Context: an optimization exercise on an open-source flow, tuned for small area. The choices shown serve that exercise and are no tape-out recipe. At most, simulation tests tie the RTL to the original design; equivalence was not proved. The series may have gaps, and a smaller design here may also do less where the tests do not look. Only the layout flow was run in runs 5, 11 and 12; the RTL was not checked for function there. Power and IR drop assume default switching activity.

Fig. 1: run 1, cell classes on the final placement
Scale bar: 100 µm.
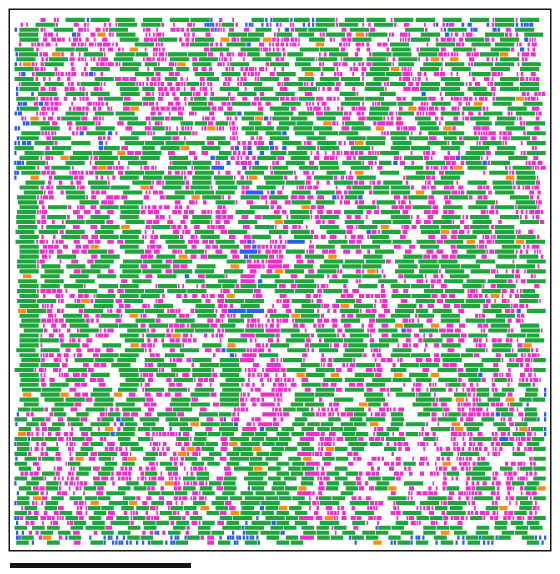
Fig. 2: run 1, clock wiring as the flow saved it
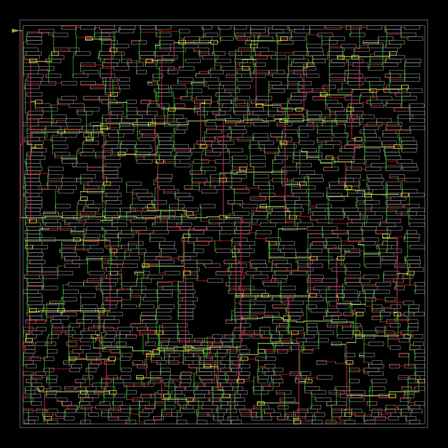
Fig. 3: run 1, wires after detailed routing
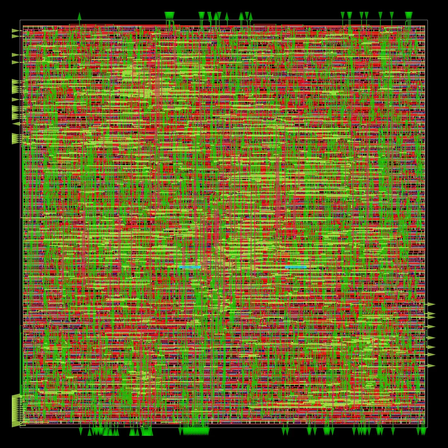
Fig. 4: run 1, cells by drive strength
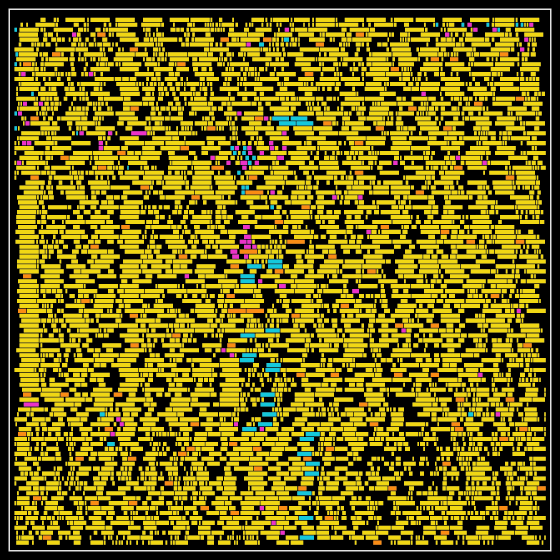
**design/flow/config.mk**
```make
export PLATFORM = sky130hd
export DESIGN_NAME = core
export DESIGN_NICKNAME = core
export VERILOG_FILES = /design/flow/design.v
export SDC_FILE = /design/flow/constraint.sdc
export NUM_CORES = 4
export LEC_CHECK = 0
export CAP_MARGIN = 20
export CORE_MARGIN = 2
export CORE_UTILIZATION = 65
export SLEW_MARGIN = 20
export CTS_ARGS = -sink_clustering_enable -repair_clock_nets -dont_use_dummy_load -buf_list sky130_fd_sc_hd__clkbuf_8 -sink_clustering_size 16 -sink_clustering_max_diameter 60
export BUFFER_PORTS_ARGS = -buffer_cell sky130_fd_sc_hd__buf_1
```
**design/flow/constraint.sdc**
```tcl
create_clock -name core_clock -period 6.0 [get_ports {clock}]
set_input_delay 1.2000 -clock core_clock [delete_from_list [all_inputs] [get_ports {clock}]]
set_output_delay 1.2000 -clock core_clock [all_outputs]
set_load 0.01 [all_outputs]
```
**design/flow/design.v**
```verilog
`timescale 1ns/100ps
module stage(
  clock, reset, dataIn, rise, fall, validIn,
  wrMask, wrValue, wrEdge, wrConfig, config_data,
  arm, demux_mode, level,
  run, match);
input clock, reset;
input validIn;
input [31:0] dataIn;
input [31:0] rise;		 
input [31:0] fall;		 
input wrMask, wrValue, wrEdge, wrConfig;
input [31:0] config_data;
input arm;
input demux_mode;
input [1:0] level;
output run;
output match;
reg [31:0] maskRegister, valueRegister, edgeRegister;
reg [27:0] configRegister;
reg mv, vv, ev, cv;
reg validIn_dlyd;
reg [15:0] counter;
reg [31:0] shiftRegister;
reg match32Register;
reg run, match;
reg [1:0] state;
always @(posedge clock) begin
  if (wrMask) maskRegister <= config_data;
  if (wrValue) valueRegister <= config_data;
  if (wrEdge) edgeRegister <= config_data;
  if (wrConfig) configRegister <= config_data[27:0];
end
always @(posedge clock or posedge reset)
  if (reset) begin
    mv <= 1'b0; vv <= 1'b0; ev <= 1'b0; cv <= 1'b0;
  end else begin
    mv <= mv | wrMask;
    vv <= vv | wrValue;
    ev <= ev | wrEdge;
    cv <= cv | wrConfig;
  end
wire cfgStart = configRegister[27] & cv;
wire cfgSerial = configRegister[26] & cv;
wire [4:0] cfgChannel = configRegister[24:20] & {5{cv}};
wire [1:0] cfgLevel = configRegister[17:16] & {2{cv}};
wire [15:0] cfgDelay = configRegister[15:0] & {16{cv}};
always @(posedge clock)
  validIn_dlyd <= ~wrConfig & (validIn | validIn_dlyd);
wire [31:0] value = valueRegister & {32{vv}};
wire [31:0] edgeSel = edgeRegister & {32{~cfgSerial & ev}};
wire [31:0] testValue = cfgSerial ? shiftRegister : dataIn;
wire [31:0] eq = ~(testValue ^ value);
wire [31:0] prevOk = {32{validIn_dlyd}} & (rise ^ value);
wire [31:0] bitMatch = ~maskRegister | (eq & (~edgeSel | prevOk));
wire matchL16 = ~mv | (&bitMatch[15:0]);
wire matchH16 = ~mv | (&bitMatch[31:16]);
always @(posedge clock)
  match32Register <= demux_mode ? (matchL16 | matchH16) : (matchL16 & matchH16);
wire serialChannelL16 = dataIn[{1'b0,cfgChannel[3:0]}];
wire serialChannelH16 = dataIn[{1'b1,cfgChannel[3:0]}];
always @(posedge clock)
  if (validIn)
    if (demux_mode)
      shiftRegister <= {shiftRegister[29:0],serialChannelH16,serialChannelL16};
    else shiftRegister <= {shiftRegister[30:0], (cfgChannel[4]) ? serialChannelH16 : serialChannelL16};
localparam [1:0] OFF = 2'h0, ARMED = 2'h1, MATCHED = 2'h2;
always @(posedge clock)
  if (state == ARMED) counter <= cfgDelay;
  else if (state == MATCHED && validIn) counter <= counter - 1'b1;
always @(posedge clock or posedge reset)
  if (reset) begin
    state <= OFF;
    match <= 1'b0;
    run <= 1'b0;
  end else begin
    match <= 1'b0;
    run <= 1'b0;
    case (state)
      OFF : if (arm) state <= ARMED;
      ARMED : if (match32Register && (level >= cfgLevel)) state <= MATCHED;
      MATCHED :
        if (validIn && ~|counter) begin
          run <= cfgStart;
          match <= ~cfgStart;
          state <= OFF;
        end
      default : ;
    endcase
  end
endmodule
`timescale 1ns/100ps
module core(
  clock, extReset,
  extTriggerIn,
  opcode, config_data, execute, indata, outputBusy,
  sampleReady50, outputSend, stableInput,
  memoryWrData, memoryRead, memoryWrite, memoryLastWrite,
  extTriggerOut, armLED,
  triggerLED, wrFlags, extTestMode);
input clock;
input extReset;
input [7:0] opcode;
input [31:0] config_data;
input execute;
input [31:0] indata;
input outputBusy;
input extTriggerIn;
output sampleReady50;
output outputSend;
output [31:0] stableInput;
output [31:0] memoryWrData;
output memoryRead;
output memoryWrite;
output memoryLastWrite;
output extTriggerOut;
output armLED;
output triggerLED;
output wrFlags;
output extTestMode;
reg resetCmd;
reg dec_trig;      
reg dec_long;      
reg dec_short;     
reg [3:0] dec_lo;
always @(posedge clock)
begin
  resetCmd <= execute & (opcode == 8'h00);
  dec_trig <= execute & (opcode[7:4] == 4'hC);
  dec_long <= execute & (opcode[7:3] == 5'b10000);
  dec_short <= execute & (opcode[7:3] == 5'b00000);
  dec_lo <= opcode[3:0];
end
wire arm_basic = dec_short & (dec_lo[2:0] == 3'd1);
wire finish_now = dec_short & (dec_lo[2:0] == 3'd5);
wire wrDivider = dec_long & (dec_lo[2:0] == 3'd0);
wire wrsize = dec_long & (dec_lo[2:0] == 3'd1);
assign wrFlags = dec_long & (dec_lo[2:0] == 3'd2);
wire wrfwd = dec_long & (dec_lo[2:0] == 3'd3);
wire wrbwd = dec_long & (dec_lo[2:0] == 3'd4);
wire [3:0] wrtrigmask, wrtrigval, wrtrigcfg, wrtrigedge;
genvar gs;
generate
  for (gs = 0; gs < 4; gs = gs + 1)
    begin : dec
      assign wrtrigmask[gs] = dec_trig & (dec_lo == 4*gs+0);
      assign wrtrigval[gs] = dec_trig & (dec_lo == 4*gs+1);
      assign wrtrigcfg[gs] = dec_trig & (dec_lo == 4*gs+2);
      assign wrtrigedge[gs] = dec_trig & (dec_lo == 4*gs+3);
    end
endgenerate
wire arm = arm_basic;
wire reset = extReset | resetCmd;
reg [3:0] reset_reg;
always @(posedge clock or posedge reset)
begin
  if (reset) reset_reg <= 4'hF;
  else reset_reg <= {reset_reg[2:0], 1'b0};
end
wire reset_core = reset_reg[3];
reg [15:0] flags_reg;
always @(posedge clock)
begin
  if (wrFlags) flags_reg <= config_data[15:0];
  if (finish_now) flags_reg[8] <= 1'b0;
end
wire demux_mode = flags_reg[0];
wire filter_mode = flags_reg[1];
wire [3:0] disabledGroups = flags_reg[5:2];
wire extClock_mode = flags_reg[6];
wire falling_edge = flags_reg[7];
wire rleEnable = flags_reg[8];
wire numberScheme = flags_reg[9];
assign extTestMode = flags_reg[10] && !numberScheme;
wire intTestMode = flags_reg[11];
wire [1:0] rle_mode = flags_reg[15:14];
wire run_basic, run;
reg sampled_extTriggerIn;
reg extTriggerOut;
always @(posedge clock)
begin
  sampled_extTriggerIn <= extTriggerIn;
  extTriggerOut <= run;
end
assign run = sampled_extTriggerIn | run_basic;
reg armLED, triggerLED;
always @(posedge clock or posedge extReset)
begin
  if (extReset) triggerLED <= 1'b0;
  else if (arm) triggerLED <= 1'b0;
  else if (run) triggerLED <= 1'b1;
end
always @(posedge clock or posedge reset)
begin
  if (reset) armLED <= 1'b0;
  else if (arm) armLED <= 1'b1;
  else if (run) armLED <= 1'b0;
end
reg sampled_intTestMode, sampled_numberScheme, dly_intTestMode;
reg [31:0] sync_indata;
reg [31:0] dly_itm180;
reg cnt_clear;
reg [7:0] cnt1;
reg [31:0] filtered;
reg [1:0] select;
reg [31:0] selectdata;
wire [31:0] cnt1w = {cnt1[3],cnt1[2],cnt1[1],cnt1[0],cnt1[7],cnt1[6],cnt1[5],cnt1[4],
                     cnt1[3],cnt1[2],cnt1[1],cnt1[0],cnt1[4],cnt1[5],cnt1[6],cnt1[7],
                     cnt1[0],cnt1[1],cnt1[2],cnt1[3],cnt1[4],cnt1[5],cnt1[6],cnt1[7],
                     cnt1};
wire [31:0] itm_indata = sampled_intTestMode ? cnt1w : sync_indata;
wire [31:0] itm_indata180 = sampled_intTestMode ? ~cnt1w : sync_indata;
wire s00 = (select == 2'b00), s01 = (select == 2'b01);
wire s10 = (select == 2'b10), s11 = (select == 2'b11);
wire s0x = ~select[1];
wire dN = s10 & sampled_numberScheme, dL = s10 & ~sampled_numberScheme;
wire T = sampled_intTestMode;
wire aLo = ~T & (s0x | dL);      
wire aHi = ~T & (s0x | dN);      
wire [31:0] cLo = {32{T}} & (({32{s00}} & cnt1w) | ({32{s01}} & ~cnt1w) | ({32{dL}} & cnt1w));
wire [31:0] cHi = {32{T}} & (({32{s00}} & cnt1w) | ({32{s01}} & ~cnt1w) | ({32{dN}} & cnt1w));
wire [31:0] next_selectdata;
assign next_selectdata[15:0] = ({16{aLo}} & sync_indata[15:0]) | cLo[15:0] |
                               ({16{dN}} & dly_itm180[31:16]) | ({16{s11}} & filtered[15:0]);
assign next_selectdata[31:16] = ({16{aHi}} & sync_indata[31:16]) | cHi[31:16] |
                                ({16{dL}} & dly_itm180[15:0]) | ({16{s11}} & filtered[31:16]);
always @(posedge clock)
begin
  sampled_intTestMode <= intTestMode;
  sampled_numberScheme <= numberScheme;
  dly_intTestMode <= sampled_intTestMode;
  sync_indata <= indata;
  dly_itm180 <= itm_indata180;
  cnt_clear <= reset_core;
  cnt1 <= cnt_clear ? 8'h00 : cnt1 + 1'b1;
  filtered <= dly_itm180 & (filtered | itm_indata | {32{~dly_intTestMode}});
  if (demux_mode) select <= 2'b10;
  else if (filter_mode) select <= 2'b11;
  else select <= {1'b0, falling_edge};
  selectdata <= next_selectdata;
end
wire [31:0] syncedInput = sampled_numberScheme ? {selectdata[15:0],selectdata[31:16]} : selectdata;
reg [31:0] stableInput;
reg stableValid;
always @(posedge clock) stableInput <= syncedInput;
always @(posedge clock or posedge reset_core)
begin
  if (reset_core) stableValid <= 1'b0;
  else stableValid <= 1'b1;
end
reg sample_valid;
reg [31:0] sample_data;
reg sampleReady50;
reg [23:0] divider;
reg [23:0] scounter;
wire scounter_zero = ~|scounter;
always @(posedge clock)
begin
  if (wrDivider) begin
    divider <= config_data[23:0];
    scounter <= config_data[23:0];
  end else if (stableValid) begin
    if (scounter_zero) scounter <= divider;
    else scounter <= scounter - 1'b1;
  end
  sample_valid <= ~wrDivider & (extClock_mode ? stableValid : (stableValid & scounter_zero));
  if (extClock_mode | (stableValid & scounter_zero)) sample_data <= stableInput;
  if (wrDivider) sampleReady50 <= 1'b0;
  else if (scounter_zero) sampleReady50 <= 1'b1;
  else if (scounter == {1'b0, divider[23:1]}) sampleReady50 <= 1'b0;
end
reg [31:0] last_sample;
always @(posedge clock) if (sample_valid) last_sample <= sample_data;
wire [31:0] rise = sample_data & ~last_sample;
wire [31:0] fall = ~sample_data & last_sample;
reg capture;
reg [1:0] levelReg;
wire [3:0] stageRun, stageMatch;
assign run_basic = |stageRun;
generate
  for (gs = 0; gs < 4; gs = gs + 1)
    begin : st
      stage stage (
        .clock(clock), .reset(reset_core), .dataIn(sample_data),
        .rise(last_sample), .fall(fall), .validIn(sample_valid),
        .wrMask(wrtrigmask[gs]), .wrValue(wrtrigval[gs]), .wrEdge(wrtrigedge[gs]),
        .wrConfig(wrtrigcfg[gs]), .config_data(config_data),
        .arm(arm_basic), .level(levelReg), .demux_mode(demux_mode),
        .run(stageRun[gs]), .match(stageMatch[gs]));
    end
endgenerate
always @(posedge clock or posedge reset_core)
begin
  if (reset_core) begin
    capture <= 1'b0;
    levelReg <= 2'b00;
  end else begin
    capture <= arm | capture;
    if (|stageMatch) levelReg <= levelReg + 1'b1;
  end
end
reg [1:0] dly_valid;
reg [31:0] dly_data1, dly_data2;
always @(posedge clock)
begin
  dly_valid <= {dly_valid[0], sample_valid};
  dly_data1 <= sample_data;
  dly_data2 <= dly_data1;
end
reg [1:0] insel0, insel1;
reg insel2;
reg [31:0] aligned_data;
reg aligned_data_valid;
always @(posedge clock)
begin
  aligned_data_valid <= dly_valid[1] & capture;
  aligned_data[31:24] <= dly_data2[31:24];
  aligned_data[23:16] <= insel2 ? dly_data2[31:24] : dly_data2[23:16];
  case (insel1)
    2'h1 : aligned_data[15:8] <= dly_data2[23:16];
    2'h2 : aligned_data[15:8] <= dly_data2[31:24];
    default : aligned_data[15:8] <= dly_data2[15:8];
  endcase
  case (insel0)
    2'h1 : aligned_data[7:0] <= dly_data2[15:8];
    2'h2 : aligned_data[7:0] <= dly_data2[23:16];
    2'h3 : aligned_data[7:0] <= dly_data2[31:24];
    default : aligned_data[7:0] <= dly_data2[7:0];
  endcase
  insel0 <= 2'h0;
  insel1 <= 2'h0;
  insel2 <= 1'b0;
  case (disabledGroups)
    4'b0001 : begin insel2 <= 1'b1; insel1 <= 2'h1; insel0 <= 2'h1; end
    4'b0010 : begin insel2 <= 1'b1; insel1 <= 2'h1; end
    4'b0100 : begin insel2 <= 1'b1; end
    4'b0011 : begin insel1 <= 2'h2; insel0 <= 2'h2; end
    4'b0101 : begin insel1 <= 2'h2; insel0 <= 2'h1; end
    4'b1001 : begin insel1 <= 2'h1; insel0 <= 2'h1; end
    4'b0110 : begin insel1 <= 2'h2; end
    4'b1010 : begin insel1 <= 2'h1; end
    4'b0111 : insel0 <= 2'h3;
    4'b1011 : insel0 <= 2'h2;
    4'b1101 : insel0 <= 2'h1;
    default : ;
  endcase
end
reg [1:0] rmode;
reg [30:0] data_mask;
reg ractive, mask_flag;
reg [30:0] last_data;
reg last_valid;
reg [31:0] rle_data;
reg rle_data_valid;
reg [30:0] count;
reg [8:0] fieldcount;
reg [1:0] track;
wire count_zero = ~|count;
wire count_gt_one = track[1];
wire count_full = (count == data_mask);
wire [30:0] masked_dataIn = aligned_data[30:0] & data_mask;
wire mismatch = |(masked_dataIn ^ last_data);
wire demux_mismatch = demux_mode & (
  (rmode == 2'h1) ? (aligned_data[14:8] != aligned_data[6:0]) :
  (rmode == 2'h3) ? (aligned_data[30:16] != aligned_data[14:0]) : 1'b0);
always @(posedge clock)
begin
  rmode <= 2'h3;
  case (disabledGroups)
    4'b1110,4'b1101,4'b1011,4'b0111 : rmode <= 2'h0;
    4'b1100,4'b1010,4'b0110,4'b1001,4'b0101,4'b0011 : rmode <= 2'h1;
    4'b1000,4'b0100,4'b0010,4'b0001 : rmode <= 2'h2;
    default : ;
  endcase
  case (rmode)
    2'h0 : data_mask <= 31'h0000007F;
    2'h1 : data_mask <= demux_mode ? 31'h00007F7F : 31'h00007FFF;
    2'h2 : data_mask <= 31'h007FFFFF;
    default : data_mask <= demux_mode ? 31'h7FFF7FFF : 31'h7FFFFFFF;
  endcase
end
wire rle_emit = ractive & aligned_data_valid & last_valid &
                (~rleEnable | mismatch | demux_mismatch | count_full);
wire rle_inc = ractive & aligned_data_valid & last_valid & ~rle_emit;
always @(posedge clock or posedge reset_core)
begin
  if (reset_core) begin
    ractive <= 1'b0;
    mask_flag <= 1'b0;
  end else begin
    if (rle_emit) ractive <= rleEnable;
    else ractive <= ractive | (rleEnable & arm);
    mask_flag <= mask_flag | (rleEnable & arm);
  end
end
always @(posedge clock)
begin
  if (aligned_data_valid) last_data <= masked_dataIn;
  last_valid <= ractive & (last_valid | aligned_data_valid);
  if (rle_emit) begin
    if (!count_gt_one) rle_data <= {1'b0, last_data};
    else case (rmode)
      2'h0 : rle_data <= {24'd0, 1'b1, count[6:0]};
      2'h1 : rle_data <= {16'd0, 1'b1, count[14:0]};
      2'h2 : rle_data <= {8'd0, 1'b1, count[22:0]};
      default : rle_data <= {1'b1, count};
    endcase
  end else
    rle_data <= mask_flag ? {1'b0, masked_dataIn} : aligned_data;
  rle_data_valid <= ractive ? (rle_emit | (rle_inc & count_zero)) : aligned_data_valid;
  if (!ractive) begin
    count <= 31'd0;
    fieldcount <= 9'd0;
    track <= 2'd0;
  end else if (rle_emit) begin
    fieldcount <= fieldcount + 1'b1;
    if (mismatch || demux_mismatch || ~rle_mode[1] || (~rle_mode[0] & fieldcount[8])) begin
      count <= 31'd0;
      track <= 2'd0;
    end else begin
      count <= 31'd1;
      track <= 2'd1;
    end
  end else if (rle_inc) begin
    count <= count + 1'b1;
    if (count_zero) fieldcount <= 9'd0;
    track <= {|track, 1'b1};
  end
end
reg [1:0] dly_arm_reg;
reg dly_run;
always @(posedge clock or posedge reset_core)
begin
  if (reset_core) begin
    dly_arm_reg <= 2'b00;
    dly_run <= 1'b0;
  end else begin
    dly_arm_reg <= {dly_arm_reg[0], arm};
    dly_run <= run;
  end
end
wire dly_arm = dly_arm_reg[1];
reg [25:0] fwd, bwd;
reg outputSend;
reg memoryRead, memoryWrite, memoryLastWrite;
reg [27:0] ccounter;
reg [31:0] memoryWrData;
reg [2:0] state;
localparam [2:0] IDLE = 3'h0, SAMPLE = 3'h1, DELAY = 3'h2, READ = 3'h3, READWAIT = 3'h4;
always @(posedge clock) memoryWrData <= rle_data;
always @(posedge clock)
begin
  if (wrsize) begin
    fwd <= {10'd0, config_data[31:16]};
    bwd <= {10'd0, config_data[15:0]};
  end else if (wrfwd)
    fwd <= config_data[25:0];
  else if (wrbwd)
    bwd <= config_data[25:0];
end
always @(posedge clock or posedge reset_core)
begin
  if (reset_core) begin
    state <= IDLE;
    memoryWrite <= 1'b0;
    memoryLastWrite <= 1'b0;
    memoryRead <= 1'b0;
  end else begin
    memoryWrite <= 1'b0;
    memoryLastWrite <= 1'b0;
    memoryRead <= 1'b0;
    case (state)
      IDLE : begin
        memoryWrite <= 1'b1;
        if (dly_run) state <= DELAY;
        else if (dly_arm) state <= SAMPLE;
      end
      SAMPLE : begin
        memoryWrite <= rle_data_valid;
        if (dly_run) state <= DELAY;
      end
      DELAY :
        if (rle_data_valid) begin
          memoryWrite <= 1'b1;
          if (ccounter == {fwd,2'b11}) begin
            memoryLastWrite <= 1'b1;
            state <= READ;
          end
        end
      READ : begin
        memoryRead <= 1'b1;
        if (ccounter == {bwd,2'b11}) state <= IDLE;
        else state <= READWAIT;
      end
      READWAIT :
        if (!outputBusy && !outputSend) state <= READ;
      default : ;
    endcase
  end
end
always @(posedge clock)
begin
  outputSend <= (state == READ);
  case (state)
    IDLE, SAMPLE : ccounter <= 28'd0;
    DELAY :
      if (rle_data_valid) begin
        if (ccounter == {fwd,2'b11}) ccounter <= 28'd0;
        else ccounter <= ccounter + 1'b1;
      end
    READ :
      if (ccounter == {bwd,2'b11}) ccounter <= 28'd0;
      else ccounter <= ccounter + 1'b1;
    default : ;
  endcase
end
endmodule
```
**design/flow/flow/run.sh**
```bash
#!/bin/bash
set -e
cat >> config.mk <<'EOF'
export CTS_ARGS = -sink_clustering_enable -repair_clock_nets -dont_use_dummy_load -buf_list sky130_fd_sc_hd__clkbuf_8 -sink_clustering_size 16 -sink_clustering_max_diameter 60
export BUFFER_PORTS_ARGS = -buffer_cell sky130_fd_sc_hd__buf_1
EOF
rm -rf scripts_local
cp -r "$FLOW_HOME/scripts" scripts_local
cp flow/abc_speed.script scripts_local/abc_speed.script
bash standard.sh SCRIPTS_DIR="$PWD/scripts_local" > standard.log 2>&1
```
**design/flow/flow/abc_speed.script**
```
&get -n
&st
&dch
&nf -p -R 1000
&st
&syn2
&if -g -K 6
&synch2
&nf -p -R 1000
&st
&syn2
&if -g -K 6
&synch2
&nf -p -R 1000
&st
&syn2
&if -g -K 6
&synch2
&nf -p -R 1000
&st
&syn2
&if -g -K 6
&synch2
&nf -p -R 1000
&st
&syn2
&if -g -K 6
&synch2
&nf -p -R 1000
&put
&get -n
&st
&dch
&nf -p -R 1000 -a
&put
topo
dnsize -c
stime -c
```
**design/flow/standard.sh**
```bash
#!/bin/bash
# synth_recipe.tcl (not shown) runs the flow's synth.tcl, then flattens the netlist and writes it again
# the make line also repeats each setting of config.mk as NAME=value (left out here)
make -C /OpenROAD-flow-scripts/flow DESIGN_CONFIG=/design/flow/config.mk WORK_HOME=/design/flow/orfs CLKGATE_MAP_FILE= SYNTH_SCRIPT=/design/flow/synth_recipe.tcl "${@:-finish}"
```
==> flow_summary.json, run 1 <==
{
  "status": "timing/DRC/antenna clean",
  "grt_pass1_wl_mm": 222,
  "rsz0062_at_grt": "no",
  "hp-class": "register to asynchronous set/reset pin",
  "r2r_cells": 11,
  "power_leader": "registers",
  "finalWeightedCongestion": 0.932,
  "pwr-share-comb_pct": 10.4,
  "timing.final.crit_share_pct": 60.5,
  "die_h_um": 298,
  "coreArea_um2": 85400,
  "path_buf_inv": 1,
  "htree_levels": 3,
  "die_area_um2": 88700,
  "power_density_nw_per_um2": 289,
  "stdcell_area_um2": 60400,
  "inverters": 78,
  "regArea_um2": 36800,
  "nMultiInputCombCells": 2855,
  "grt_pass1_vias": 34800,
  "num_rows": 107,
  "slew_headroom_pct": 21.7,
  "final-clk-cell-share_pct": 2.42,
  "path_class": "register to register",
  "ys_seq_area_share_pct": 65.6,
  "worst-path-stages": 11,
  "maxCapViolations": 0,
  "gr-total-overflow": 0,
  "nNonClkBuffers": 221,
  "finalSetupViolCount": 0,
  "cpLargestDelayFamily": "simple AND/OR/NAND/NOR gates",
  "ctsHoldBuffers": 0,
  "root_buffer": "clkbuf_8",
  "cp-end-kind": "register",
  "multiInputGateArea_um2": 19100,
  "muxShareOfSynthArea_pct": 7.21,
  "insertion_delay_ns": 0.80,
  "max_stage_delay_ns": 0.66,
  "max_slew.worst_pin.slew_ns": 1.17,
  "switching_share_pct": 25.5,
  "drt_iter0_drc": 4999,
  "layout_commonest_cell": "edfxtp_1",
  "worstSetupStartpointType": "register",
  "synth_area_leaders": "edfxtp_1 (48%), dfxtp_1 (16%), nand2_1 (3.9%)",
  "ir_drop_mv": 0.235,
  "final_cell_mix": "edfxtp_1 (892), nand2_1 (586), dfxtp_1 (433)",
  "clock_skew_ns": 0.0616,
  "worstPathCellList": "and2_0 -> xnor2_1 -> nand2_1 -> a2111oi_0 -> nand4_1 -> nor4_1 -> nor2b_1 -> nand2b_2 -> buf_4 -> a221oi_1 -> a21oi_1",
  "postPlaceCellArea_um2": 58800,
  "cp-startpoint": "data_mask[29]$_DFF_P_",
  "nClkBuffers": 106,
  "synth_fa_ha_area_share_pct": 0.825,
  "yosysWarnings": 2,
  "multi_input_area_share_pct": 31.7
}
-- Fig. 1 (at the start) --
| colour | class | cells | share of their area |
|---|---|---|---|
| green | flip-flops | 1380 | 62% |
| orange | cells driving clock nets | 106 | 2.5% |
| magenta | all other logic | 2933 | 33% |
| blue | other buffers and delay cells | 221 | 2.1% |

-- Fig. 2 (at the start) --
clk pwr: 0.00441 W
CTS buffer count: 106

-- Fig. 3 (at the start) --
Via Count: 36.8k
Total Wirelength: 151 mm
WL per Instance: 26.0 µm
Top Layer Used: met5

-- Fig. 4 (at the start) --
| colour | size | cells | share | most used |
|---|---|---|---|---|
| yellow | drive 1 or less | 4392 | 95% | edfxtp_1 |
| orange | drive 6 and up | 113 | 2.4% | clkbuf_8 |
| magenta | drive 3 to 4 | 76 | 1.6% | buf_4 |
| cyan | drive 2 | 59 | 1.3% | mux4_2 |

==> run 1: worst register-to-register path: stages (launching register included) <==
cell       delay [ns]
dfxtp_1          0.66
and2_0           0.26
xnor2_1          0.14
nand2_1          0.10
a2111oi_0        0.36
nand4_1          0.15
nor4_1           0.34
nor2b_1          0.28
nand2b_2         0.51
buf_4            0.46
a221oi_1         0.11
a21oi_1          0.16
==> run 1: metal layers <==
metal / wire (µm) / vias up / global-route usage [%]
met2: 67800 / 1893 / 51.6
met1: 62200 / 18100 / 49.7
met3: 15100 / 310 / 5.82
li1: - / 16500 / -
met4: 5500 / 4 / 11.0
met5: 27 / - / 0
==> run 1: metrics by stage <==
step / utilization (%) / instances / worst slack [ns] / total power, W / hold WS (ns)
2_1_floorplan: - / 4314 / 0.266 / 0.0125 / 0.155
5_1_grt: 70.7 / 5786 / 2.04 / 0.0181 / 0.238
4_1_cts: 70.5 / 5779 / 1.94 / 0.0175 / 0.211
6_report: 70.7 / 5788 / 2.37 / 0.0175 / 0.247
3_5_place_dp: 68.8 / 5673 / 2.01 / 0.0132 / 0.287
3_3_place_gp: 68.8 / 5672 / 2.11 / 0.0132 / 0.282
==> run 2, diff against run 1 <==
--- a/design/flow/design.v
+++ b/design/flow/design.v
@@ -51,7 +51,7 @@
 wire [31:0] edgeSel = edgeRegister & {32{~cfgSerial & ev}};
 wire [31:0] testValue = cfgSerial ? shiftRegister : dataIn;
 wire [31:0] eq = ~(testValue ^ value);
-wire [31:0] prevOk = {32{validIn_dlyd}} & (rise ^ value);
+wire [31:0] prevOk = {32{validIn_dlyd}} & rise;
 wire [31:0] bitMatch = ~maskRegister | (eq & (~edgeSel | prevOk));
 wire matchL16 = ~mv | (&bitMatch[15:0]);
 wire matchH16 = ~mv | (&bitMatch[31:16]);
@@ -282,7 +282,7 @@
     begin : st
       stage stage (
         .clock(clock), .reset(reset_core), .dataIn(sample_data),
-        .rise(last_sample), .fall(fall), .validIn(sample_valid),
+        .rise(sample_data ^ last_sample), .fall(fall), .validIn(sample_valid),
         .wrMask(wrtrigmask[gs]), .wrValue(wrtrigval[gs]), .wrEdge(wrtrigedge[gs]),
         .wrConfig(wrtrigcfg[gs]), .config_data(config_data),
         .arm(arm_basic), .level(levelReg), .demux_mode(demux_mode),
Fig. 5: run 2, cells by drive strength
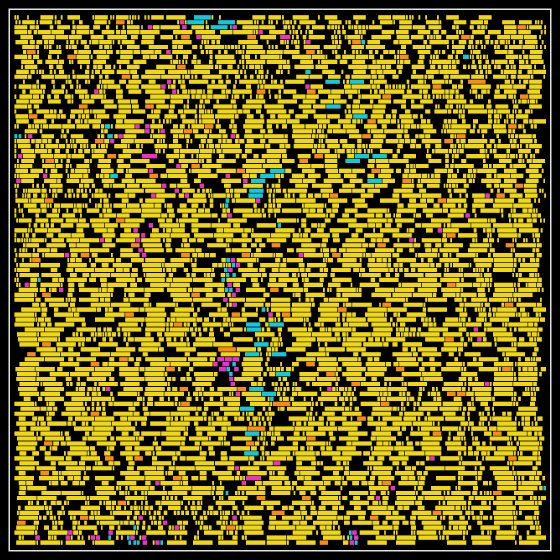
| colour | size | cells | share | most used |
|---|---|---|---|---|
| orange | drive 6 and up | 109 | 2.4% | clkbuf_8 |
| magenta | drive 3 to 4 | 101 | 2.2% | buf_4 |
| cyan | drive 2 | 67 | 1.5% | mux4_2 |
| yellow | drive 1 or less | 4284 | 94% | edfxtp_1 |

Fig. 6: run 2, clock wiring as the flow saved it
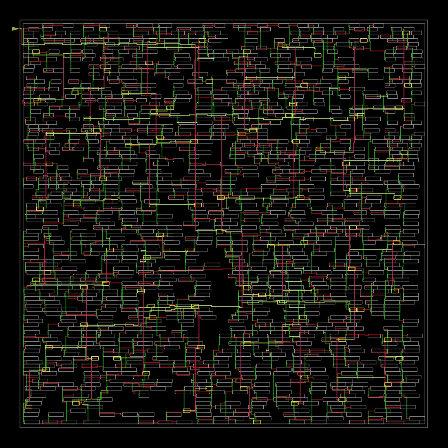
CLK BUF: 104
clock skew: 0.0929 ns
CTS buffer count: 104
clk pwr: 0.00436 W

==> flow_summary.json, run 2 <==
{
  "worstSetupStartpointType": "register",
  "ys_seq_area_share_pct": 66.3,
  "finalSetupViolCount": 0,
  "path_buf_inv": 0,
  "hp-class": "register to asynchronous set/reset pin",
  "stdcell_area_um2": 60000,
  "finalWeightedCongestion": 0.942,
  "use_met3_pct": 5.72,
  "status": "timing/DRC/antenna clean",
  "layout_commonest_cell": "edfxtp_1",
  "grt_pass1_vias": 34600,
  "power_w": 0.0167,
  "ir_drop_mv": 0.221,
  "top_usage_layer": "met2",
  "drt-met1-wl_mm": 62.5,
  "timing.final.crit_share_pct": 73.7,
  "worst-path-stages": 14,
  "regArea_um2": 36800,
  "dp.cells": 5598,
  "rsz0062_at_grt": "no",
  "num_rows": 107,
  "multiInputGateArea_um2": 18600,
  "grt_util_met1_pct": 50.2,
  "insertion_delay_ns": 0.81,
  "preCtsSetupSlack_ns": 1.63,
  "maxCapViolations": 0,
  "synth_area_leaders": "edfxtp_1 (48%), dfxtp_1 (16%), xor2_1 (3.8%)",
  "use_met2_pct": 53.4,
  "layout.cells.non_filler": 5714
}
==> run 2: changes by cell type in the layout (fill, tap and decap cells not counted), sizes merged, moves of 23 or more <==
cell and delta:
nand3 +37, buf +25, a21oi -33, xnor2 -122, a31oi -33, nand2 -82
xor2 +23
==> run 2: worst reg2reg max path, delay by kind of cell, from the launching register on <==
family | cells | cell delay, ns
DFF | 1 | 0.50
and+or+nand+nor | 8 | 2.06
xor gates and xnor gates | 1 | 0.11
AOI/OAI and AO/OA | 5 | 1.69
==> run 2: where the power goes <==
group	switching, W	internal [W]
clock network	0.00281	0.00155
logic	0.000907	0.000532
registers	0.000312	0.0106
total	0.00403	0.0127
==> run 2: kinds of logic (layout without fill, tap and decap cells) <==
group	Yosys count	after routing	share of synthesized area [%]
flip-flops	1380	1380	66.3
adder cells (fa/ha/maj)	37	37	0.833
AO/OA/AOI/OAI	714	714	8.51
XOR/XNOR	365	365	5.75
multiplexers	350	350	7.27
buffers and inverters	72	422	0.486
AND/OR/NAND/NOR	1291	1291	10.9
other	2	11	0.0135
==> run 3, diff against run 2 <==
--- a/design/flow/design.v
+++ b/design/flow/design.v
@@ -447,6 +447,7 @@
 reg [31:0] memoryWrData;
 reg [2:0] state;
 localparam [2:0] IDLE = 3'h0, SAMPLE = 3'h1, DELAY = 3'h2, READ = 3'h3, READWAIT = 3'h4;
+wire ccounter_hit = (ccounter == {(state == READ) ? bwd : fwd, 2'b11});
 always @(posedge clock) memoryWrData <= rle_data;
 always @(posedge clock)
 begin
@@ -482,14 +483,14 @@
       DELAY :
         if (rle_data_valid) begin
           memoryWrite <= 1'b1;
-          if (ccounter == {fwd,2'b11}) begin
+          if (ccounter_hit) begin
             memoryLastWrite <= 1'b1;
             state <= READ;
           end
         end
       READ : begin
         memoryRead <= 1'b1;
-        if (ccounter == {bwd,2'b11}) state <= IDLE;
+        if (ccounter_hit) state <= IDLE;
         else state <= READWAIT;
       end
       READWAIT :
@@ -505,11 +506,11 @@
     IDLE, SAMPLE : ccounter <= 28'd0;
     DELAY :
       if (rle_data_valid) begin
-        if (ccounter == {fwd,2'b11}) ccounter <= 28'd0;
+        if (ccounter_hit) ccounter <= 28'd0;
         else ccounter <= ccounter + 1'b1;
       end
     READ :
-      if (ccounter == {bwd,2'b11}) ccounter <= 28'd0;
+      if (ccounter_hit) ccounter <= 28'd0;
       else ccounter <= ccounter + 1'b1;
     default : ;
   endcase
==> design/flow/flow/abc_speed.script (replaced) <==
&get -n
&st
&dch
&nf -p -R 1000 -a
&st
&syn2
&if -g -K 6
&synch2
&nf -p -R 1000 -a
&st
&dch
&nf -p -R 1000 -a
&put
topo
dnsize -c
stime -c
Fig. 7: run 3, the metal 2 layer
Scale bar: 100 µm.
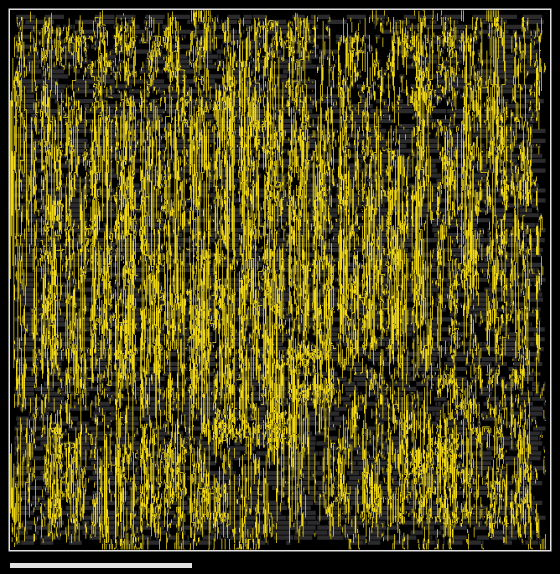
main direction: vertical
share of all routed wire: 45%
longest straight run: 148 µm
nets with wire on the layer: 3852
wire length on this layer: 67.7 mm

Fig. 8: run 3, clock wiring as the flow saved it
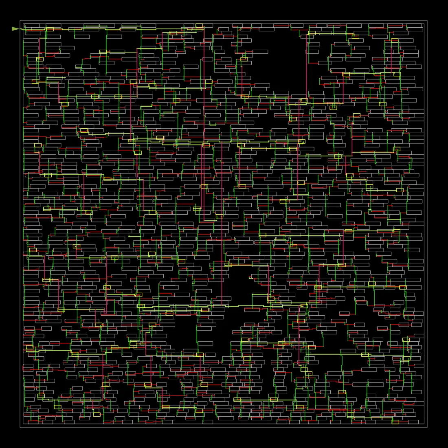
FFs & Latches: 1380
clock skew: 0.0745 ns

==> flow_summary.json, run 3 <==
{
  "hp-class": "primary input to asynchronous set/reset pin",
  "num_rows": 107,
  "crit_path_max_fanout": 45,
  "rsz0062_at_grt": "no",
  "dp.cells": 5717,
  "use_met3_pct": 5.97,
  "syn_area_um2": 55500,
  "tns_ns": 0,
  "insertion_delay_ns": 0.77,
  "synth_cell_types": 62,
  "worstSetupStartpointType": "register",
  "drt-met1-wl_mm": 60.7,
  "postPlaceCellArea_um2": 58400,
  "synth_top_area_share_pct": 48.3,
  "status": "timing/DRC/antenna clean",
  "ys_seq_area_share_pct": 66.4,
  "vias_per_cell": 6.30,
  "dpl.hpwl_mm": 95.1,
  "power_w": 0.0168,
  "synth_area_leaders": "edfxtp_1 (48%), dfxtp_1 (16%), nand2_1 (3.9%)",
  "path_buf_inv": 1,
  "vias": 36800,
  "nets": 4800,
  "layout_commonest_cell": "edfxtp_1",
  "final_util_pct": 70.8,
  "grt_util_met1_pct": 49.0,
  "rr_endpoint": "fieldcount[7]$_SDFFE_PN0P_",
  "cp-startpoint": "data_mask[14]$_DFF_P_",
  "worst-path-stages": 13,
  "use_met2_pct": 51.9,
  "p_leak_nw": 20.9,
  "layout.cells.non_filler": 5831,
  "cts_made_buffers": 104,
  "power_density_nw_per_um2": 280,
  "num_io_pins": 151,
  "synth-edff-count": 892,
  "ctsHoldBuffers": 0,
  "maxCapViolations": 0,
  "die_area_um2": 87700,
  "finalSetupViolCount": 0,
  "synth-xor-area-share_pct": 5.35,
  "top_usage_layer": "met2",
  "cts_tree": "built",
  "stdcell_area_um2": 60100,
  "synth-simple-area-share_pct": 10.8,
  "synth_top_family_by_area": "simple AND/OR/NAND/NOR gates",
  "muxShareOfSynthArea_pct": 7.46,
  "preCtsSetupSlack_ns": 1.73,
  "grt_pass1_vias": 34200,
  "ir_drop_mv": 0.258,
  "hold_viol_final": 0,
  "synth_compound_area_share_pct": 8.60,
  "finalWeightedCongestion": 0.924,
  "synth_fa_ha_area_share_pct": 0.906,
  "timing.final.crit_share_pct": 73.4
}
run 3: layout make-up:
class / count / area (µm²) / area share, %
repair buffers: 264 / 1580 / 2.63
flip-flops and latches: 1380 / 36800 / 61.3
well taps: 1144 / 1430 / 2.38
diodes: 3 / 7.51 / 0.0125
clock buffers: 104 / 1430 / 2.38
multi-input cells: 2862 / 18500 / 30.8
inverters: 74 / 278 / 0.462
run 3: how the worst min path moves through the flow:
| stage | start | endpoint | slack, ns |
|---|---|---|---|
| after floorplan | resetCmd$_DFF_P_ | armLED$_DFFE_PP0P_ | 0.15 |
| after global placement | dly_data1[5]$_DFF_P_ | dly_data2[5]$_DFF_P_ | 0.31 |
| after detailed placement | dly_data1[19]$_DFF_P_ | dly_data2[19]$_DFF_P_ | 0.31 |
| after CTS | extReset | triggerLED$_DFFE_PP0P_ | 0.24 |
| after global routing | extReset | triggerLED$_DFFE_PP0P_ | 0.30 |
| final | extReset | triggerLED$_DFFE_PP0P_ | 0.31 |
run 3: report_power, final:
group / switching (W) / internal, W
Clock: 0.00283 / 0.00155
Combinational: 0.000949 / 0.000553
Sequential: 0.000335 / 0.0106
==> run 4, diff against run 3 <==
--- a/design/flow/design.v
+++ b/design/flow/design.v
@@ -51,7 +51,7 @@
 wire [31:0] edgeSel = edgeRegister & {32{~cfgSerial & ev}};
 wire [31:0] testValue = cfgSerial ? shiftRegister : dataIn;
 wire [31:0] eq = ~(testValue ^ value);
-wire [31:0] prevOk = {32{validIn_dlyd}} & rise;
+wire [31:0] prevOk = {32{validIn_dlyd}} & (rise ^ value);
 wire [31:0] bitMatch = ~maskRegister | (eq & (~edgeSel | prevOk));
 wire matchL16 = ~mv | (&bitMatch[15:0]);
 wire matchH16 = ~mv | (&bitMatch[31:16]);
@@ -210,20 +210,8 @@
                      cnt1};
 wire [31:0] itm_indata = sampled_intTestMode ? cnt1w : sync_indata;
 wire [31:0] itm_indata180 = sampled_intTestMode ? ~cnt1w : sync_indata;
-wire s00 = (select == 2'b00), s01 = (select == 2'b01);
-wire s10 = (select == 2'b10), s11 = (select == 2'b11);
-wire s0x = ~select[1];
-wire dN = s10 & sampled_numberScheme, dL = s10 & ~sampled_numberScheme;
-wire T = sampled_intTestMode;
-wire aLo = ~T & (s0x | dL);      
-wire aHi = ~T & (s0x | dN);      
-wire [31:0] cLo = {32{T}} & (({32{s00}} & cnt1w) | ({32{s01}} & ~cnt1w) | ({32{dL}} & cnt1w));
-wire [31:0] cHi = {32{T}} & (({32{s00}} & cnt1w) | ({32{s01}} & ~cnt1w) | ({32{dN}} & cnt1w));
-wire [31:0] next_selectdata;
-assign next_selectdata[15:0] = ({16{aLo}} & sync_indata[15:0]) | cLo[15:0] |
-                               ({16{dN}} & dly_itm180[31:16]) | ({16{s11}} & filtered[15:0]);
-assign next_selectdata[31:16] = ({16{aHi}} & sync_indata[31:16]) | cHi[31:16] |
-                                ({16{dL}} & dly_itm180[15:0]) | ({16{s11}} & filtered[31:16]);
+wire [31:0] demux_indata = sampled_numberScheme ?
+  {itm_indata[31:16], dly_itm180[31:16]} : {dly_itm180[15:0], itm_indata[15:0]};
 always @(posedge clock)
 begin
   sampled_intTestMode <= intTestMode;
@@ -237,7 +225,12 @@
   if (demux_mode) select <= 2'b10;
   else if (filter_mode) select <= 2'b11;
   else select <= {1'b0, falling_edge};
-  selectdata <= next_selectdata;
+  case (select)
+    2'b00 : selectdata <= itm_indata;
+    2'b01 : selectdata <= itm_indata180;
+    2'b10 : selectdata <= demux_indata;
+    2'b11 : selectdata <= filtered;
+  endcase
 end
 wire [31:0] syncedInput = sampled_numberScheme ? {selectdata[15:0],selectdata[31:16]} : selectdata;
 reg [31:0] stableInput;
@@ -282,7 +275,7 @@
     begin : st
       stage stage (
         .clock(clock), .reset(reset_core), .dataIn(sample_data),
-        .rise(sample_data ^ last_sample), .fall(fall), .validIn(sample_valid),
+        .rise(last_sample), .fall(fall), .validIn(sample_valid),
         .wrMask(wrtrigmask[gs]), .wrValue(wrtrigval[gs]), .wrEdge(wrtrigedge[gs]),
         .wrConfig(wrtrigcfg[gs]), .config_data(config_data),
         .arm(arm_basic), .level(levelReg), .demux_mode(demux_mode),
@@ -447,7 +440,6 @@
 reg [31:0] memoryWrData;
 reg [2:0] state;
 localparam [2:0] IDLE = 3'h0, SAMPLE = 3'h1, DELAY = 3'h2, READ = 3'h3, READWAIT = 3'h4;
-wire ccounter_hit = (ccounter == {(state == READ) ? bwd : fwd, 2'b11});
 always @(posedge clock) memoryWrData <= rle_data;
 always @(posedge clock)
 begin
@@ -483,14 +475,14 @@
       DELAY :
         if (rle_data_valid) begin
           memoryWrite <= 1'b1;
-          if (ccounter_hit) begin
+          if (ccounter == {fwd,2'b11}) begin
             memoryLastWrite <= 1'b1;
             state <= READ;
           end
         end
       READ : begin
         memoryRead <= 1'b1;
-        if (ccounter_hit) state <= IDLE;
+        if (ccounter == {bwd,2'b11}) state <= IDLE;
         else state <= READWAIT;
       end
       READWAIT :
@@ -506,11 +498,11 @@
     IDLE, SAMPLE : ccounter <= 28'd0;
     DELAY :
       if (rle_data_valid) begin
-        if (ccounter_hit) ccounter <= 28'd0;
+        if (ccounter == {fwd,2'b11}) ccounter <= 28'd0;
         else ccounter <= ccounter + 1'b1;
       end
     READ :
-      if (ccounter_hit) ccounter <= 28'd0;
+      if (ccounter == {bwd,2'b11}) ccounter <= 28'd0;
       else ccounter <= ccounter + 1'b1;
     default : ;
   endcase
==> design/flow/flow/abc_speed.script (replaced) <==
&get -n
&st
&dch
&nf -p -R 1000
&st
&syn2
&if -g -K 6
&synch2
&nf -p -R 1000
&st
&syn2
&if -g -K 6
&synch2
&nf -p -R 1000
&st
&syn2
&if -g -K 6
&synch2
&nf -p -R 1000
&st
&syn2
&if -g -K 6
&synch2
&nf -p -R 1000
&st
&syn2
&if -g -K 6
&synch2
&nf -p -R 1000
&put
topo
dnsize -c
stime -c
Fig. 9: run 4, cell classes on the final placement
Scale bar: 100 µm.
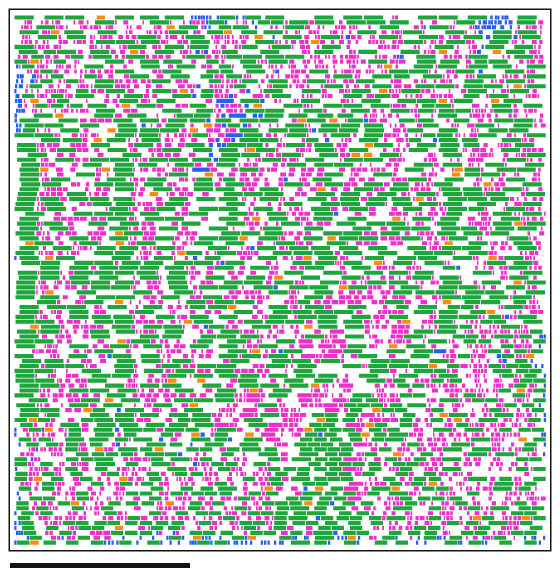
| colour | class | cells | share of their area |
|---|---|---|---|
| magenta | all other logic | 2957 | 34% |
| orange | cells driving clock nets | 109 | 2.5% |
| green | flip-flops | 1380 | 62% |
| blue | other buffers and delay cells | 232 | 2.1% |
Seq area share: 60.3%
Row Count: 108
fin area: 61000 µm²
post-layout util: 70.5%

Fig. 10: run 4, wires after detailed routing
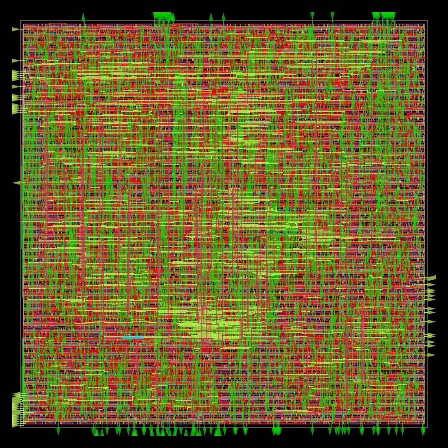
wire length on met2: 67.7 mm
met1 WL: 62.1 mm
Total Wirelength: 152 mm

==> flow_summary.json, run 4 <==
{
  "cp-startpoint": "dec_lo[1]$_DFF_P_",
  "drt_iter0_drc": 4332,
  "hp-class": "register to asynchronous set/reset pin",
  "synth_cell_types": 61,
  "synth_area_leaders": "edfxtp_1 (47%), dfxtp_1 (15%), xnor2_1 (4.2%)",
  "slowest_stage": "dfxtp_1",
  "hold_viol_final": 0,
  "syn_nets": 4452,
  "power_density_nw_per_um2": 279,
  "avgSynthCellArea_um2": 13.1,
  "cts_tree": "built",
  "worstSetupStartpointType": "register",
  "path_buf_inv": 1,
  "insertion_delay_ns": 0.81,
  "syn_area_um2": 56700,
  "cts-resized-gates": 0,
  "reg2reg_slack_ns": 2.11,
  "synth-edff-count": 892,
  "tns_ns": 0,
  "synth_top_family_by_area": "simple AND/OR/NAND/NOR gates",
  "grt_pass1_vias": 35000,
  "finalSetupViolCount": 0,
  "die_area_um2": 89600,
  "synth-xor-area-share_pct": 7.93,
  "avgRoutedWirePerCell_um": 26.0,
  "nets": 4794,
  "synth_top_area_share_pct": 47.3,
  "antenna_left": 0,
  "ir_drop_mv": 0.247,
  "synth-simple-area-share_pct": 10.7,
  "grtUsageTotal_pct": 33.6,
  "muxShareOfSynthArea_pct": 7.49,
  "p_leak_nw": 21.3,
  "crit_path_max_fanout": 16,
  "ys_seq_area_share_pct": 65.0,
  "rr_endpoint": "fieldcount[5]$_SDFFE_PN0P_",
  "dpl.hpwl_mm": 97.8,
  "maxCapViolations": 0,
  "cts_made_buffers": 109,
  "fin_ws_ns": 1.98,
  "layout_commonest_cell": "edfxtp_1",
  "vias": 36800,
  "finalWeightedCongestion": 0.926,
  "clock_skew_ns": 0.0674,
  "synth_fa_ha_area_share_pct": 0.923,
  "preCtsSetupSlack_ns": 2.19,
  "status": "timing/DRC/antenna clean",
  "timing.final.crit_share_pct": 67.0,
  "num_io_pins": 151,
  "critPathArrivalTime_ns": 2.82,
  "ctsHoldBuffers": 0,
  "rsz0062_at_grt": "no",
  "worst-path-stages": 3,
  "timing.hold.ws_ns": 0.230,
  "synth_compound_area_share_pct": 7.63,
  "vias_per_cell": 6.30
}
## run 4: changes by cell type after synthesis, sizes merged, moves of 33 or more
cell,change
nor2,-33
xnor2,+170
a21oi,-85
mux2i,-37
o21ai,-58
nor3,-36
a31oi,+48
## run 4: where the power goes
| part | switching (W) | total, W | internal [W] |
|---|---|---|---|
| combinational | 0.000953 | 0.00156 | 0.000609 |
| clock | 0.00285 | 0.00446 | 0.00162 |
| sequential | 0.000388 | 0.0110 | 0.0106 |
| total | 0.00419 | 0.0171 | 0.0129 |
## run 4: metal layers
metal	routed length, µm	vias up	global-route usage, %
met5	13	-	0
met4	7230	2	15.0
met3	14500	360	6.33
met2	67700	1805	50.9
met1	62100	18000	47.9
li1	-	16600	-
## run 4: metrics by stage
step	cell area [µm²]	std cells	power, W
floorplan	56700	4338	0.0122
global placement	59400	5720	0.0127
detailed placement	59400	5720	0.0128
CTS	60900	5829	0.0171
global route	61000	5834	0.0176
finish	61000	5838	0.0171
## run 4: cell type report
cell class | count | area, µm²
diodes | 5 | 12.5
repair buffers | 232 | 1280
flip-flops and latches | 1380 | 36800
inverters | 54 | 203
well taps | 1155 | 1450
fillers | 6320 | 25600
clock buffers | 109 | 1500
multi-input cells | 2903 | 19800
==> run 5, diff against run 4 <==
--- a/design/flow/design.v
+++ b/design/flow/design.v
@@ -50,9 +50,8 @@
 wire [31:0] value = valueRegister & {32{vv}};
 wire [31:0] edgeSel = edgeRegister & {32{~cfgSerial & ev}};
 wire [31:0] testValue = cfgSerial ? shiftRegister : dataIn;
-wire [31:0] eq = ~(testValue ^ value);
-wire [31:0] prevOk = {32{validIn_dlyd}} & (rise ^ value);
-wire [31:0] bitMatch = ~maskRegister | (eq & (~edgeSel | prevOk));
+wire [31:0] edgeMatch = {32{validIn_dlyd}} & ((value & rise) | (~value & fall));
+wire [31:0] bitMatch = ~maskRegister | (edgeSel & edgeMatch) | (~edgeSel & ~(testValue ^ value));
 wire matchL16 = ~mv | (&bitMatch[15:0]);
 wire matchH16 = ~mv | (&bitMatch[31:16]);
 always @(posedge clock)
@@ -197,10 +196,8 @@
   else if (run) armLED <= 1'b0;
 end
 reg sampled_intTestMode, sampled_numberScheme, dly_intTestMode;
-reg [31:0] sync_indata;
-reg [31:0] dly_itm180;
-reg cnt_clear;
-reg [7:0] cnt1;
+reg [31:0] sync_indata, dly_sync_indata;
+reg [7:0] testcount, cnt1, cnt2;
 reg [31:0] filtered;
 reg [1:0] select;
 reg [31:0] selectdata;
@@ -208,8 +205,13 @@
                      cnt1[3],cnt1[2],cnt1[1],cnt1[0],cnt1[4],cnt1[5],cnt1[6],cnt1[7],
                      cnt1[0],cnt1[1],cnt1[2],cnt1[3],cnt1[4],cnt1[5],cnt1[6],cnt1[7],
                      cnt1};
+wire [31:0] cnt2w = {cnt2[3],cnt2[2],cnt2[1],cnt2[0],cnt2[7],cnt2[6],cnt2[5],cnt2[4],
+                     cnt2[3],cnt2[2],cnt2[1],cnt2[0],cnt2[4],cnt2[5],cnt2[6],cnt2[7],
+                     cnt2[0],cnt2[1],cnt2[2],cnt2[3],cnt2[4],cnt2[5],cnt2[6],cnt2[7],
+                     cnt2};
 wire [31:0] itm_indata = sampled_intTestMode ? cnt1w : sync_indata;
 wire [31:0] itm_indata180 = sampled_intTestMode ? ~cnt1w : sync_indata;
+wire [31:0] dly_itm180 = dly_intTestMode ? ~cnt2w : dly_sync_indata;
 wire [31:0] demux_indata = sampled_numberScheme ?
   {itm_indata[31:16], dly_itm180[31:16]} : {dly_itm180[15:0], itm_indata[15:0]};
 always @(posedge clock)
@@ -218,10 +220,11 @@
   sampled_numberScheme <= numberScheme;
   dly_intTestMode <= sampled_intTestMode;
   sync_indata <= indata;
-  dly_itm180 <= itm_indata180;
-  cnt_clear <= reset_core;
-  cnt1 <= cnt_clear ? 8'h00 : cnt1 + 1'b1;
-  filtered <= dly_itm180 & (filtered | itm_indata | {32{~dly_intTestMode}});
+  dly_sync_indata <= sync_indata;
+  testcount <= reset_core ? 8'h00 : testcount + 1'b1;
+  cnt1 <= testcount;
+  cnt2 <= cnt1;
+  filtered <= dly_intTestMode ? ((filtered | itm_indata) & ~cnt2w) : dly_sync_indata;
   if (demux_mode) select <= 2'b10;
   else if (filter_mode) select <= 2'b11;
   else select <= {1'b0, falling_edge};
@@ -275,7 +278,7 @@
     begin : st
       stage stage (
         .clock(clock), .reset(reset_core), .dataIn(sample_data),
-        .rise(last_sample), .fall(fall), .validIn(sample_valid),
+        .rise(rise), .fall(fall), .validIn(sample_valid),
         .wrMask(wrtrigmask[gs]), .wrValue(wrtrigval[gs]), .wrEdge(wrtrigedge[gs]),
         .wrConfig(wrtrigcfg[gs]), .config_data(config_data),
         .arm(arm_basic), .level(levelReg), .demux_mode(demux_mode),
==> design/flow/run.sh (new file) <==
#!/bin/bash
# synth_recipe.tcl (not shown) runs the flow's synth.tcl, then flattens the netlist and writes it again
# the make line also repeats each setting of config.mk as NAME=value (left out here)
make -C /OpenROAD-flow-scripts/flow DESIGN_CONFIG=/design/flow/config.mk WORK_HOME=/design/flow/orfs CLKGATE_MAP_FILE= SYNTH_SCRIPT=/design/flow/synth_recipe.tcl finish
==> design/flow/config.mk (replaced) <==
export PLATFORM = sky130hd
export DESIGN_NAME = core
export DESIGN_NICKNAME = core
export VERILOG_FILES = /design/flow/design.v
export SDC_FILE = /design/flow/constraint.sdc
export NUM_CORES = 4
export LEC_CHECK = 0
export CAP_MARGIN = 20
export CORE_MARGIN = 2
export CORE_UTILIZATION = 40
export CTS_BUF_LIST = sky130_fd_sc_hd__clkbuf_4
export SLEW_MARGIN = 20
removed: design/flow/flow/run.sh
removed: design/flow/flow/abc_speed.script
removed: design/flow/standard.sh
Fig. 11: run 5, clock wiring as the flow saved it
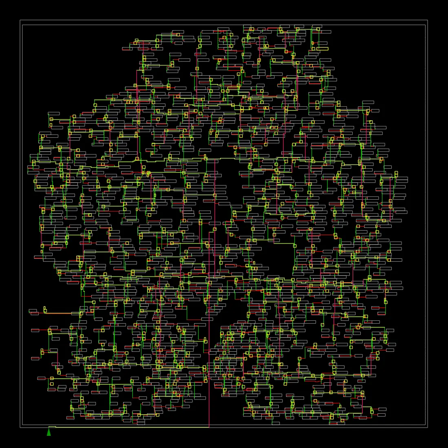
clock skew: 0.136 ns
FFs & Latches: 1395
CLK BUF: 569

Fig. 12: run 5, the metal 2 layer
Scale bar: 100 µm.
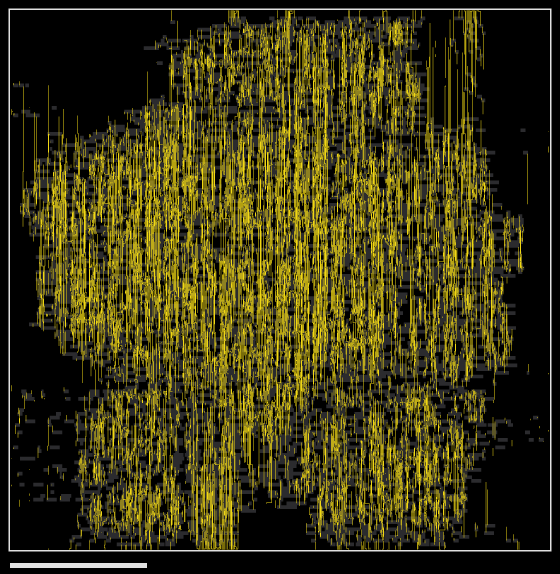
main direction: vertical
wire length on this layer: 86.4 mm
longest straight run: 125 µm
share of all routed wire: 45%

==> flow_summary.json, run 5 <==
{
  "comb_power_w": 0.00232,
  "synth-xor-area-share_pct": 6.17,
  "synth_area_leaders": "edfxtp_1 (44%), dfxtp_1 (15%), xnor2_1 (3.9%)",
  "nets": 5534,
  "grtUsageTotal_pct": 24.0,
  "path_buf_inv": 1,
  "rsz0062_at_grt": "no",
  "largestClassByArea": "registers",
  "nNonClkBuffers": 260,
  "slowest_stage": "dfxtp_1",
  "avgRoutedWirePerCell_um": 24.6,
  "multiInputGateArea_um2": 22200,
  "syn_area_um2": 60700,
  "nMultiInputCombCells": 3282,
  "p_clk_w": 0.00834,
  "synth_cell_types": 93,
  "power_leader": "registers",
  "cts_made_buffers": 379,
  "antenna_left": 0,
  "crit_path_max_fanout": 16,
  "synth_top_family_by_area": "simple AND/OR/NAND/NOR gates",
  "ir_drop_mv": 0.172,
  "final_util_pct": 46.2,
  "p_leak_nw": 24.9,
  "worst-path-stages": 3,
  "muxShareOfSynthArea_pct": 7.07,
  "power_frac_seq_pct": 52.0,
  "nFillCells": 13800,
  "drt_iter0_drc": 4495,
  "final-clk-cell-share_pct": 6.77,
  "synth_top_area_share_pct": 44.1,
  "clkPwrFrac_pct": 37.6,
  "dp.cells": 7051,
  "p_int_w": 0.0163,
  "tapcell.inserted": 2016,
  "num_antenna_cells": 10,
  "power_w": 0.0222,
  "switching_share_pct": 26.7,
  "synth_fa_ha_area_share_pct": 0.812,
  "synth-edff-count": 892,
  "fin_ws_ns": 1.53,
  "worstSetupStartpointType": "register",
  "vias_per_cell": 5.60,
  "status": "timing/DRC/antenna clean",
  "die_area_um2": 155000,
  "wirelength_mm": 191,
  "avgSynthCellArea_um2": 12.0
}
[run 5: cell count changes in the layout (fill, tap and decap cells not counted), sizes merged, moves of 42 or more]
cell           change
inv              +104
clkdlybuf4s50    +145
a21oi             +52
nand3             +42
clkbuf           +457
a211oi            +44
xor2              -82
nand2b            +68
buf              -115
o21ai             +86
[run 5: through the flow]
| step | hold slack (ns) | area (µm²) |
|---|---|---|
| 5_1_grt | 0.201 | 69400 |
| 4_1_cts | 0.178 | 69300 |
| 3_5_place_dp | 0.312 | 64600 |
| 2_1_floorplan | 0.155 | 60700 |
| 6_report | 0.262 | 69400 |
| 3_3_place_gp | 0.310 | 64500 |
[run 5: per-layer routing]
layer	global-route usage (%)	share of wire [%]	vias to the layer above
li1	-	-	19500
met1	31.5	41	21200
met2	37.3	45	2112
met3	5.56	8.8	432
met4	11.9	4.7	4
met5	0	0.012	-
[run 5: kinds of logic after synthesis]
kind of cell,after synthesis
flip-flops,1395
AO/OA/AOI/OAI,993
XOR/XNOR,428
other,2
multiplexers,367
buffers and inverters,377
adder cells (fa/ha/maj),40
AND/OR/NAND/NOR,1452
==> run 6: a larger rewrite; changed files in full <==
removed: design/flow/run.sh
==> design/flow/design.v <==
`timescale 1ns/100ps
module stage(
  clock, reset, dataIn, rise, fall, validIn,
  wrMask, wrValue, wrEdge, wrConfig, config_data,
  arm, demux_mode, level,
  run, match);
input clock, reset;
input validIn;
input [31:0] dataIn;
input [31:0] rise;		 
input [31:0] fall;		 
input wrMask, wrValue, wrEdge, wrConfig;
input [31:0] config_data;
input arm;
input demux_mode;
input [1:0] level;
output run;
output match;
reg [31:0] maskRegister, valueRegister, edgeRegister;
reg [27:0] configRegister;
reg mv, vv, ev, cv;
reg validIn_dlyd;
reg [15:0] counter;
reg [31:0] shiftRegister;
reg match32Register;
reg run, match;
reg [1:0] state;
always @(posedge clock) begin
  if (wrMask) maskRegister <= config_data;
  if (wrValue) valueRegister <= config_data;
  if (wrEdge) edgeRegister <= config_data;
  if (wrConfig) configRegister <= config_data[27:0];
end
always @(posedge clock or posedge reset)
  if (reset) begin
    mv <= 1'b0; vv <= 1'b0; ev <= 1'b0; cv <= 1'b0;
  end else begin
    mv <= mv | wrMask;
    vv <= vv | wrValue;
    ev <= ev | wrEdge;
    cv <= cv | wrConfig;
  end
wire cfgStart = configRegister[27] & cv;
wire cfgSerial = configRegister[26] & cv;
wire [4:0] cfgChannel = configRegister[24:20] & {5{cv}};
wire [1:0] cfgLevel = configRegister[17:16] & {2{cv}};
wire [15:0] cfgDelay = configRegister[15:0] & {16{cv}};
always @(posedge clock)
  validIn_dlyd <= ~wrConfig & (validIn | validIn_dlyd);
wire [31:0] value = valueRegister & {32{vv}};
wire [31:0] edgeSel = edgeRegister & {32{~cfgSerial & ev}};
wire [31:0] testValue = cfgSerial ? shiftRegister : dataIn;
wire [31:0] eq = ~(testValue ^ value);
wire [31:0] prevOk = {32{validIn_dlyd}} & rise;
wire [31:0] bitMatch = ~maskRegister | (eq & (~edgeSel | prevOk));
wire matchL16 = ~mv | (&bitMatch[15:0]);
wire matchH16 = ~mv | (&bitMatch[31:16]);
always @(posedge clock)
  match32Register <= demux_mode ? (matchL16 | matchH16) : (matchL16 & matchH16);
wire serialChannelL16 = dataIn[{1'b0,cfgChannel[3:0]}];
wire serialChannelH16 = dataIn[{1'b1,cfgChannel[3:0]}];
wire shHold = ~validIn;
wire shTwo = validIn & demux_mode;
wire shOne = validIn & ~demux_mode;
always @(posedge clock)
  shiftRegister <= ({32{shHold}} & shiftRegister) |
                   ({32{shTwo}} & {shiftRegister[29:0], serialChannelH16, serialChannelL16}) |
                   ({32{shOne}} & {shiftRegister[30:0], (cfgChannel[4]) ? serialChannelH16 : serialChannelL16});
localparam [1:0] OFF = 2'h0, ARMED = 2'h1, MATCHED = 2'h2;
wire [15:0] borrow = {~|counter[14:0], ~|counter[13:0], ~|counter[12:0], ~|counter[11:0],
                      ~|counter[10:0], ~|counter[9:0], ~|counter[8:0], ~|counter[7:0],
                      ~|counter[6:0], ~|counter[5:0], ~|counter[4:0], ~|counter[3:0],
                      ~|counter[2:0], ~|counter[1:0], ~counter[0], 1'b1};
wire countDown = (state == MATCHED) & validIn;
always @(posedge clock)
  counter <= (state == ARMED) ? cfgDelay : counter ^ (borrow & {16{countDown}});
always @(posedge clock or posedge reset)
  if (reset) begin
    state <= OFF;
    match <= 1'b0;
    run <= 1'b0;
  end else begin
    match <= 1'b0;
    run <= 1'b0;
    case (state)
      OFF : if (arm) state <= ARMED;
      ARMED : if (match32Register && (level >= cfgLevel)) state <= MATCHED;
      MATCHED :
        if (validIn && ~|counter) begin
          run <= cfgStart;
          match <= ~cfgStart;
          state <= OFF;
        end
      default : ;
    endcase
  end
endmodule
`timescale 1ns/100ps
module core(
  clock, extReset,
  extTriggerIn,
  opcode, config_data, execute, indata, outputBusy,
  sampleReady50, outputSend, stableInput,
  memoryWrData, memoryRead, memoryWrite, memoryLastWrite,
  extTriggerOut, armLED,
  triggerLED, wrFlags, extTestMode);
input clock;
input extReset;
input [7:0] opcode;
input [31:0] config_data;
input execute;
input [31:0] indata;
input outputBusy;
input extTriggerIn;
output sampleReady50;
output outputSend;
output [31:0] stableInput;
output [31:0] memoryWrData;
output memoryRead;
output memoryWrite;
output memoryLastWrite;
output extTriggerOut;
output armLED;
output triggerLED;
output wrFlags;
output extTestMode;
reg resetCmd;
reg dec_trig;      
reg dec_long;      
reg dec_short;     
reg [3:0] dec_lo;
always @(posedge clock)
begin
  resetCmd <= execute & (opcode == 8'h00);
  dec_trig <= execute & (opcode[7:4] == 4'hC);
  dec_long <= execute & (opcode[7:3] == 5'b10000);
  dec_short <= execute & (opcode[7:3] == 5'b00000);
  dec_lo <= opcode[3:0];
end
wire arm_basic = dec_short & (dec_lo[2:0] == 3'd1);
wire finish_now = dec_short & (dec_lo[2:0] == 3'd5);
wire wrDivider = dec_long & (dec_lo[2:0] == 3'd0);
wire wrsize = dec_long & (dec_lo[2:0] == 3'd1);
assign wrFlags = dec_long & (dec_lo[2:0] == 3'd2);
wire wrfwd = dec_long & (dec_lo[2:0] == 3'd3);
wire wrbwd = dec_long & (dec_lo[2:0] == 3'd4);
wire [3:0] wrtrigmask, wrtrigval, wrtrigcfg, wrtrigedge;
genvar gs;
generate
  for (gs = 0; gs < 4; gs = gs + 1)
    begin : dec
      assign wrtrigmask[gs] = dec_trig & (dec_lo == 4*gs+0);
      assign wrtrigval[gs] = dec_trig & (dec_lo == 4*gs+1);
      assign wrtrigcfg[gs] = dec_trig & (dec_lo == 4*gs+2);
      assign wrtrigedge[gs] = dec_trig & (dec_lo == 4*gs+3);
    end
endgenerate
wire arm = arm_basic;
wire reset = extReset | resetCmd;
reg [3:0] reset_reg;
always @(posedge clock or posedge reset)
begin
  if (reset) reset_reg <= 4'hF;
  else reset_reg <= {reset_reg[2:0], 1'b0};
end
wire reset_core = reset_reg[3];
reg [15:0] flags_reg;
always @(posedge clock)
begin
  if (wrFlags) flags_reg <= config_data[15:0];
  if (finish_now) flags_reg[8] <= 1'b0;
end
wire demux_mode = flags_reg[0];
wire filter_mode = flags_reg[1];
wire [3:0] disabledGroups = flags_reg[5:2];
wire extClock_mode = flags_reg[6];
wire falling_edge = flags_reg[7];
wire rleEnable = flags_reg[8];
wire numberScheme = flags_reg[9];
assign extTestMode = flags_reg[10] && !numberScheme;
wire intTestMode = flags_reg[11];
wire [1:0] rle_mode = flags_reg[15:14];
wire run_basic, run;
reg sampled_extTriggerIn;
reg extTriggerOut;
always @(posedge clock)
begin
  sampled_extTriggerIn <= extTriggerIn;
  extTriggerOut <= run;
end
assign run = sampled_extTriggerIn | run_basic;
reg armLED, triggerLED;
always @(posedge clock or posedge extReset)
begin
  if (extReset) triggerLED <= 1'b0;
  else if (arm) triggerLED <= 1'b0;
  else if (run) triggerLED <= 1'b1;
end
always @(posedge clock or posedge reset)
begin
  if (reset) armLED <= 1'b0;
  else if (arm) armLED <= 1'b1;
  else if (run) armLED <= 1'b0;
end
reg sampled_intTestMode, sampled_numberScheme, dly_intTestMode;
reg [31:0] sync_indata;
reg [31:0] dly_itm180;
reg cnt_clear;
reg [7:0] cnt1;
reg [31:0] filtered;
reg [1:0] select;
reg [31:0] selectdata;
wire [31:0] cnt1w = {cnt1[3],cnt1[2],cnt1[1],cnt1[0],cnt1[7],cnt1[6],cnt1[5],cnt1[4],
                     cnt1[3],cnt1[2],cnt1[1],cnt1[0],cnt1[4],cnt1[5],cnt1[6],cnt1[7],
                     cnt1[0],cnt1[1],cnt1[2],cnt1[3],cnt1[4],cnt1[5],cnt1[6],cnt1[7],
                     cnt1};
wire [31:0] itm_indata = sampled_intTestMode ? cnt1w : sync_indata;
wire [31:0] itm_indata180 = sampled_intTestMode ? ~cnt1w : sync_indata;
wire s00 = (select == 2'b00), s01 = (select == 2'b01);
wire s10 = (select == 2'b10), s11 = (select == 2'b11);
wire s0x = ~select[1];
wire dN = s10 & sampled_numberScheme, dL = s10 & ~sampled_numberScheme;
wire T = sampled_intTestMode;
wire aLo = ~T & (s0x | dL);      
wire aHi = ~T & (s0x | dN);      
wire [31:0] cLo = {32{T}} & (({32{s00}} & cnt1w) | ({32{s01}} & ~cnt1w) | ({32{dL}} & cnt1w));
wire [31:0] cHi = {32{T}} & (({32{s00}} & cnt1w) | ({32{s01}} & ~cnt1w) | ({32{dN}} & cnt1w));
wire [31:0] next_selectdata;
assign next_selectdata[15:0] = ({16{aLo}} & sync_indata[15:0]) | cLo[15:0] |
                               ({16{dN}} & dly_itm180[31:16]) | ({16{s11}} & filtered[15:0]);
assign next_selectdata[31:16] = ({16{aHi}} & sync_indata[31:16]) | cHi[31:16] |
                                ({16{dL}} & dly_itm180[15:0]) | ({16{s11}} & filtered[31:16]);
always @(posedge clock)
begin
  sampled_intTestMode <= intTestMode;
  sampled_numberScheme <= numberScheme;
  dly_intTestMode <= sampled_intTestMode;
  sync_indata <= indata;
  dly_itm180 <= itm_indata180;
  cnt_clear <= reset_core;
  cnt1 <= cnt_clear ? 8'h00 : cnt1 + 1'b1;
  filtered <= dly_itm180 & (filtered | itm_indata | {32{~dly_intTestMode}});
  if (demux_mode) select <= 2'b10;
  else if (filter_mode) select <= 2'b11;
  else select <= {1'b0, falling_edge};
  selectdata <= next_selectdata;
end
wire [31:0] syncedInput = sampled_numberScheme ? {selectdata[15:0],selectdata[31:16]} : selectdata;
reg [31:0] stableInput;
reg stableValid;
always @(posedge clock) stableInput <= syncedInput;
always @(posedge clock or posedge reset_core)
begin
  if (reset_core) stableValid <= 1'b0;
  else stableValid <= 1'b1;
end
reg sample_valid;
reg [31:0] sample_data;
reg sampleReady50;
reg [23:0] divider;
reg [23:0] scounter;
wire scounter_zero = ~|scounter;
reg [23:0] sborrow;
integer k;
always @*
begin
  sborrow[0] = 1'b1;
  for (k = 1; k < 24; k = k + 1) sborrow[k] = sborrow[k-1] & ~scounter[k-1];
end
always @(posedge clock)
begin
  if (wrDivider) divider <= config_data[23:0];
  if (wrDivider) scounter <= config_data[23:0];
  else if (stableValid & scounter_zero) scounter <= divider;
  else scounter <= scounter ^ (sborrow & {24{stableValid}});
  sample_valid <= ~wrDivider & (extClock_mode ? stableValid : (stableValid & scounter_zero));
  if (extClock_mode | (stableValid & scounter_zero)) sample_data <= stableInput;
  if (wrDivider) sampleReady50 <= 1'b0;
  else if (scounter_zero) sampleReady50 <= 1'b1;
  else if (scounter == {1'b0, divider[23:1]}) sampleReady50 <= 1'b0;
end
reg [31:0] last_sample;
always @(posedge clock) if (sample_valid) last_sample <= sample_data;
wire [31:0] rise = sample_data & ~last_sample;
wire [31:0] fall = ~sample_data & last_sample;
reg capture;
reg [1:0] levelReg;
wire [3:0] stageRun, stageMatch;
assign run_basic = |stageRun;
generate
  for (gs = 0; gs < 4; gs = gs + 1)
    begin : st
      stage stage (
        .clock(clock), .reset(reset_core), .dataIn(sample_data),
        .rise(sample_data ^ last_sample), .fall(fall), .validIn(sample_valid),
        .wrMask(wrtrigmask[gs]), .wrValue(wrtrigval[gs]), .wrEdge(wrtrigedge[gs]),
        .wrConfig(wrtrigcfg[gs]), .config_data(config_data),
        .arm(arm_basic), .level(levelReg), .demux_mode(demux_mode),
        .run(stageRun[gs]), .match(stageMatch[gs]));
    end
endgenerate
always @(posedge clock or posedge reset_core)
begin
  if (reset_core) begin
    capture <= 1'b0;
    levelReg <= 2'b00;
  end else begin
    capture <= arm | capture;
    if (|stageMatch) levelReg <= levelReg + 1'b1;
  end
end
reg [1:0] dly_valid;
reg [31:0] dly_data1, dly_data2;
always @(posedge clock)
begin
  dly_valid <= {dly_valid[0], sample_valid};
  dly_data1 <= sample_data;
  dly_data2 <= dly_data1;
end
reg [1:0] insel0, insel1;
reg insel2;
reg [31:0] aligned_data;
reg aligned_data_valid;
always @(posedge clock)
begin
  aligned_data_valid <= dly_valid[1] & capture;
  aligned_data[31:24] <= dly_data2[31:24];
  aligned_data[23:16] <= insel2 ? dly_data2[31:24] : dly_data2[23:16];
  case (insel1)
    2'h1 : aligned_data[15:8] <= dly_data2[23:16];
    2'h2 : aligned_data[15:8] <= dly_data2[31:24];
    default : aligned_data[15:8] <= dly_data2[15:8];
  endcase
  case (insel0)
    2'h1 : aligned_data[7:0] <= dly_data2[15:8];
    2'h2 : aligned_data[7:0] <= dly_data2[23:16];
    2'h3 : aligned_data[7:0] <= dly_data2[31:24];
    default : aligned_data[7:0] <= dly_data2[7:0];
  endcase
  insel0 <= 2'h0;
  insel1 <= 2'h0;
  insel2 <= 1'b0;
  case (disabledGroups)
    4'b0001 : begin insel2 <= 1'b1; insel1 <= 2'h1; insel0 <= 2'h1; end
    4'b0010 : begin insel2 <= 1'b1; insel1 <= 2'h1; end
    4'b0100 : begin insel2 <= 1'b1; end
    4'b0011 : begin insel1 <= 2'h2; insel0 <= 2'h2; end
    4'b0101 : begin insel1 <= 2'h2; insel0 <= 2'h1; end
    4'b1001 : begin insel1 <= 2'h1; insel0 <= 2'h1; end
    4'b0110 : begin insel1 <= 2'h2; end
    4'b1010 : begin insel1 <= 2'h1; end
    4'b0111 : insel0 <= 2'h3;
    4'b1011 : insel0 <= 2'h2;
    4'b1101 : insel0 <= 2'h1;
    default : ;
  endcase
end
reg [1:0] rmode;
reg [30:0] data_mask;
reg ractive, mask_flag;
reg [30:0] last_data;
reg last_valid;
reg [31:0] rle_data;
reg rle_data_valid;
reg [30:0] count;
reg [8:0] fieldcount;
reg [1:0] track;
wire count_zero = ~|count;
wire count_gt_one = track[1];
wire count_full = (count == data_mask);
wire [30:0] masked_dataIn = aligned_data[30:0] & data_mask;
wire mismatch = |(masked_dataIn ^ last_data);
wire demux_mismatch = demux_mode & (
  (rmode == 2'h1) ? (aligned_data[14:8] != aligned_data[6:0]) :
  (rmode == 2'h3) ? (aligned_data[30:16] != aligned_data[14:0]) : 1'b0);
always @(posedge clock)
begin
  rmode <= 2'h3;
  case (disabledGroups)
    4'b1110,4'b1101,4'b1011,4'b0111 : rmode <= 2'h0;
    4'b1100,4'b1010,4'b0110,4'b1001,4'b0101,4'b0011 : rmode <= 2'h1;
    4'b1000,4'b0100,4'b0010,4'b0001 : rmode <= 2'h2;
    default : ;
  endcase
  case (rmode)
    2'h0 : data_mask <= 31'h0000007F;
    2'h1 : data_mask <= demux_mode ? 31'h00007F7F : 31'h00007FFF;
    2'h2 : data_mask <= 31'h007FFFFF;
    default : data_mask <= demux_mode ? 31'h7FFF7FFF : 31'h7FFFFFFF;
  endcase
end
wire rle_emit = ractive & aligned_data_valid & last_valid &
                (~rleEnable | mismatch | demux_mismatch | count_full);
wire rle_inc = ractive & aligned_data_valid & last_valid & ~rle_emit;
wire rle_keep1 = ~(mismatch | demux_mismatch | ~rle_mode[1] | (~rle_mode[0] & fieldcount[8]));
reg [30:0] ccarry;
reg [8:0] fcarry;
integer kr;
always @*
begin
  ccarry[0] = 1'b1;
  for (kr = 1; kr < 31; kr = kr + 1) ccarry[kr] = ccarry[kr-1] & count[kr-1];
  fcarry[0] = 1'b1;
  for (kr = 1; kr < 9; kr = kr + 1) fcarry[kr] = fcarry[kr-1] & fieldcount[kr-1];
end
always @(posedge clock or posedge reset_core)
begin
  if (reset_core) begin
    ractive <= 1'b0;
    mask_flag <= 1'b0;
  end else begin
    if (rle_emit) ractive <= rleEnable;
    else ractive <= ractive | (rleEnable & arm);
    mask_flag <= mask_flag | (rleEnable & arm);
  end
end
always @(posedge clock)
begin
  if (aligned_data_valid) last_data <= masked_dataIn;
  last_valid <= ractive & (last_valid | aligned_data_valid);
  if (rle_emit) begin
    if (!count_gt_one) rle_data <= {1'b0, last_data};
    else case (rmode)
      2'h0 : rle_data <= {24'd0, 1'b1, count[6:0]};
      2'h1 : rle_data <= {16'd0, 1'b1, count[14:0]};
      2'h2 : rle_data <= {8'd0, 1'b1, count[22:0]};
      default : rle_data <= {1'b1, count};
    endcase
  end else
    rle_data <= mask_flag ? {1'b0, masked_dataIn} : aligned_data;
  rle_data_valid <= ractive ? (rle_emit | (rle_inc & count_zero)) : aligned_data_valid;
  if (!ractive) track <= 2'd0;
  else if (rle_emit) track <= {1'b0, rle_keep1};
  else if (rle_inc) track <= {|track, 1'b1};
  if (~ractive | rle_emit) count <= {30'd0, rle_emit & rle_keep1};
  else count <= count ^ (ccarry & {31{rle_inc}});
  fieldcount <= {9{~(~ractive | (rle_inc & count_zero))}} & (fieldcount ^ (fcarry & {9{rle_emit}}));
end
reg [1:0] dly_arm_reg;
reg dly_run;
always @(posedge clock or posedge reset_core)
begin
  if (reset_core) begin
    dly_arm_reg <= 2'b00;
    dly_run <= 1'b0;
  end else begin
    dly_arm_reg <= {dly_arm_reg[0], arm};
    dly_run <= run;
  end
end
wire dly_arm = dly_arm_reg[1];
reg [25:0] fwd, bwd;
reg outputSend;
reg memoryRead, memoryWrite, memoryLastWrite;
reg [27:0] ccounter;
reg [31:0] memoryWrData;
reg [2:0] state;
localparam [2:0] IDLE = 3'h0, SAMPLE = 3'h1, DELAY = 3'h2, READ = 3'h3, READWAIT = 3'h4;
wire ccounter_hit = (ccounter == {(state == READ) ? bwd : fwd, 2'b11});
always @(posedge clock) memoryWrData <= rle_data;
always @(posedge clock)
begin
  if (wrsize) begin
    fwd <= {10'd0, config_data[31:16]};
    bwd <= {10'd0, config_data[15:0]};
  end else if (wrfwd)
    fwd <= config_data[25:0];
  else if (wrbwd)
    bwd <= config_data[25:0];
end
always @(posedge clock or posedge reset_core)
begin
  if (reset_core) begin
    state <= IDLE;
    memoryWrite <= 1'b0;
    memoryLastWrite <= 1'b0;
    memoryRead <= 1'b0;
  end else begin
    memoryWrite <= 1'b0;
    memoryLastWrite <= 1'b0;
    memoryRead <= 1'b0;
    case (state)
      IDLE : begin
        memoryWrite <= 1'b1;
        if (dly_run) state <= DELAY;
        else if (dly_arm) state <= SAMPLE;
      end
      SAMPLE : begin
        memoryWrite <= rle_data_valid;
        if (dly_run) state <= DELAY;
      end
      DELAY :
        if (rle_data_valid) begin
          memoryWrite <= 1'b1;
          if (ccounter_hit) begin
            memoryLastWrite <= 1'b1;
            state <= READ;
          end
        end
      READ : begin
        memoryRead <= 1'b1;
        if (ccounter_hit) state <= IDLE;
        else state <= READWAIT;
      end
      READWAIT :
        if (!outputBusy && !outputSend) state <= READ;
      default : ;
    endcase
  end
end
wire cc_en = ((state == DELAY) & rle_data_valid) | (state == READ);
wire cc_clr = (state == IDLE) | (state == SAMPLE) | (cc_en & ccounter_hit);
reg [27:0] cccarry;
integer kc;
always @*
begin
  cccarry[0] = 1'b1;
  for (kc = 1; kc < 28; kc = kc + 1) cccarry[kc] = cccarry[kc-1] & ccounter[kc-1];
end
always @(posedge clock)
begin
  outputSend <= (state == READ);
  ccounter <= {28{~cc_clr}} & (ccounter ^ (cccarry & {28{cc_en}}));
end
endmodule
==> design/flow/flow/run.sh <==
#!/bin/bash
set -e
cat >> config.mk <<'EOF'
export CTS_ARGS = -sink_clustering_enable -repair_clock_nets -dont_use_dummy_load -buf_list sky130_fd_sc_hd__clkbuf_8 -sink_clustering_size 16 -sink_clustering_max_diameter 60
export BUFFER_PORTS_ARGS = -buffer_cell sky130_fd_sc_hd__buf_1
EOF
rm -rf scripts_local
cp -r "$FLOW_HOME/scripts" scripts_local
cp flow/abc_speed.script scripts_local/abc_speed.script
bash standard.sh SCRIPTS_DIR="$PWD/scripts_local" > standard.log 2>&1
==> design/flow/flow/abc_speed.script <==
strash
dc2
dch -f
amap -m
topo
stime -c
==> design/flow/standard.sh <==
#!/bin/bash
# synth_recipe.tcl (not shown) runs the flow's synth.tcl, then flattens the netlist and writes it again
# the make line also repeats each setting of config.mk as NAME=value (left out here)
make -C /OpenROAD-flow-scripts/flow DESIGN_CONFIG=/design/flow/config.mk WORK_HOME=/design/flow/orfs CLKGATE_MAP_FILE= SYNTH_SCRIPT=/design/flow/synth_recipe.tcl "${@:-finish}"
==> design/flow/config.mk <==
export PLATFORM = sky130hd
export DESIGN_NAME = core
export DESIGN_NICKNAME = core
export VERILOG_FILES = /design/flow/design.v
export SDC_FILE = /design/flow/constraint.sdc
export NUM_CORES = 4
export LEC_CHECK = 0
export CAP_MARGIN = 20
export CORE_MARGIN = 2
export CORE_UTILIZATION = 65
export SLEW_MARGIN = 20
export CTS_ARGS = -sink_clustering_enable -repair_clock_nets -dont_use_dummy_load -buf_list sky130_fd_sc_hd__clkbuf_8 -sink_clustering_size 16 -sink_clustering_max_diameter 60
export BUFFER_PORTS_ARGS = -buffer_cell sky130_fd_sc_hd__buf_1
Fig. 13: run 6, cells by drive strength
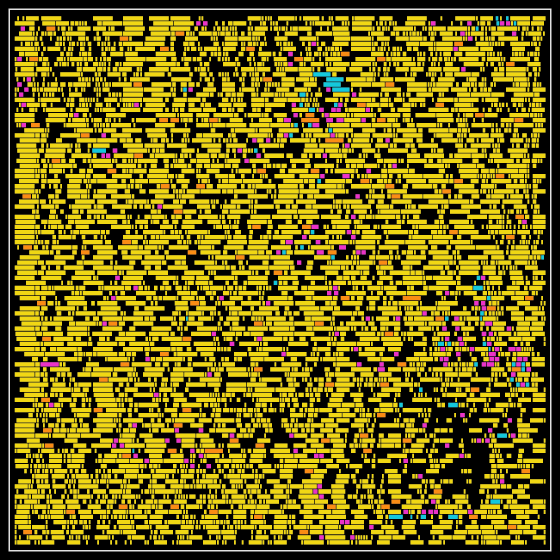
| colour | size | cells | share | most used |
|---|---|---|---|---|
| yellow | drive 1 or less | 4738 | 93% | dfxtp_1 |
| orange | drive 6 and up | 108 | 2.1% | clkbuf_8 |
| cyan | drive 2 | 55 | 1.1% | nor2_2 |
| magenta | drive 3 to 4 | 183 | 3.6% | buf_4 |
Area Growth Syn to Fin: 9.37%
Buffers, non-clock: 319
setup ws final: 0.220 ns
fin area: 57600 µm²

Fig. 14: run 6, the metal 2 layer
Scale bar: 100 µm.
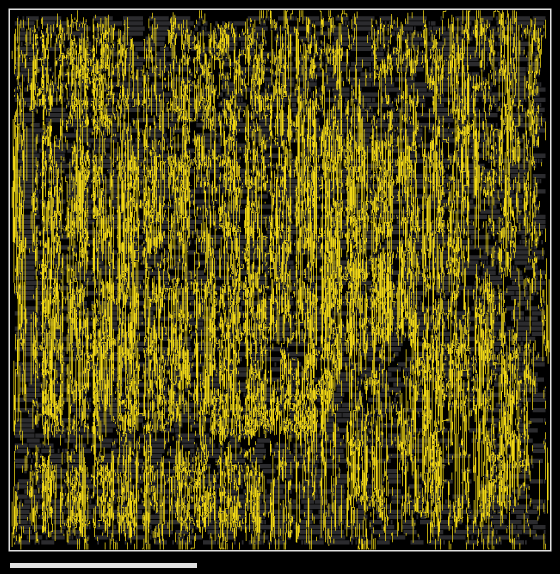
main direction: vertical
nets with wire on the layer: 4239
longest straight run: 91.6 µm
wire length on this layer: 67.5 mm
Total Wirelength: 153 mm
met2 Use GR: 54.9%
Via Count: 40.1k

==> flow_summary.json, run 6 <==
{
  "nClkBuffers": 104,
  "clkPwrFrac_pct": 28.1,
  "drt_iter0_drc": 5800,
  "status": "timing/DRC/antenna clean",
  "path_buf_inv": 3,
  "timing.hold.ws_ns": 0.234,
  "syn_area_um2": 52700,
  "final-clk-cell-share_pct": 2.48,
  "antenna_left": 0,
  "nets": 5198,
  "avgSynthCellArea_um2": 11.3,
  "crit_path_max_fanout": 3,
  "clock_skew_ns": 0.0527,
  "ir_drop_mv": 0.241,
  "dr_wl_met3_mm": 17.6,
  "met2_length_mm": 67.5,
  "nMultiInputCombCells": 2650,
  "comb_power_w": 0.000967,
  "largestClassByArea": "registers",
  "synth-edff-count": 648,
  "worst-path-stages": 38,
  "switching_share_pct": 23.4,
  "slowest_stage": "edfxtp_1",
  "use_met3_pct": 6.78,
  "die_area_um2": 83400,
  "avgRoutedWirePerCell_um": 24.9,
  "num_antenna_cells": 2,
  "synth_area_leaders": "edfxtp_1 (37%), dfxtp_1 (26%), clkinv_1 (4.5%)",
  "p_clk_w": 0.00437
}
## run 6: cell types whose count changed after synthesis, sizes merged, moves of 186 or more
cell,previous run,this run
clkinv,0,631
o22ai,23,368
xnor2,271,2
edfxtp,892,648
dfxtp,450,679
nor2,232,448
nand2,533,323
clkbuf,200,0
mux2,186,0
## run 6: cells by family after synthesis
group,Yosys count,share of synthesized area [%]
AND/OR/NAND/NOR,1034,8.45
flip-flops,1380,65.3
buffers and inverters,632,4.50
XOR/XNOR,4,0.0665
adder cells (fa/ha/maj),35,0.831
AO/OA/AOI/OAI,1575,20.9
other,2,0.0143
## run 6: through the flow
stage                     setup TNS, ns  instances  util [%]  area (µm²)
after CTS                             0       6135      71.4       57400
after global routing             -0.717       6145      71.7       57600
after floorplan                       0       4662         -       52700
after global placement                0       6028      69.5       55900
after detailed placement        -0.0516       6031      69.6       56000
final                                 0       6146      71.7       57600
## run 6: worst max-delay path by stage
stage | end
after floorplan | count[30]$_SDFF_PN0_
after global placement | count[30]$_SDFF_PN0_
after detailed placement | count[30]$_SDFF_PN0_
after CTS | count[30]$_SDFF_PN0_
after global routing | count[30]$_SDFF_PN0_
final | count[30]$_SDFF_PN0_
==> run 7, diff against run 6 <==
==> design/flow/flow/abc_speed.script (replaced) <==
&get -n
&st
&dch
&nf -p -R 1000 -a
&st
&syn2
&if -g -K 6
&synch2
&nf -p -R 1000 -a
&st
&dch
&nf -p -R 1000 -a
&put
topo
dnsize -c
stime -c
Fig. 15: run 7, cell classes on the final placement
Scale bar: 100 µm.
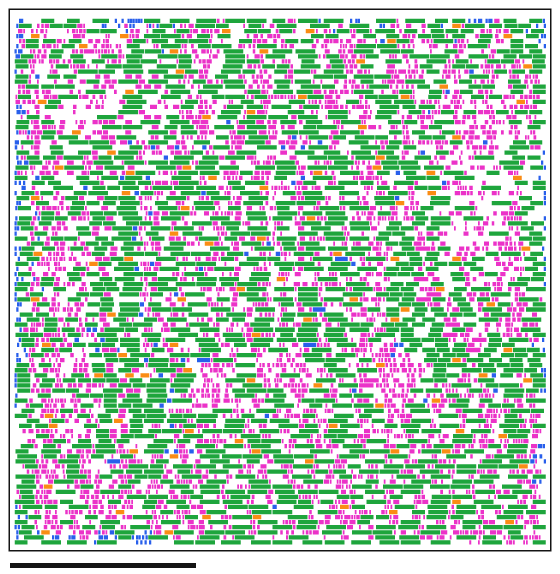
| colour | class | cells | share of their area |
|---|---|---|---|
| orange | cells driving clock nets | 104 | 2.6% |
| magenta | all other logic | 3207 | 34% |
| green | flip-flops | 1380 | 61% |
| blue | other buffers and delay cells | 240 | 2.3% |
Core ar.: 80800 µm²
post-layout util: 71.0%
Row Count: 104
fin area: 57400 µm²

Fig. 16: run 7, the metal 2 layer
Scale bar: 100 µm.
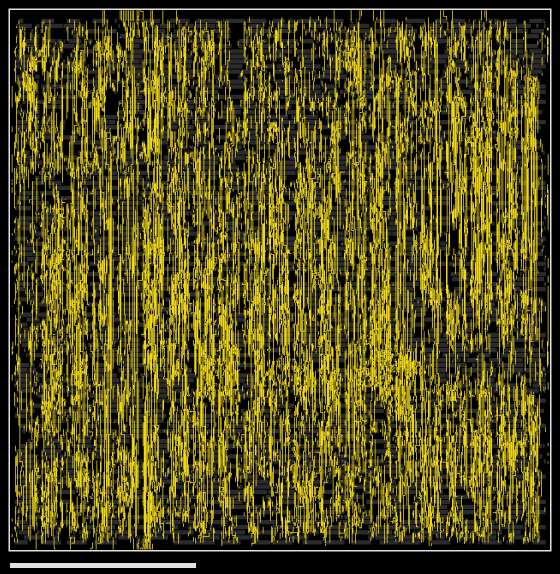
wire length on this layer: 67.7 mm
nets with wire on the layer: 3979
share of all routed wire: 47%
Via Count: 37.2k
met2 Use GR: 55.2%
Total Wirelength: 144 mm

==> flow_summary.json, run 7 <==
{
  "switching_share_pct": 23.9,
  "clkPwrFrac_pct": 27.2,
  "p_clk_w": 0.00434,
  "crit_path_max_fanout": 28,
  "drt_iter0_drc": 4289,
  "nMultiInputCombCells": 3152,
  "postPlaceCellArea_um2": 55900,
  "crit_end": "ccounter[17]$_DFF_P_",
  "tns_ns": 0,
  "status": "timing/DRC/antenna clean",
  "rr_endpoint": "ccounter[17]$_DFF_P_",
  "final-clk-cell-share_pct": 2.49,
  "num_antenna_cells": 2,
  "layout.cells.non_filler": 5993,
  "antenna_left": 0,
  "syn_area_um2": 53200,
  "nNonClkBuffers": 240,
  "area_growth_pct": 7.91,
  "nClkBuffers": 104,
  "fin_ws_ns": 1.58,
  "synth_area_leaders": "edfxtp_1 (37%), dfxtp_1 (26%), nand2_1 (5.4%)",
  "slowest_stage": "clkinv_1",
  "avgSynthCellArea_um2": 11.6,
  "die_area_um2": 84200,
  "largestClassByArea": "registers",
  "dp.cells": 5884,
  "worst-path-stages": 12,
  "synth-edff-count": 648,
  "ir_drop_mv": 0.226,
  "nets": 5045,
  "synth_most_common_cell": "nand2_1",
  "syn_nets": 4700
}
run 7: how the worst min path moves through the flow:
stage / to / slack [ns] / cells past startpoint
6_report: triggerLED$_DFFE_PP0P_ / 0.28 / 2
4_1_cts: triggerLED$_DFFE_PP0P_ / 0.21 / 2
3_5_place_dp: armLED$_DFFE_PP0P_ / 0.30 / 1
5_1_grt: triggerLED$_DFFE_PP0P_ / 0.27 / 2
3_3_place_gp: armLED$_DFFE_PP0P_ / 0.29 / 1
2_1_floorplan: armLED$_DFFE_PP0P_ / 0.15 / 1
run 7: cell families (layout without fill, tap and decap cells):
group	count (synthesis)	count (layout)	synth area share, %
AND/OR/NAND/NOR	1624	1624	13.6
AO/OA/AOI/OAI	935	935	10.4
multiplexers	249	249	5.05
adder cells (fa/ha/maj)	39	39	0.898
XOR/XNOR	303	303	4.99
buffers and inverters	56	399	0.395
flip-flops	1380	1380	64.6
other	2	4	0.0141
run 7: routing by layer:
layer  GRT usage [%]  vias up  part of all wire [%]
li1                -    17200                     -
met1            46.0    18000                    41
met2            55.2     1678                    47
met3            4.97      294                   8.2
met4            13.6        0                   4.3
met5               0        -                     0
==> run 8, diff against run 7 <==
--- a/design/flow/design.v
+++ b/design/flow/design.v
@@ -460,13 +460,10 @@
 always @(posedge clock) memoryWrData <= rle_data;
 always @(posedge clock)
 begin
-  if (wrsize) begin
-    fwd <= {10'd0, config_data[31:16]};
-    bwd <= {10'd0, config_data[15:0]};
-  end else if (wrfwd)
-    fwd <= config_data[25:0];
-  else if (wrbwd)
-    bwd <= config_data[25:0];
+  fwd <= ({26{~(wrsize | wrfwd)}} & fwd) | ({26{wrsize}} & {10'd0, config_data[31:16]}) |
+         ({26{wrfwd}} & config_data[25:0]);
+  if (wrsize | wrbwd) bwd[15:0] <= config_data[15:0];
+  bwd[25:16] <= ({10{~(wrsize | wrbwd)}} & bwd[25:16]) | ({10{wrbwd}} & config_data[25:16]);
 end
 always @(posedge clock or posedge reset_core)
 begin
--- a/design/flow/flow/run.sh
+++ b/design/flow/flow/run.sh
@@ -3,6 +3,7 @@
 cat >> config.mk <<'EOF'
 export CTS_ARGS = -sink_clustering_enable -repair_clock_nets -dont_use_dummy_load -buf_list sky130_fd_sc_hd__clkbuf_8 -sink_clustering_size 16 -sink_clustering_max_diameter 60
 export BUFFER_PORTS_ARGS = -buffer_cell sky130_fd_sc_hd__buf_1
+export RECOVER_POWER = 100
 EOF
 rm -rf scripts_local
 cp -r "$FLOW_HOME/scripts" scripts_local
--- a/design/flow/config.mk
+++ b/design/flow/config.mk
@@ -7,7 +7,8 @@
 export LEC_CHECK = 0
 export CAP_MARGIN = 20
 export CORE_MARGIN = 2
-export CORE_UTILIZATION = 65
+export CORE_UTILIZATION = 78
 export SLEW_MARGIN = 20
 export CTS_ARGS = -sink_clustering_enable -repair_clock_nets -dont_use_dummy_load -buf_list sky130_fd_sc_hd__clkbuf_8 -sink_clustering_size 16 -sink_clustering_max_diameter 60
 export BUFFER_PORTS_ARGS = -buffer_cell sky130_fd_sc_hd__buf_1
+export RECOVER_POWER = 100
Fig. 17: run 8, clock wires, drivers and flops
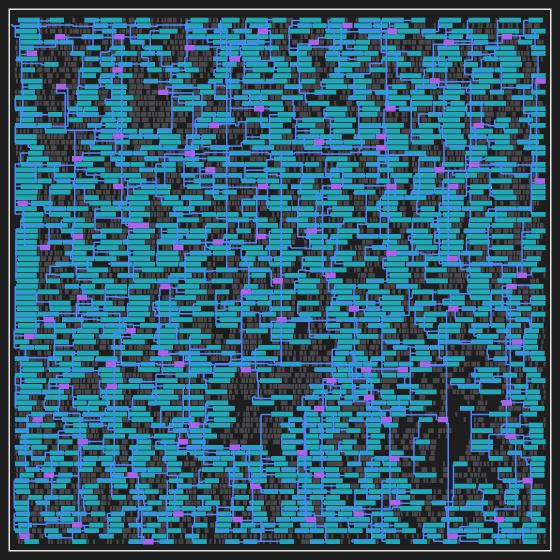
[purple] cells driving clock nets | count: 98
[cyan] flip-flops | count: 1380
[blue] clock wires | length: 12800 µm
routed clock nets: 99

Fig. 18: run 8, the metal 2 layer
Scale bar: 100 µm.
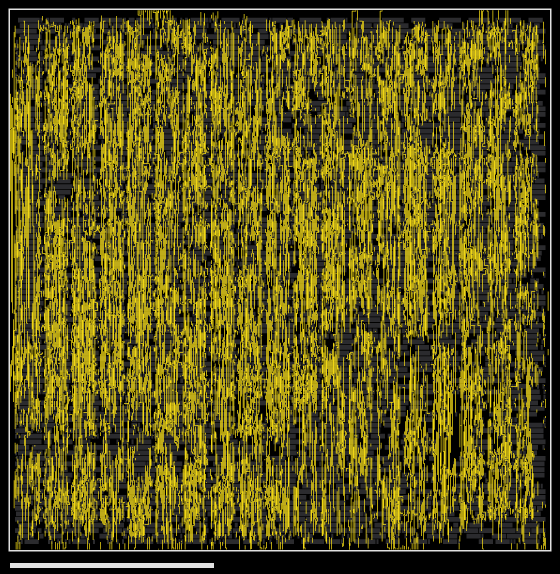
longest straight run: 84.8 µm
nets with wire on the layer: 4220
share of all routed wire: 45%
Total Wirelength: 149 mm
met2 Use GR: 65.0%
Via Count: 39.4k

==> flow_summary.json, run 8 <==
{
  "coreArea_um2": 67300,
  "drt_iter0_drc": 5628,
  "dp.cells": 5701,
  "clkPwrFrac_pct": 26.7,
  "area_growth_pct": 6.64,
  "crit_end": "st[2].stage.shiftRegister[19]$_DFF_P_",
  "inverters": 80,
  "p_clk_w": 0.00422,
  "nNonClkBuffers": 239,
  "synth_top_family_by_area": "simple AND/OR/NAND/NOR gates",
  "maxCapViolations": 46,
  "drv_slew": 1361,
  "num_rows": 95,
  "synth_most_common_cell": "nand2_1",
  "synth_compound_area_share_pct": 10.9,
  "avgSynthCellArea_um2": 11.5,
  "switching_share_pct": 24.1,
  "crit_path_max_fanout": 87,
  "syn_nets": 4707,
  "layout.cells.non_filler": 5805,
  "largestClassByArea": "registers",
  "synth-edff-count": 632,
  "synth_fa_ha_area_share_pct": 0.902,
  "antenna_left": 0,
  "nMultiInputCombCells": 3134,
  "synth-simple-area-share_pct": 13.5,
  "nets": 5045,
  "synth-xor-area-share_pct": 4.97,
  "ir_drop_mv": 0.256,
  "period_minus_slack_ns": 5.05,
  "syn_area_um2": 53000,
  "synth_area_leaders": "edfxtp_1 (36%), dfxtp_1 (26%), nand2_1 (5.6%)",
  "muxShareOfSynthArea_pct": 4.65,
  "final-clk-cell-share_pct": 2.39,
  "status": "complete, but fails checks",
  "num_antenna_cells": 1,
  "rr_endpoint": "st[2].stage.shiftRegister[19]$_DFF_P_",
  "die_area_um2": 70100,
  "cts-resized-gates": 0,
  "root_buffer": "clkbuf_8",
  "so.violations": "capacitance limit, slew limit"
}
[run 8: critical path: stages, from the launching register on]
cell      delay, ns
edfxtp_1       0.48
buf_4          0.52
clkbuf_1       3.04
nand2_1        0.53
a31oi_1        0.33
[run 8: layer usage]
layer | vias to the layer above | wire (µm) | share of wire, % | GRT usage (%)
li1 | 17200 | - | - | -
met1 | 18600 | 52500 | 35 | 56.8
met2 | 2936 | 66700 | 45 | 65.0
met3 | 604 | 20400 | 14 | 9.44
met4 | 4 | 9570 | 6.4 | 23.0
met5 | - | 27 | 0.018 | 0
[run 8: through the flow]
| step | cell area [µm²] | hold WS [ns] | utilization, % | setup WS [ns] | TNS [ns] |
|---|---|---|---|---|---|
| 6_report | 56500 | 0.235 | 84.0 | 0.953 | 0 |
| 5_1_grt | 56500 | 0.267 | 84.0 | 0.855 | 0 |
| 4_1_cts | 56800 | 0.243 | 84.4 | 1.71 | 0 |
| 3_5_place_dp | 55400 | 0.214 | 82.4 | 1.74 | 0 |
| 3_3_place_gp | 55400 | 0.206 | 82.4 | 1.85 | 0 |
| 2_1_floorplan | 53000 | 0.155 | - | -0.248 | -1.45 |
==> run 9, diff against run 8 <==
--- a/design/flow/flow/run.sh
+++ b/design/flow/flow/run.sh
@@ -3,7 +3,6 @@
 cat >> config.mk <<'EOF'
 export CTS_ARGS = -sink_clustering_enable -repair_clock_nets -dont_use_dummy_load -buf_list sky130_fd_sc_hd__clkbuf_8 -sink_clustering_size 16 -sink_clustering_max_diameter 60
 export BUFFER_PORTS_ARGS = -buffer_cell sky130_fd_sc_hd__buf_1
-export RECOVER_POWER = 100
 EOF
 rm -rf scripts_local
 cp -r "$FLOW_HOME/scripts" scripts_local
--- a/design/flow/config.mk
+++ b/design/flow/config.mk
@@ -11,4 +11,3 @@
 export SLEW_MARGIN = 20
 export CTS_ARGS = -sink_clustering_enable -repair_clock_nets -dont_use_dummy_load -buf_list sky130_fd_sc_hd__clkbuf_8 -sink_clustering_size 16 -sink_clustering_max_diameter 60
 export BUFFER_PORTS_ARGS = -buffer_cell sky130_fd_sc_hd__buf_1
-export RECOVER_POWER = 100
Fig. 19: run 9, cells by drive strength
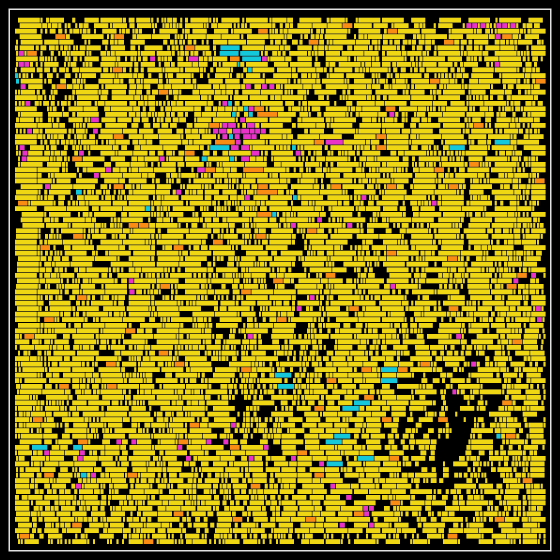
| colour | size | cells | share | most used |
|---|---|---|---|---|
| orange | drive 6 and up | 103 | 2.1% | clkbuf_8 |
| magenta | drive 3 to 4 | 99 | 2.0% | buf_4 |
| yellow | drive 1 or less | 4692 | 95% | nand2_1 |
| cyan | drive 2 | 37 | 0.75% | mux4_2 |

Fig. 20: run 9, cell classes on the final placement
Scale bar: 100 µm.
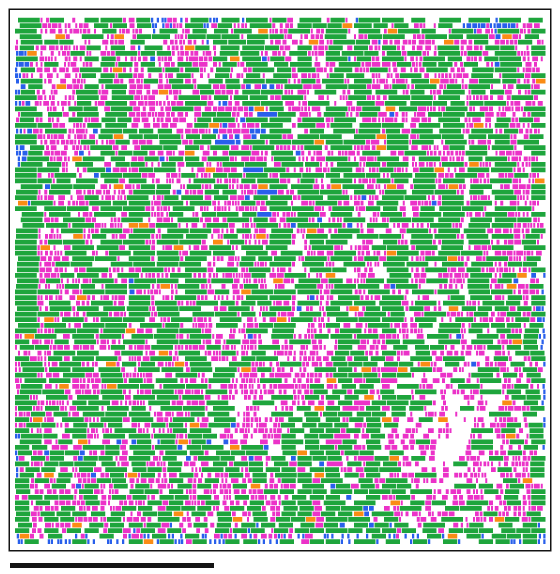
| colour | class | cells | share of their area |
|---|---|---|---|
| green | flip-flops | 1380 | 61% |
| magenta | all other logic | 3214 | 34% |
| orange | cells driving clock nets | 98 | 2.4% |
| blue | other buffers and delay cells | 239 | 2.4% |

==> flow_summary.json, run 9 <==
{
  "status": "timing/DRC/antenna clean",
  "rsz0062_at_grt": "no",
  "drv_slew": 0,
  "rr_endpoint": "ccounter[2]$_DFF_P_",
  "ir_drop_mv": 0.255,
  "cpMostUsedCell": "nor3_1",
  "crit_path_max_fanout": 30,
  "tns_ns": 0,
  "top_usage_layer": "met2",
  "path_buf_inv": 1,
  "drt-met1-wl_mm": 53.3,
  "wirelength_mm": 149,
  "final_util_pct": 84.6,
  "largestClassByArea": "registers",
  "slowest_stage": "nor2b_4",
  "switching_share_pct": 24.1,
  "use_met3_pct": 9.44,
  "grt_util_met1_pct": 56.8,
  "area_growth_pct": 7.38,
  "syn_area_um2": 53000,
  "use_met2_pct": 65.0,
  "highest_layer": "met5",
  "avgSynthCellArea_um2": 11.5,
  "clkPwrFrac_pct": 26.7,
  "drtPass1Iterations": 9,
  "worst-path-stages": 13,
  "power_frac_seq_pct": 66.2,
  "inverters": 80,
  "antenna_left": 0,
  "dpl.hpwl_mm": 97.9,
  "fin_ws_ns": 1.64,
  "synth_area_leaders": "edfxtp_1 (36%), dfxtp_1 (26%), nand2_1 (5.6%)",
  "cts-resized-gates": 0,
  "num_antenna_cells": 1,
  "dp.cells": 5701,
  "maxCapViolations": 0,
  "drt_iter0_drc": 5904,
  "syn_nets": 4707,
  "worstPathCellList": "nand2b_1 -> nor2b_4 -> mux2i_1 -> xor2_1 -> nand4_1 -> nor3_1 -> nand3_1 -> or4_1 -> nor2_1 -> o21ai_0 -> o21ai_1 -> buf_4 -> nor3_1",
  "nMultiInputCombCells": 3134,
  "synth_most_common_cell": "nand2_1",
  "timing.hold.ws_ns": 0.235,
  "nets": 5045,
  "num_rows": 95,
  "coreArea_um2": 67300,
  "die_area_um2": 70100,
  "synth-edff-count": 632,
  "met2_length_mm": 66.7,
  "root_buffer": "clkbuf_8",
  "max_stage_delay_ns": 0.82,
  "cpLargestDelayFamily": "simple AND/OR/NAND/NOR gates",
  "period_minus_slack_ns": 4.36,
  "vias": 39400
}
[run 9: changes by cell type in the layout (fill, tap and decap cells not counted), sizes merged]
cell | previous run | this run
buf | 161 | 238
clkbuf | 176 | 99
[run 9: power by group through the flow]
stage / clock network (W) / registers [W] / logic (W)
2_1_floorplan: 0 / 0.0106 / 0.000703
3_3_place_gp: 0 / 0.0107 / 0.00103
3_5_place_dp: 0 / 0.0107 / 0.00109
4_1_cts: 0.00420 / 0.0105 / 0.00110
5_1_grt: 0.00451 / 0.0105 / 0.00122
6_report: 0.00423 / 0.0105 / 0.00113
[run 9: kinds of logic after synthesis]
| kind of cell | count (synthesis) | share of synthesized area, % |
|---|---|---|
| other | 2 | 0.0142 |
| XOR/XNOR | 301 | 4.97 |
| AO/OA/AOI/OAI | 961 | 10.9 |
| buffers and inverters | 81 | 0.574 |
| AND/OR/NAND/NOR | 1602 | 13.5 |
| adder cells (fa/ha/maj) | 39 | 0.902 |
| flip-flops | 1380 | 64.6 |
| multiplexers | 229 | 4.65 |
==> run 10, diff against run 9 <==
--- a/design/flow/design.v
+++ b/design/flow/design.v
@@ -460,10 +460,13 @@
 always @(posedge clock) memoryWrData <= rle_data;
 always @(posedge clock)
 begin
-  fwd <= ({26{~(wrsize | wrfwd)}} & fwd) | ({26{wrsize}} & {10'd0, config_data[31:16]}) |
-         ({26{wrfwd}} & config_data[25:0]);
-  if (wrsize | wrbwd) bwd[15:0] <= config_data[15:0];
-  bwd[25:16] <= ({10{~(wrsize | wrbwd)}} & bwd[25:16]) | ({10{wrbwd}} & config_data[25:16]);
+  if (wrsize) begin
+    fwd <= {10'd0, config_data[31:16]};
+    bwd <= {10'd0, config_data[15:0]};
+  end else if (wrfwd)
+    fwd <= config_data[25:0];
+  else if (wrbwd)
+    bwd <= config_data[25:0];
 end
 always @(posedge clock or posedge reset_core)
 begin
==> design/flow/flow/run.sh (replaced) <==
#!/bin/bash
set -e
cat >> config.mk <<'EOF'
export CTS_ARGS = -sink_clustering_enable -repair_clock_nets -dont_use_dummy_load -buf_list sky130_fd_sc_hd__clkbuf_4 -sink_clustering_size 10 -sink_clustering_max_diameter 40
export BUFFER_PORTS_ARGS = -buffer_cell sky130_fd_sc_hd__buf_1
EOF
rm -rf scripts_local
cp -r "$FLOW_HOME/scripts" scripts_local
cp flow/abc_speed.script scripts_local/abc_speed.script
bash standard.sh SCRIPTS_DIR="$PWD/scripts_local" > standard.log 2>&1
==> design/flow/config.mk (replaced) <==
export PLATFORM = sky130hd
export DESIGN_NAME = core
export DESIGN_NICKNAME = core
export VERILOG_FILES = /design/flow/design.v
export SDC_FILE = /design/flow/constraint.sdc
export NUM_CORES = 4
export LEC_CHECK = 0
export CAP_MARGIN = 20
export CORE_MARGIN = 2
export CORE_UTILIZATION = 78
export SLEW_MARGIN = 20
export CTS_ARGS = -sink_clustering_enable -repair_clock_nets -dont_use_dummy_load -buf_list sky130_fd_sc_hd__clkbuf_4 -sink_clustering_size 10 -sink_clustering_max_diameter 40
export BUFFER_PORTS_ARGS = -buffer_cell sky130_fd_sc_hd__buf_1
Fig. 21: run 10, cell classes on the final placement
Scale bar: 100 µm.
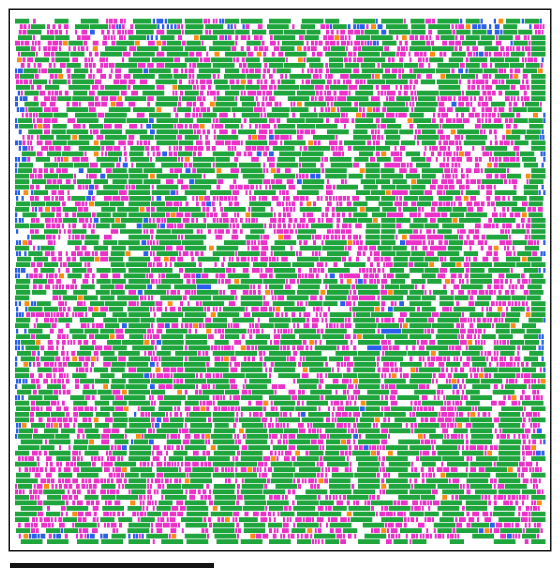
| colour | class | cells | share of their area |
|---|---|---|---|
| green | flip-flops | 1380 | 62% |
| orange | cells driving clock nets | 168 | 2.3% |
| magenta | all other logic | 3207 | 34% |
| blue | other buffers and delay cells | 234 | 2.2% |
post-layout util: 84.5%
fin area: 56900 µm²

Fig. 22: run 10, wires after detailed routing
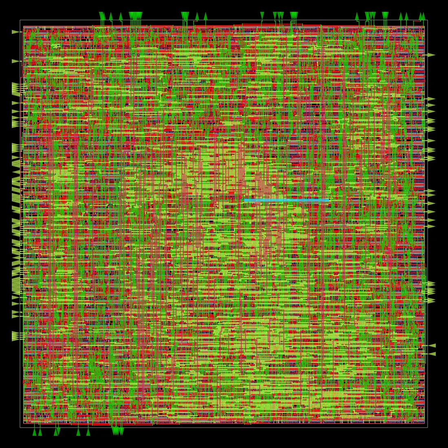
Via Count: 39.4k
Total Wirelength: 147 mm
WL per Instance: 25.1 µm

==> flow_summary.json, run 10 <==
{
  "status": "timing/DRC/antenna clean",
  "switching_share_pct": 24.7,
  "drv_slew": 0,
  "synth_area_leaders": "edfxtp_1 (37%), dfxtp_1 (26%), nand2_1 (5.4%)",
  "fin_ws_ns": 1.84,
  "rsz0062_at_grt": "no",
  "synth-xor-area-share_pct": 4.99,
  "tns_ns": 0,
  "synth_compound_area_share_pct": 10.4,
  "max_stage_delay_ns": 0.86,
  "worst-path-stages": 13,
  "drtPass1Iterations": 9,
  "muxShareOfSynthArea_pct": 5.05,
  "dpl.hpwl_mm": 96.3,
  "rr_endpoint": "count[28]$_SDFF_PN0_",
  "timing.hold.ws_ns": 0.169,
  "synth-edff-count": 648,
  "maxCapViolations": 0,
  "synth_top_family_by_area": "simple AND/OR/NAND/NOR gates",
  "ir_drop_mv": 0.233,
  "cpLargestDelayFamily": "simple AND/OR/NAND/NOR gates",
  "period_minus_slack_ns": 4.16,
  "drt_iter0_drc": 6160,
  "antenna_left": 0,
  "slowest_stage": "nor3_1",
  "dp.cells": 5691,
  "nets": 5103,
  "syn_area_um2": 53200,
  "die_area_um2": 70300,
  "area_growth_pct": 7.04,
  "avgSynthCellArea_um2": 11.6,
  "path_buf_inv": 0,
  "num_rows": 95
}
## run 10: layout make-up
type / instances / area [µm²] / share of cell area, %
flip-flops and latches: 1380 / 34400 / 60.4
multi-input cells: 3152 / 18700 / 32.9
clock buffers: 168 / 1260 / 2.21
repair buffers: 234 / 1250 / 2.20
well taps: 873 / 1090 / 1.92
inverters: 55 / 209 / 0.367
diodes: 4 / 10.0 / 0.0176
## run 10: repair_timing
item                                   4_1_cts  5_1_grt
hold buffers                                 1        0
endpoints found under the hold margin        1        0
gates resized for setup                      0        0
buffers inserted                             0        0
## run 10: power by group through the flow
stage | logic, W | registers [W] | clock network [W]
3_3_place_gp | 0.00108 | 0.0107 | 0
5_1_grt | 0.00128 | 0.0105 | 0.00445
3_5_place_dp | 0.00114 | 0.0107 | 0
4_1_cts | 0.00114 | 0.0105 | 0.00410
6_report | 0.00117 | 0.0105 | 0.00412
2_1_floorplan | 0.000715 | 0.0106 | 0
## run 10: layer usage
metal / vias up / wire [µm] / GRT usage [%]
met2: 2963 / 64700 / 63.0
met3: 514 / 21300 / 9.63
met1: 18500 / 52300 / 56.5
li1: 17400 / - / -
met5: - / 53 / 0
met4: 2 / 8930 / 24.3
==> run 11, diff against run 10 <==
--- a/design/flow/design.v
+++ b/design/flow/design.v
@@ -315,44 +315,47 @@
 begin
   dly_valid <= {dly_valid[0], sample_valid};
   dly_data1 <= sample_data;
-  dly_data2 <= dly_data1;
 end
 reg [1:0] insel0, insel1;
 reg insel2;
 reg [31:0] aligned_data;
 reg aligned_data_valid;
+always @*
+begin
+  insel0 = 2'h0;
+  insel1 = 2'h0;
+  insel2 = 1'b0;
+  case (disabledGroups)
+    4'b0001 : begin insel2 = 1'b1; insel1 = 2'h1; insel0 = 2'h1; end
+    4'b0010 : begin insel2 = 1'b1; insel1 = 2'h1; end
+    4'b0100 : begin insel2 = 1'b1; end
+    4'b0011 : begin insel1 = 2'h2; insel0 = 2'h2; end
+    4'b0101 : begin insel1 = 2'h2; insel0 = 2'h1; end
+    4'b1001 : begin insel1 = 2'h1; insel0 = 2'h1; end
+    4'b0110 : begin insel1 = 2'h2; end
+    4'b1010 : begin insel1 = 2'h1; end
+    4'b0111 : insel0 = 2'h3;
+    4'b1011 : insel0 = 2'h2;
+    4'b1101 : insel0 = 2'h1;
+    default : ;
+  endcase
+end
 always @(posedge clock)
 begin
   aligned_data_valid <= dly_valid[1] & capture;
-  aligned_data[31:24] <= dly_data2[31:24];
-  aligned_data[23:16] <= insel2 ? dly_data2[31:24] : dly_data2[23:16];
+  aligned_data <= dly_data2;
+  dly_data2[31:24] <= dly_data1[31:24];
+  dly_data2[23:16] <= insel2 ? dly_data1[31:24] : dly_data1[23:16];
   case (insel1)
-    2'h1 : aligned_data[15:8] <= dly_data2[23:16];
-    2'h2 : aligned_data[15:8] <= dly_data2[31:24];
-    default : aligned_data[15:8] <= dly_data2[15:8];
+    2'h1 : dly_data2[15:8] <= dly_data1[23:16];
+    2'h2 : dly_data2[15:8] <= dly_data1[31:24];
+    default : dly_data2[15:8] <= dly_data1[15:8];
   endcase
   case (insel0)
-    2'h1 : aligned_data[7:0] <= dly_data2[15:8];
-    2'h2 : aligned_data[7:0] <= dly_data2[23:16];
-    2'h3 : aligned_data[7:0] <= dly_data2[31:24];
-    default : aligned_data[7:0] <= dly_data2[7:0];
-  endcase
-  insel0 <= 2'h0;
-  insel1 <= 2'h0;
-  insel2 <= 1'b0;
-  case (disabledGroups)
-    4'b0001 : begin insel2 <= 1'b1; insel1 <= 2'h1; insel0 <= 2'h1; end
-    4'b0010 : begin insel2 <= 1'b1; insel1 <= 2'h1; end
-    4'b0100 : begin insel2 <= 1'b1; end
-    4'b0011 : begin insel1 <= 2'h2; insel0 <= 2'h2; end
-    4'b0101 : begin insel1 <= 2'h2; insel0 <= 2'h1; end
-    4'b1001 : begin insel1 <= 2'h1; insel0 <= 2'h1; end
-    4'b0110 : begin insel1 <= 2'h2; end
-    4'b1010 : begin insel1 <= 2'h1; end
-    4'b0111 : insel0 <= 2'h3;
-    4'b1011 : insel0 <= 2'h2;
-    4'b1101 : insel0 <= 2'h1;
-    default : ;
+    2'h1 : dly_data2[7:0] <= dly_data1[15:8];
+    2'h2 : dly_data2[7:0] <= dly_data1[23:16];
+    2'h3 : dly_data2[7:0] <= dly_data1[31:24];
+    default : dly_data2[7:0] <= dly_data1[7:0];
   endcase
 end
 reg [1:0] rmode;
--- a/design/flow/config.mk
+++ b/design/flow/config.mk
@@ -7,7 +7,7 @@
 export LEC_CHECK = 0
 export CAP_MARGIN = 20
 export CORE_MARGIN = 2
-export CORE_UTILIZATION = 78
+export CORE_UTILIZATION = 65
 export SLEW_MARGIN = 20
 export CTS_ARGS = -sink_clustering_enable -repair_clock_nets -dont_use_dummy_load -buf_list sky130_fd_sc_hd__clkbuf_4 -sink_clustering_size 10 -sink_clustering_max_diameter 40
 export BUFFER_PORTS_ARGS = -buffer_cell sky130_fd_sc_hd__buf_1
Fig. 23: run 11, clock wiring as the flow saved it
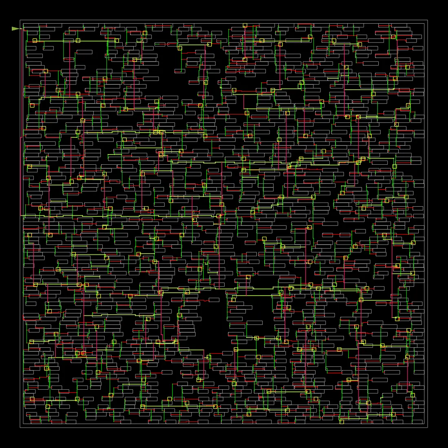
clk pwr: 0.00417 W
CTS buffer count: 171
CLK BUF: 171

Fig. 24: run 11, wires after detailed routing
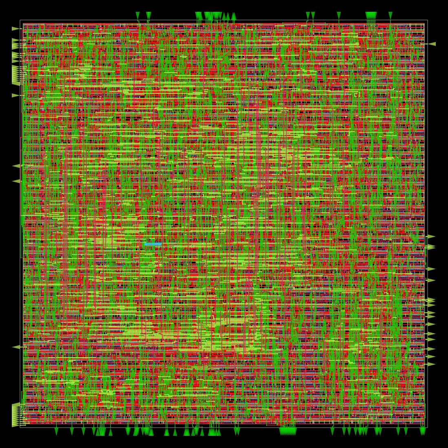
wire length on met2: 67.8 mm
Via Count: 38.2k

==> flow_summary.json, run 11 <==
{
  "status": "timing/DRC/antenna clean",
  "num_rows": 105,
  "switching_share_pct": 24.1,
  "powerSeq_w": 0.0104,
  "area_growth_pct": 7.95,
  "timing.hold.ws_ns": 0.175,
  "cts-resized-gates": 0,
  "die_area_um2": 84600,
  "drt-met1-wl_mm": 60.0,
  "highest_layer": "met5",
  "maxCapViolations": 0,
  "avgRoutedWirePerCell_um": 24.1,
  "period_minus_slack_ns": 4.63,
  "antenna_left": 0,
  "grt_util_met1_pct": 47.9,
  "stdcell_area_um2": 57700,
  "rr_endpoint": "ccounter[21]$_DFF_P_",
  "max_stage_delay_ns": 0.61,
  "comb_power_w": 0.000989,
  "dp.cells": 5971,
  "drtPass1Iterations": 6,
  "ir_drop_mv": 0.197,
  "top_usage_layer": "met2",
  "avgSynthCellArea_um2": 11.5,
  "dr_wl_met3_mm": 14.5,
  "tns_ns": 0,
  "cts_setup_buffers": 0,
  "syn_area_um2": 53500,
  "power_leader": "registers",
  "fin_ws_ns": 1.37,
  "synth_area_leaders": "edfxtp_1 (36%), dfxtp_1 (25%), nand2_1 (5.4%)",
  "use_met3_pct": 7.07,
  "drv_slew": 0,
  "dpl.hpwl_mm": 96.0,
  "final_util_pct": 70.6,
  "drt_iter0_drc": 4744,
  "rsz0062_at_grt": "no"
}
run 11: changes by cell type in the layout (fill, tap and decap cells not counted), sizes merged, moves of 8 or more:
cell,change
clkinv,+24
a21o,-9
a21oi,+39
nor2b,+14
nor2,+19
diode,+8
buf,+15
a221oi,-11
clkbuf,+8
run 11: worst reg2reg max path: cells and delay by family (launching register included):
kind	cells	cell delay, ns
buffers and inverters	2	0.99
multiplexers	1	0.26
flip-flops	1	0.49
AO/OA/AOI/OAI	4	0.99
AND/OR/NAND/NOR	6	1.77
run 11: cell type report:
class                   instances  area (µm²)  area share [%]
clock buffers                 171        1280            2.22
well taps                    1070        1340            2.32
flip-flops and latches       1380       34400            59.6
multi-input cells            3193       18900            32.8
inverters                      78         297           0.514
diodes                         12        30.0          0.0520
repair buffers                254        1430            2.48
run 11: cell families (layout without fill, tap and decap cells):
kind of cell	after synthesis	after routing	synth area share [%]
xor+xnor	292	292	4.78
mux	249	249	5.03
other cells	2	14	0.0140
flops	1380	1380	64.3
fa+ha+maj	42	42	0.964
simple gates	1645	1645	13.7
compound gates	963	963	10.6
buf+inv	79	503	0.555
==> run 12, diff against run 11 <==
==> design/flow/flow/run.sh (replaced) <==
#!/bin/bash
set -e
cat >> config.mk <<'EOF'
export CTS_ARGS = -sink_clustering_enable -repair_clock_nets -dont_use_dummy_load -buf_list sky130_fd_sc_hd__clkbuf_8 -sink_clustering_size 16 -sink_clustering_max_diameter 60
export BUFFER_PORTS_ARGS = -buffer_cell sky130_fd_sc_hd__buf_1
EOF
rm -rf scripts_local
cp -r "$FLOW_HOME/scripts" scripts_local
cp flow/abc_speed.script scripts_local/abc_speed.script
bash standard.sh SCRIPTS_DIR="$PWD/scripts_local" > standard.log 2>&1
==> design/flow/config.mk (replaced) <==
export PLATFORM = sky130hd
export DESIGN_NAME = core
export DESIGN_NICKNAME = core
export VERILOG_FILES = /design/flow/design.v
export SDC_FILE = /design/flow/constraint.sdc
export NUM_CORES = 4
export LEC_CHECK = 0
export CAP_MARGIN = 20
export CORE_MARGIN = 2
export CORE_UTILIZATION = 65
export SLEW_MARGIN = 20
export CTS_ARGS = -sink_clustering_enable -repair_clock_nets -dont_use_dummy_load -buf_list sky130_fd_sc_hd__clkbuf_8 -sink_clustering_size 16 -sink_clustering_max_diameter 60
export BUFFER_PORTS_ARGS = -buffer_cell sky130_fd_sc_hd__buf_1
Fig. 25: run 12, clock wires, drivers and flops
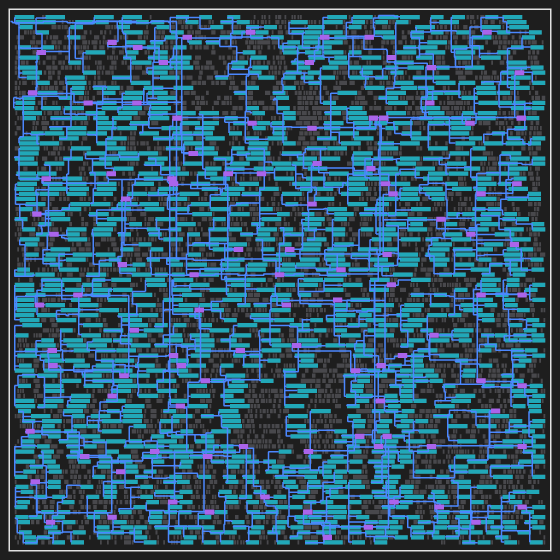
[blue] clock wires | length: 13600 µm
[purple] cells driving clock nets | count: 103
[cyan] flip-flops | count: 1380
routed clock nets: 104
flops lie: spread over the die

Fig. 26: run 12, cells by drive strength
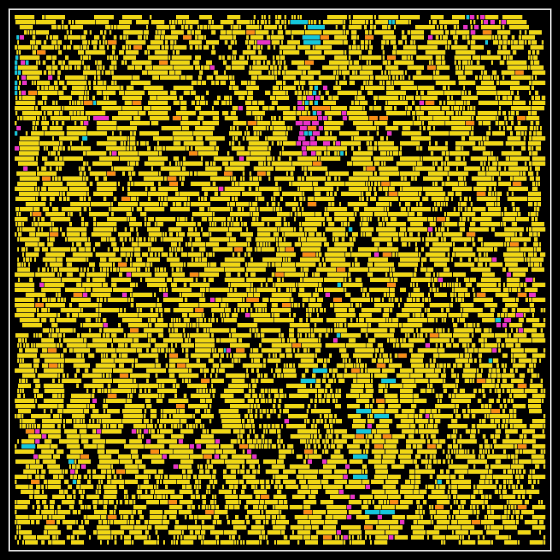
| colour | size | cells | share | most used |
|---|---|---|---|---|
| orange | drive 6 and up | 107 | 2.1% | clkbuf_8 |
| yellow | drive 1 or less | 4734 | 95% | nand2_1 |
| magenta | drive 3 to 4 | 117 | 2.3% | buf_4 |
| cyan | drive 2 | 49 | 0.98% | clkbuf_2 |
Area Growth Syn to Fin: 8.14%
setup ws final: 1.40 ns

==> flow_summary.json, run 12 <==
{
  "dp.cells": 5971,
  "max_stage_delay_ns": 0.61,
  "comb_power_w": 0.000989,
  "rsz0062_at_grt": "no",
  "muxShareOfSynthArea_pct": 5.03,
  "power_leader": "registers",
  "avgRoutedWirePerCell_um": 24.2,
  "drv_slew": 0,
  "powerSeq_w": 0.0104,
  "highest_layer": "met5",
  "status": "timing/DRC/antenna clean",
  "largestClassByArea": "registers",
  "dr_wl_met3_mm": 14.3,
  "num_rows": 105,
  "cts_setup_buffers": 0,
  "grt_util_met1_pct": 48.0,
  "syn_area_um2": 53500,
  "cts_made_buffers": 103,
  "stdcell_area_um2": 57800,
  "synth-xor-area-share_pct": 4.78,
  "tns_ns": 0,
  "met2_length_mm": 67.6,
  "synth-simple-area-share_pct": 13.7,
  "nClkBuffers": 103,
  "avgSynthCellArea_um2": 11.5,
  "synth_compound_area_share_pct": 10.6,
  "maxCapViolations": 0,
  "drtPass1Iterations": 6,
  "nNonClkBuffers": 253,
  "multiInputGateArea_um2": 18900,
  "top_usage_layer": "met2",
  "synth_fa_ha_area_share_pct": 0.964,
  "regArea_um2": 34400,
  "multi_input_area_share_pct": 32.8,
  "dpl.hpwl_mm": 96.0,
  "drt_iter0_drc": 4806,
  "drt-met1-wl_mm": 59.6,
  "p_clk_w": 0.00432,
  "final-clk-cell-share_pct": 2.45,
  "layout.nonclk_buf_share_pct": 2.46,
  "inverters": 78,
  "antenna_left": 0,
  "timing.hold.ws_ns": 0.193,
  "synth_area_leaders": "edfxtp_1 (36%), dfxtp_1 (25%), nand2_1 (5.4%)",
  "cts-resized-gates": 0,
  "tapcell.inserted": 1070,
  "period_minus_slack_ns": 4.60
}
-- run 12: worst register-to-register path, cell delays in order, from the launching register on --
cell	delay [ns]
dfrtp_1	0.49
nor2b_1	0.18
nand2_1	0.44
clkinv_1	0.61
buf_4	0.38
mux2i_1	0.27
o22ai_1	0.12
nor3_1	0.22
nand4_1	0.12
nor4_1	0.58
nand2b_1	0.21
o22ai_4	0.61
o21bai_1	0.21
a21oi_1	0.05
-- run 12: final timing paths --
kind                                            end  slack [ns]  depth (start not counted)                   start
setup / recovery               ccounter[21]$_DFF_P_        1.40                         13    state[1]$_DFFE_PP0P_
hold / removal                   armLED$_DFFE_PP0P_        0.19                          1        resetCmd$_DFF_P_
setup reg to reg               ccounter[21]$_DFF_P_        1.40                         13    state[1]$_DFFE_PP0P_
hold reg to reg                  armLED$_DFFE_PP0P_        0.19                          1        resetCmd$_DFF_P_
max in group asynchronous  st[3].stage.mv$_DFF_PP0_        4.72                          2  reset_reg[3]$_DFF_PP1_
min in group core_clock    memoryWrData[23]$_DFF_P_        0.32                          0    rle_data[23]$_DFF_P_

[port drivers added, routing unchanged]
How much do the figures lean on ideal ports? The routed layouts below were timed once more, with nothing changed but the port constraints.
Step 1: set_driving_cell puts a clkbuf_16 on clock and a buf_2 on each other input, an assumption about the parent block.
Step 2 also shifts input and output timing later by t, the mid clock arrival at the registers, as if the neighbouring blocks saw the same clock.
Slacks: ideal / step 1 / step 2; pairs: ideal / step 1.
run	t (ns)	setup WS [ns]	pins driven straight from the clock port
run 1	0.839	2.371 / 2.371 / 2.371	1
run 2	0.837	1.576 / 1.576 / 1.576	1
run 3	0.806	1.594 / 1.594 / 1.594	1
run 4	0.843	1.977 / 1.908 / 2.110	1
run 5	1.369	1.528 / 1.461 / 2.209	1
run 6	0.821	0.220 / 0.220 / 0.220	1
run 7	0.803	1.581 / 1.581 / 1.581	1
run 8	0.819	0.953 / 0.953 / 0.953	1
run 9	0.820	1.637 / 1.637 / 1.637	1
run 10	1.067	1.838 / 1.838 / 1.838	1
run 11	1.146	1.372 / 1.372 / 1.372	1
run 12	0.796	1.405 / 1.405 / 1.405	1
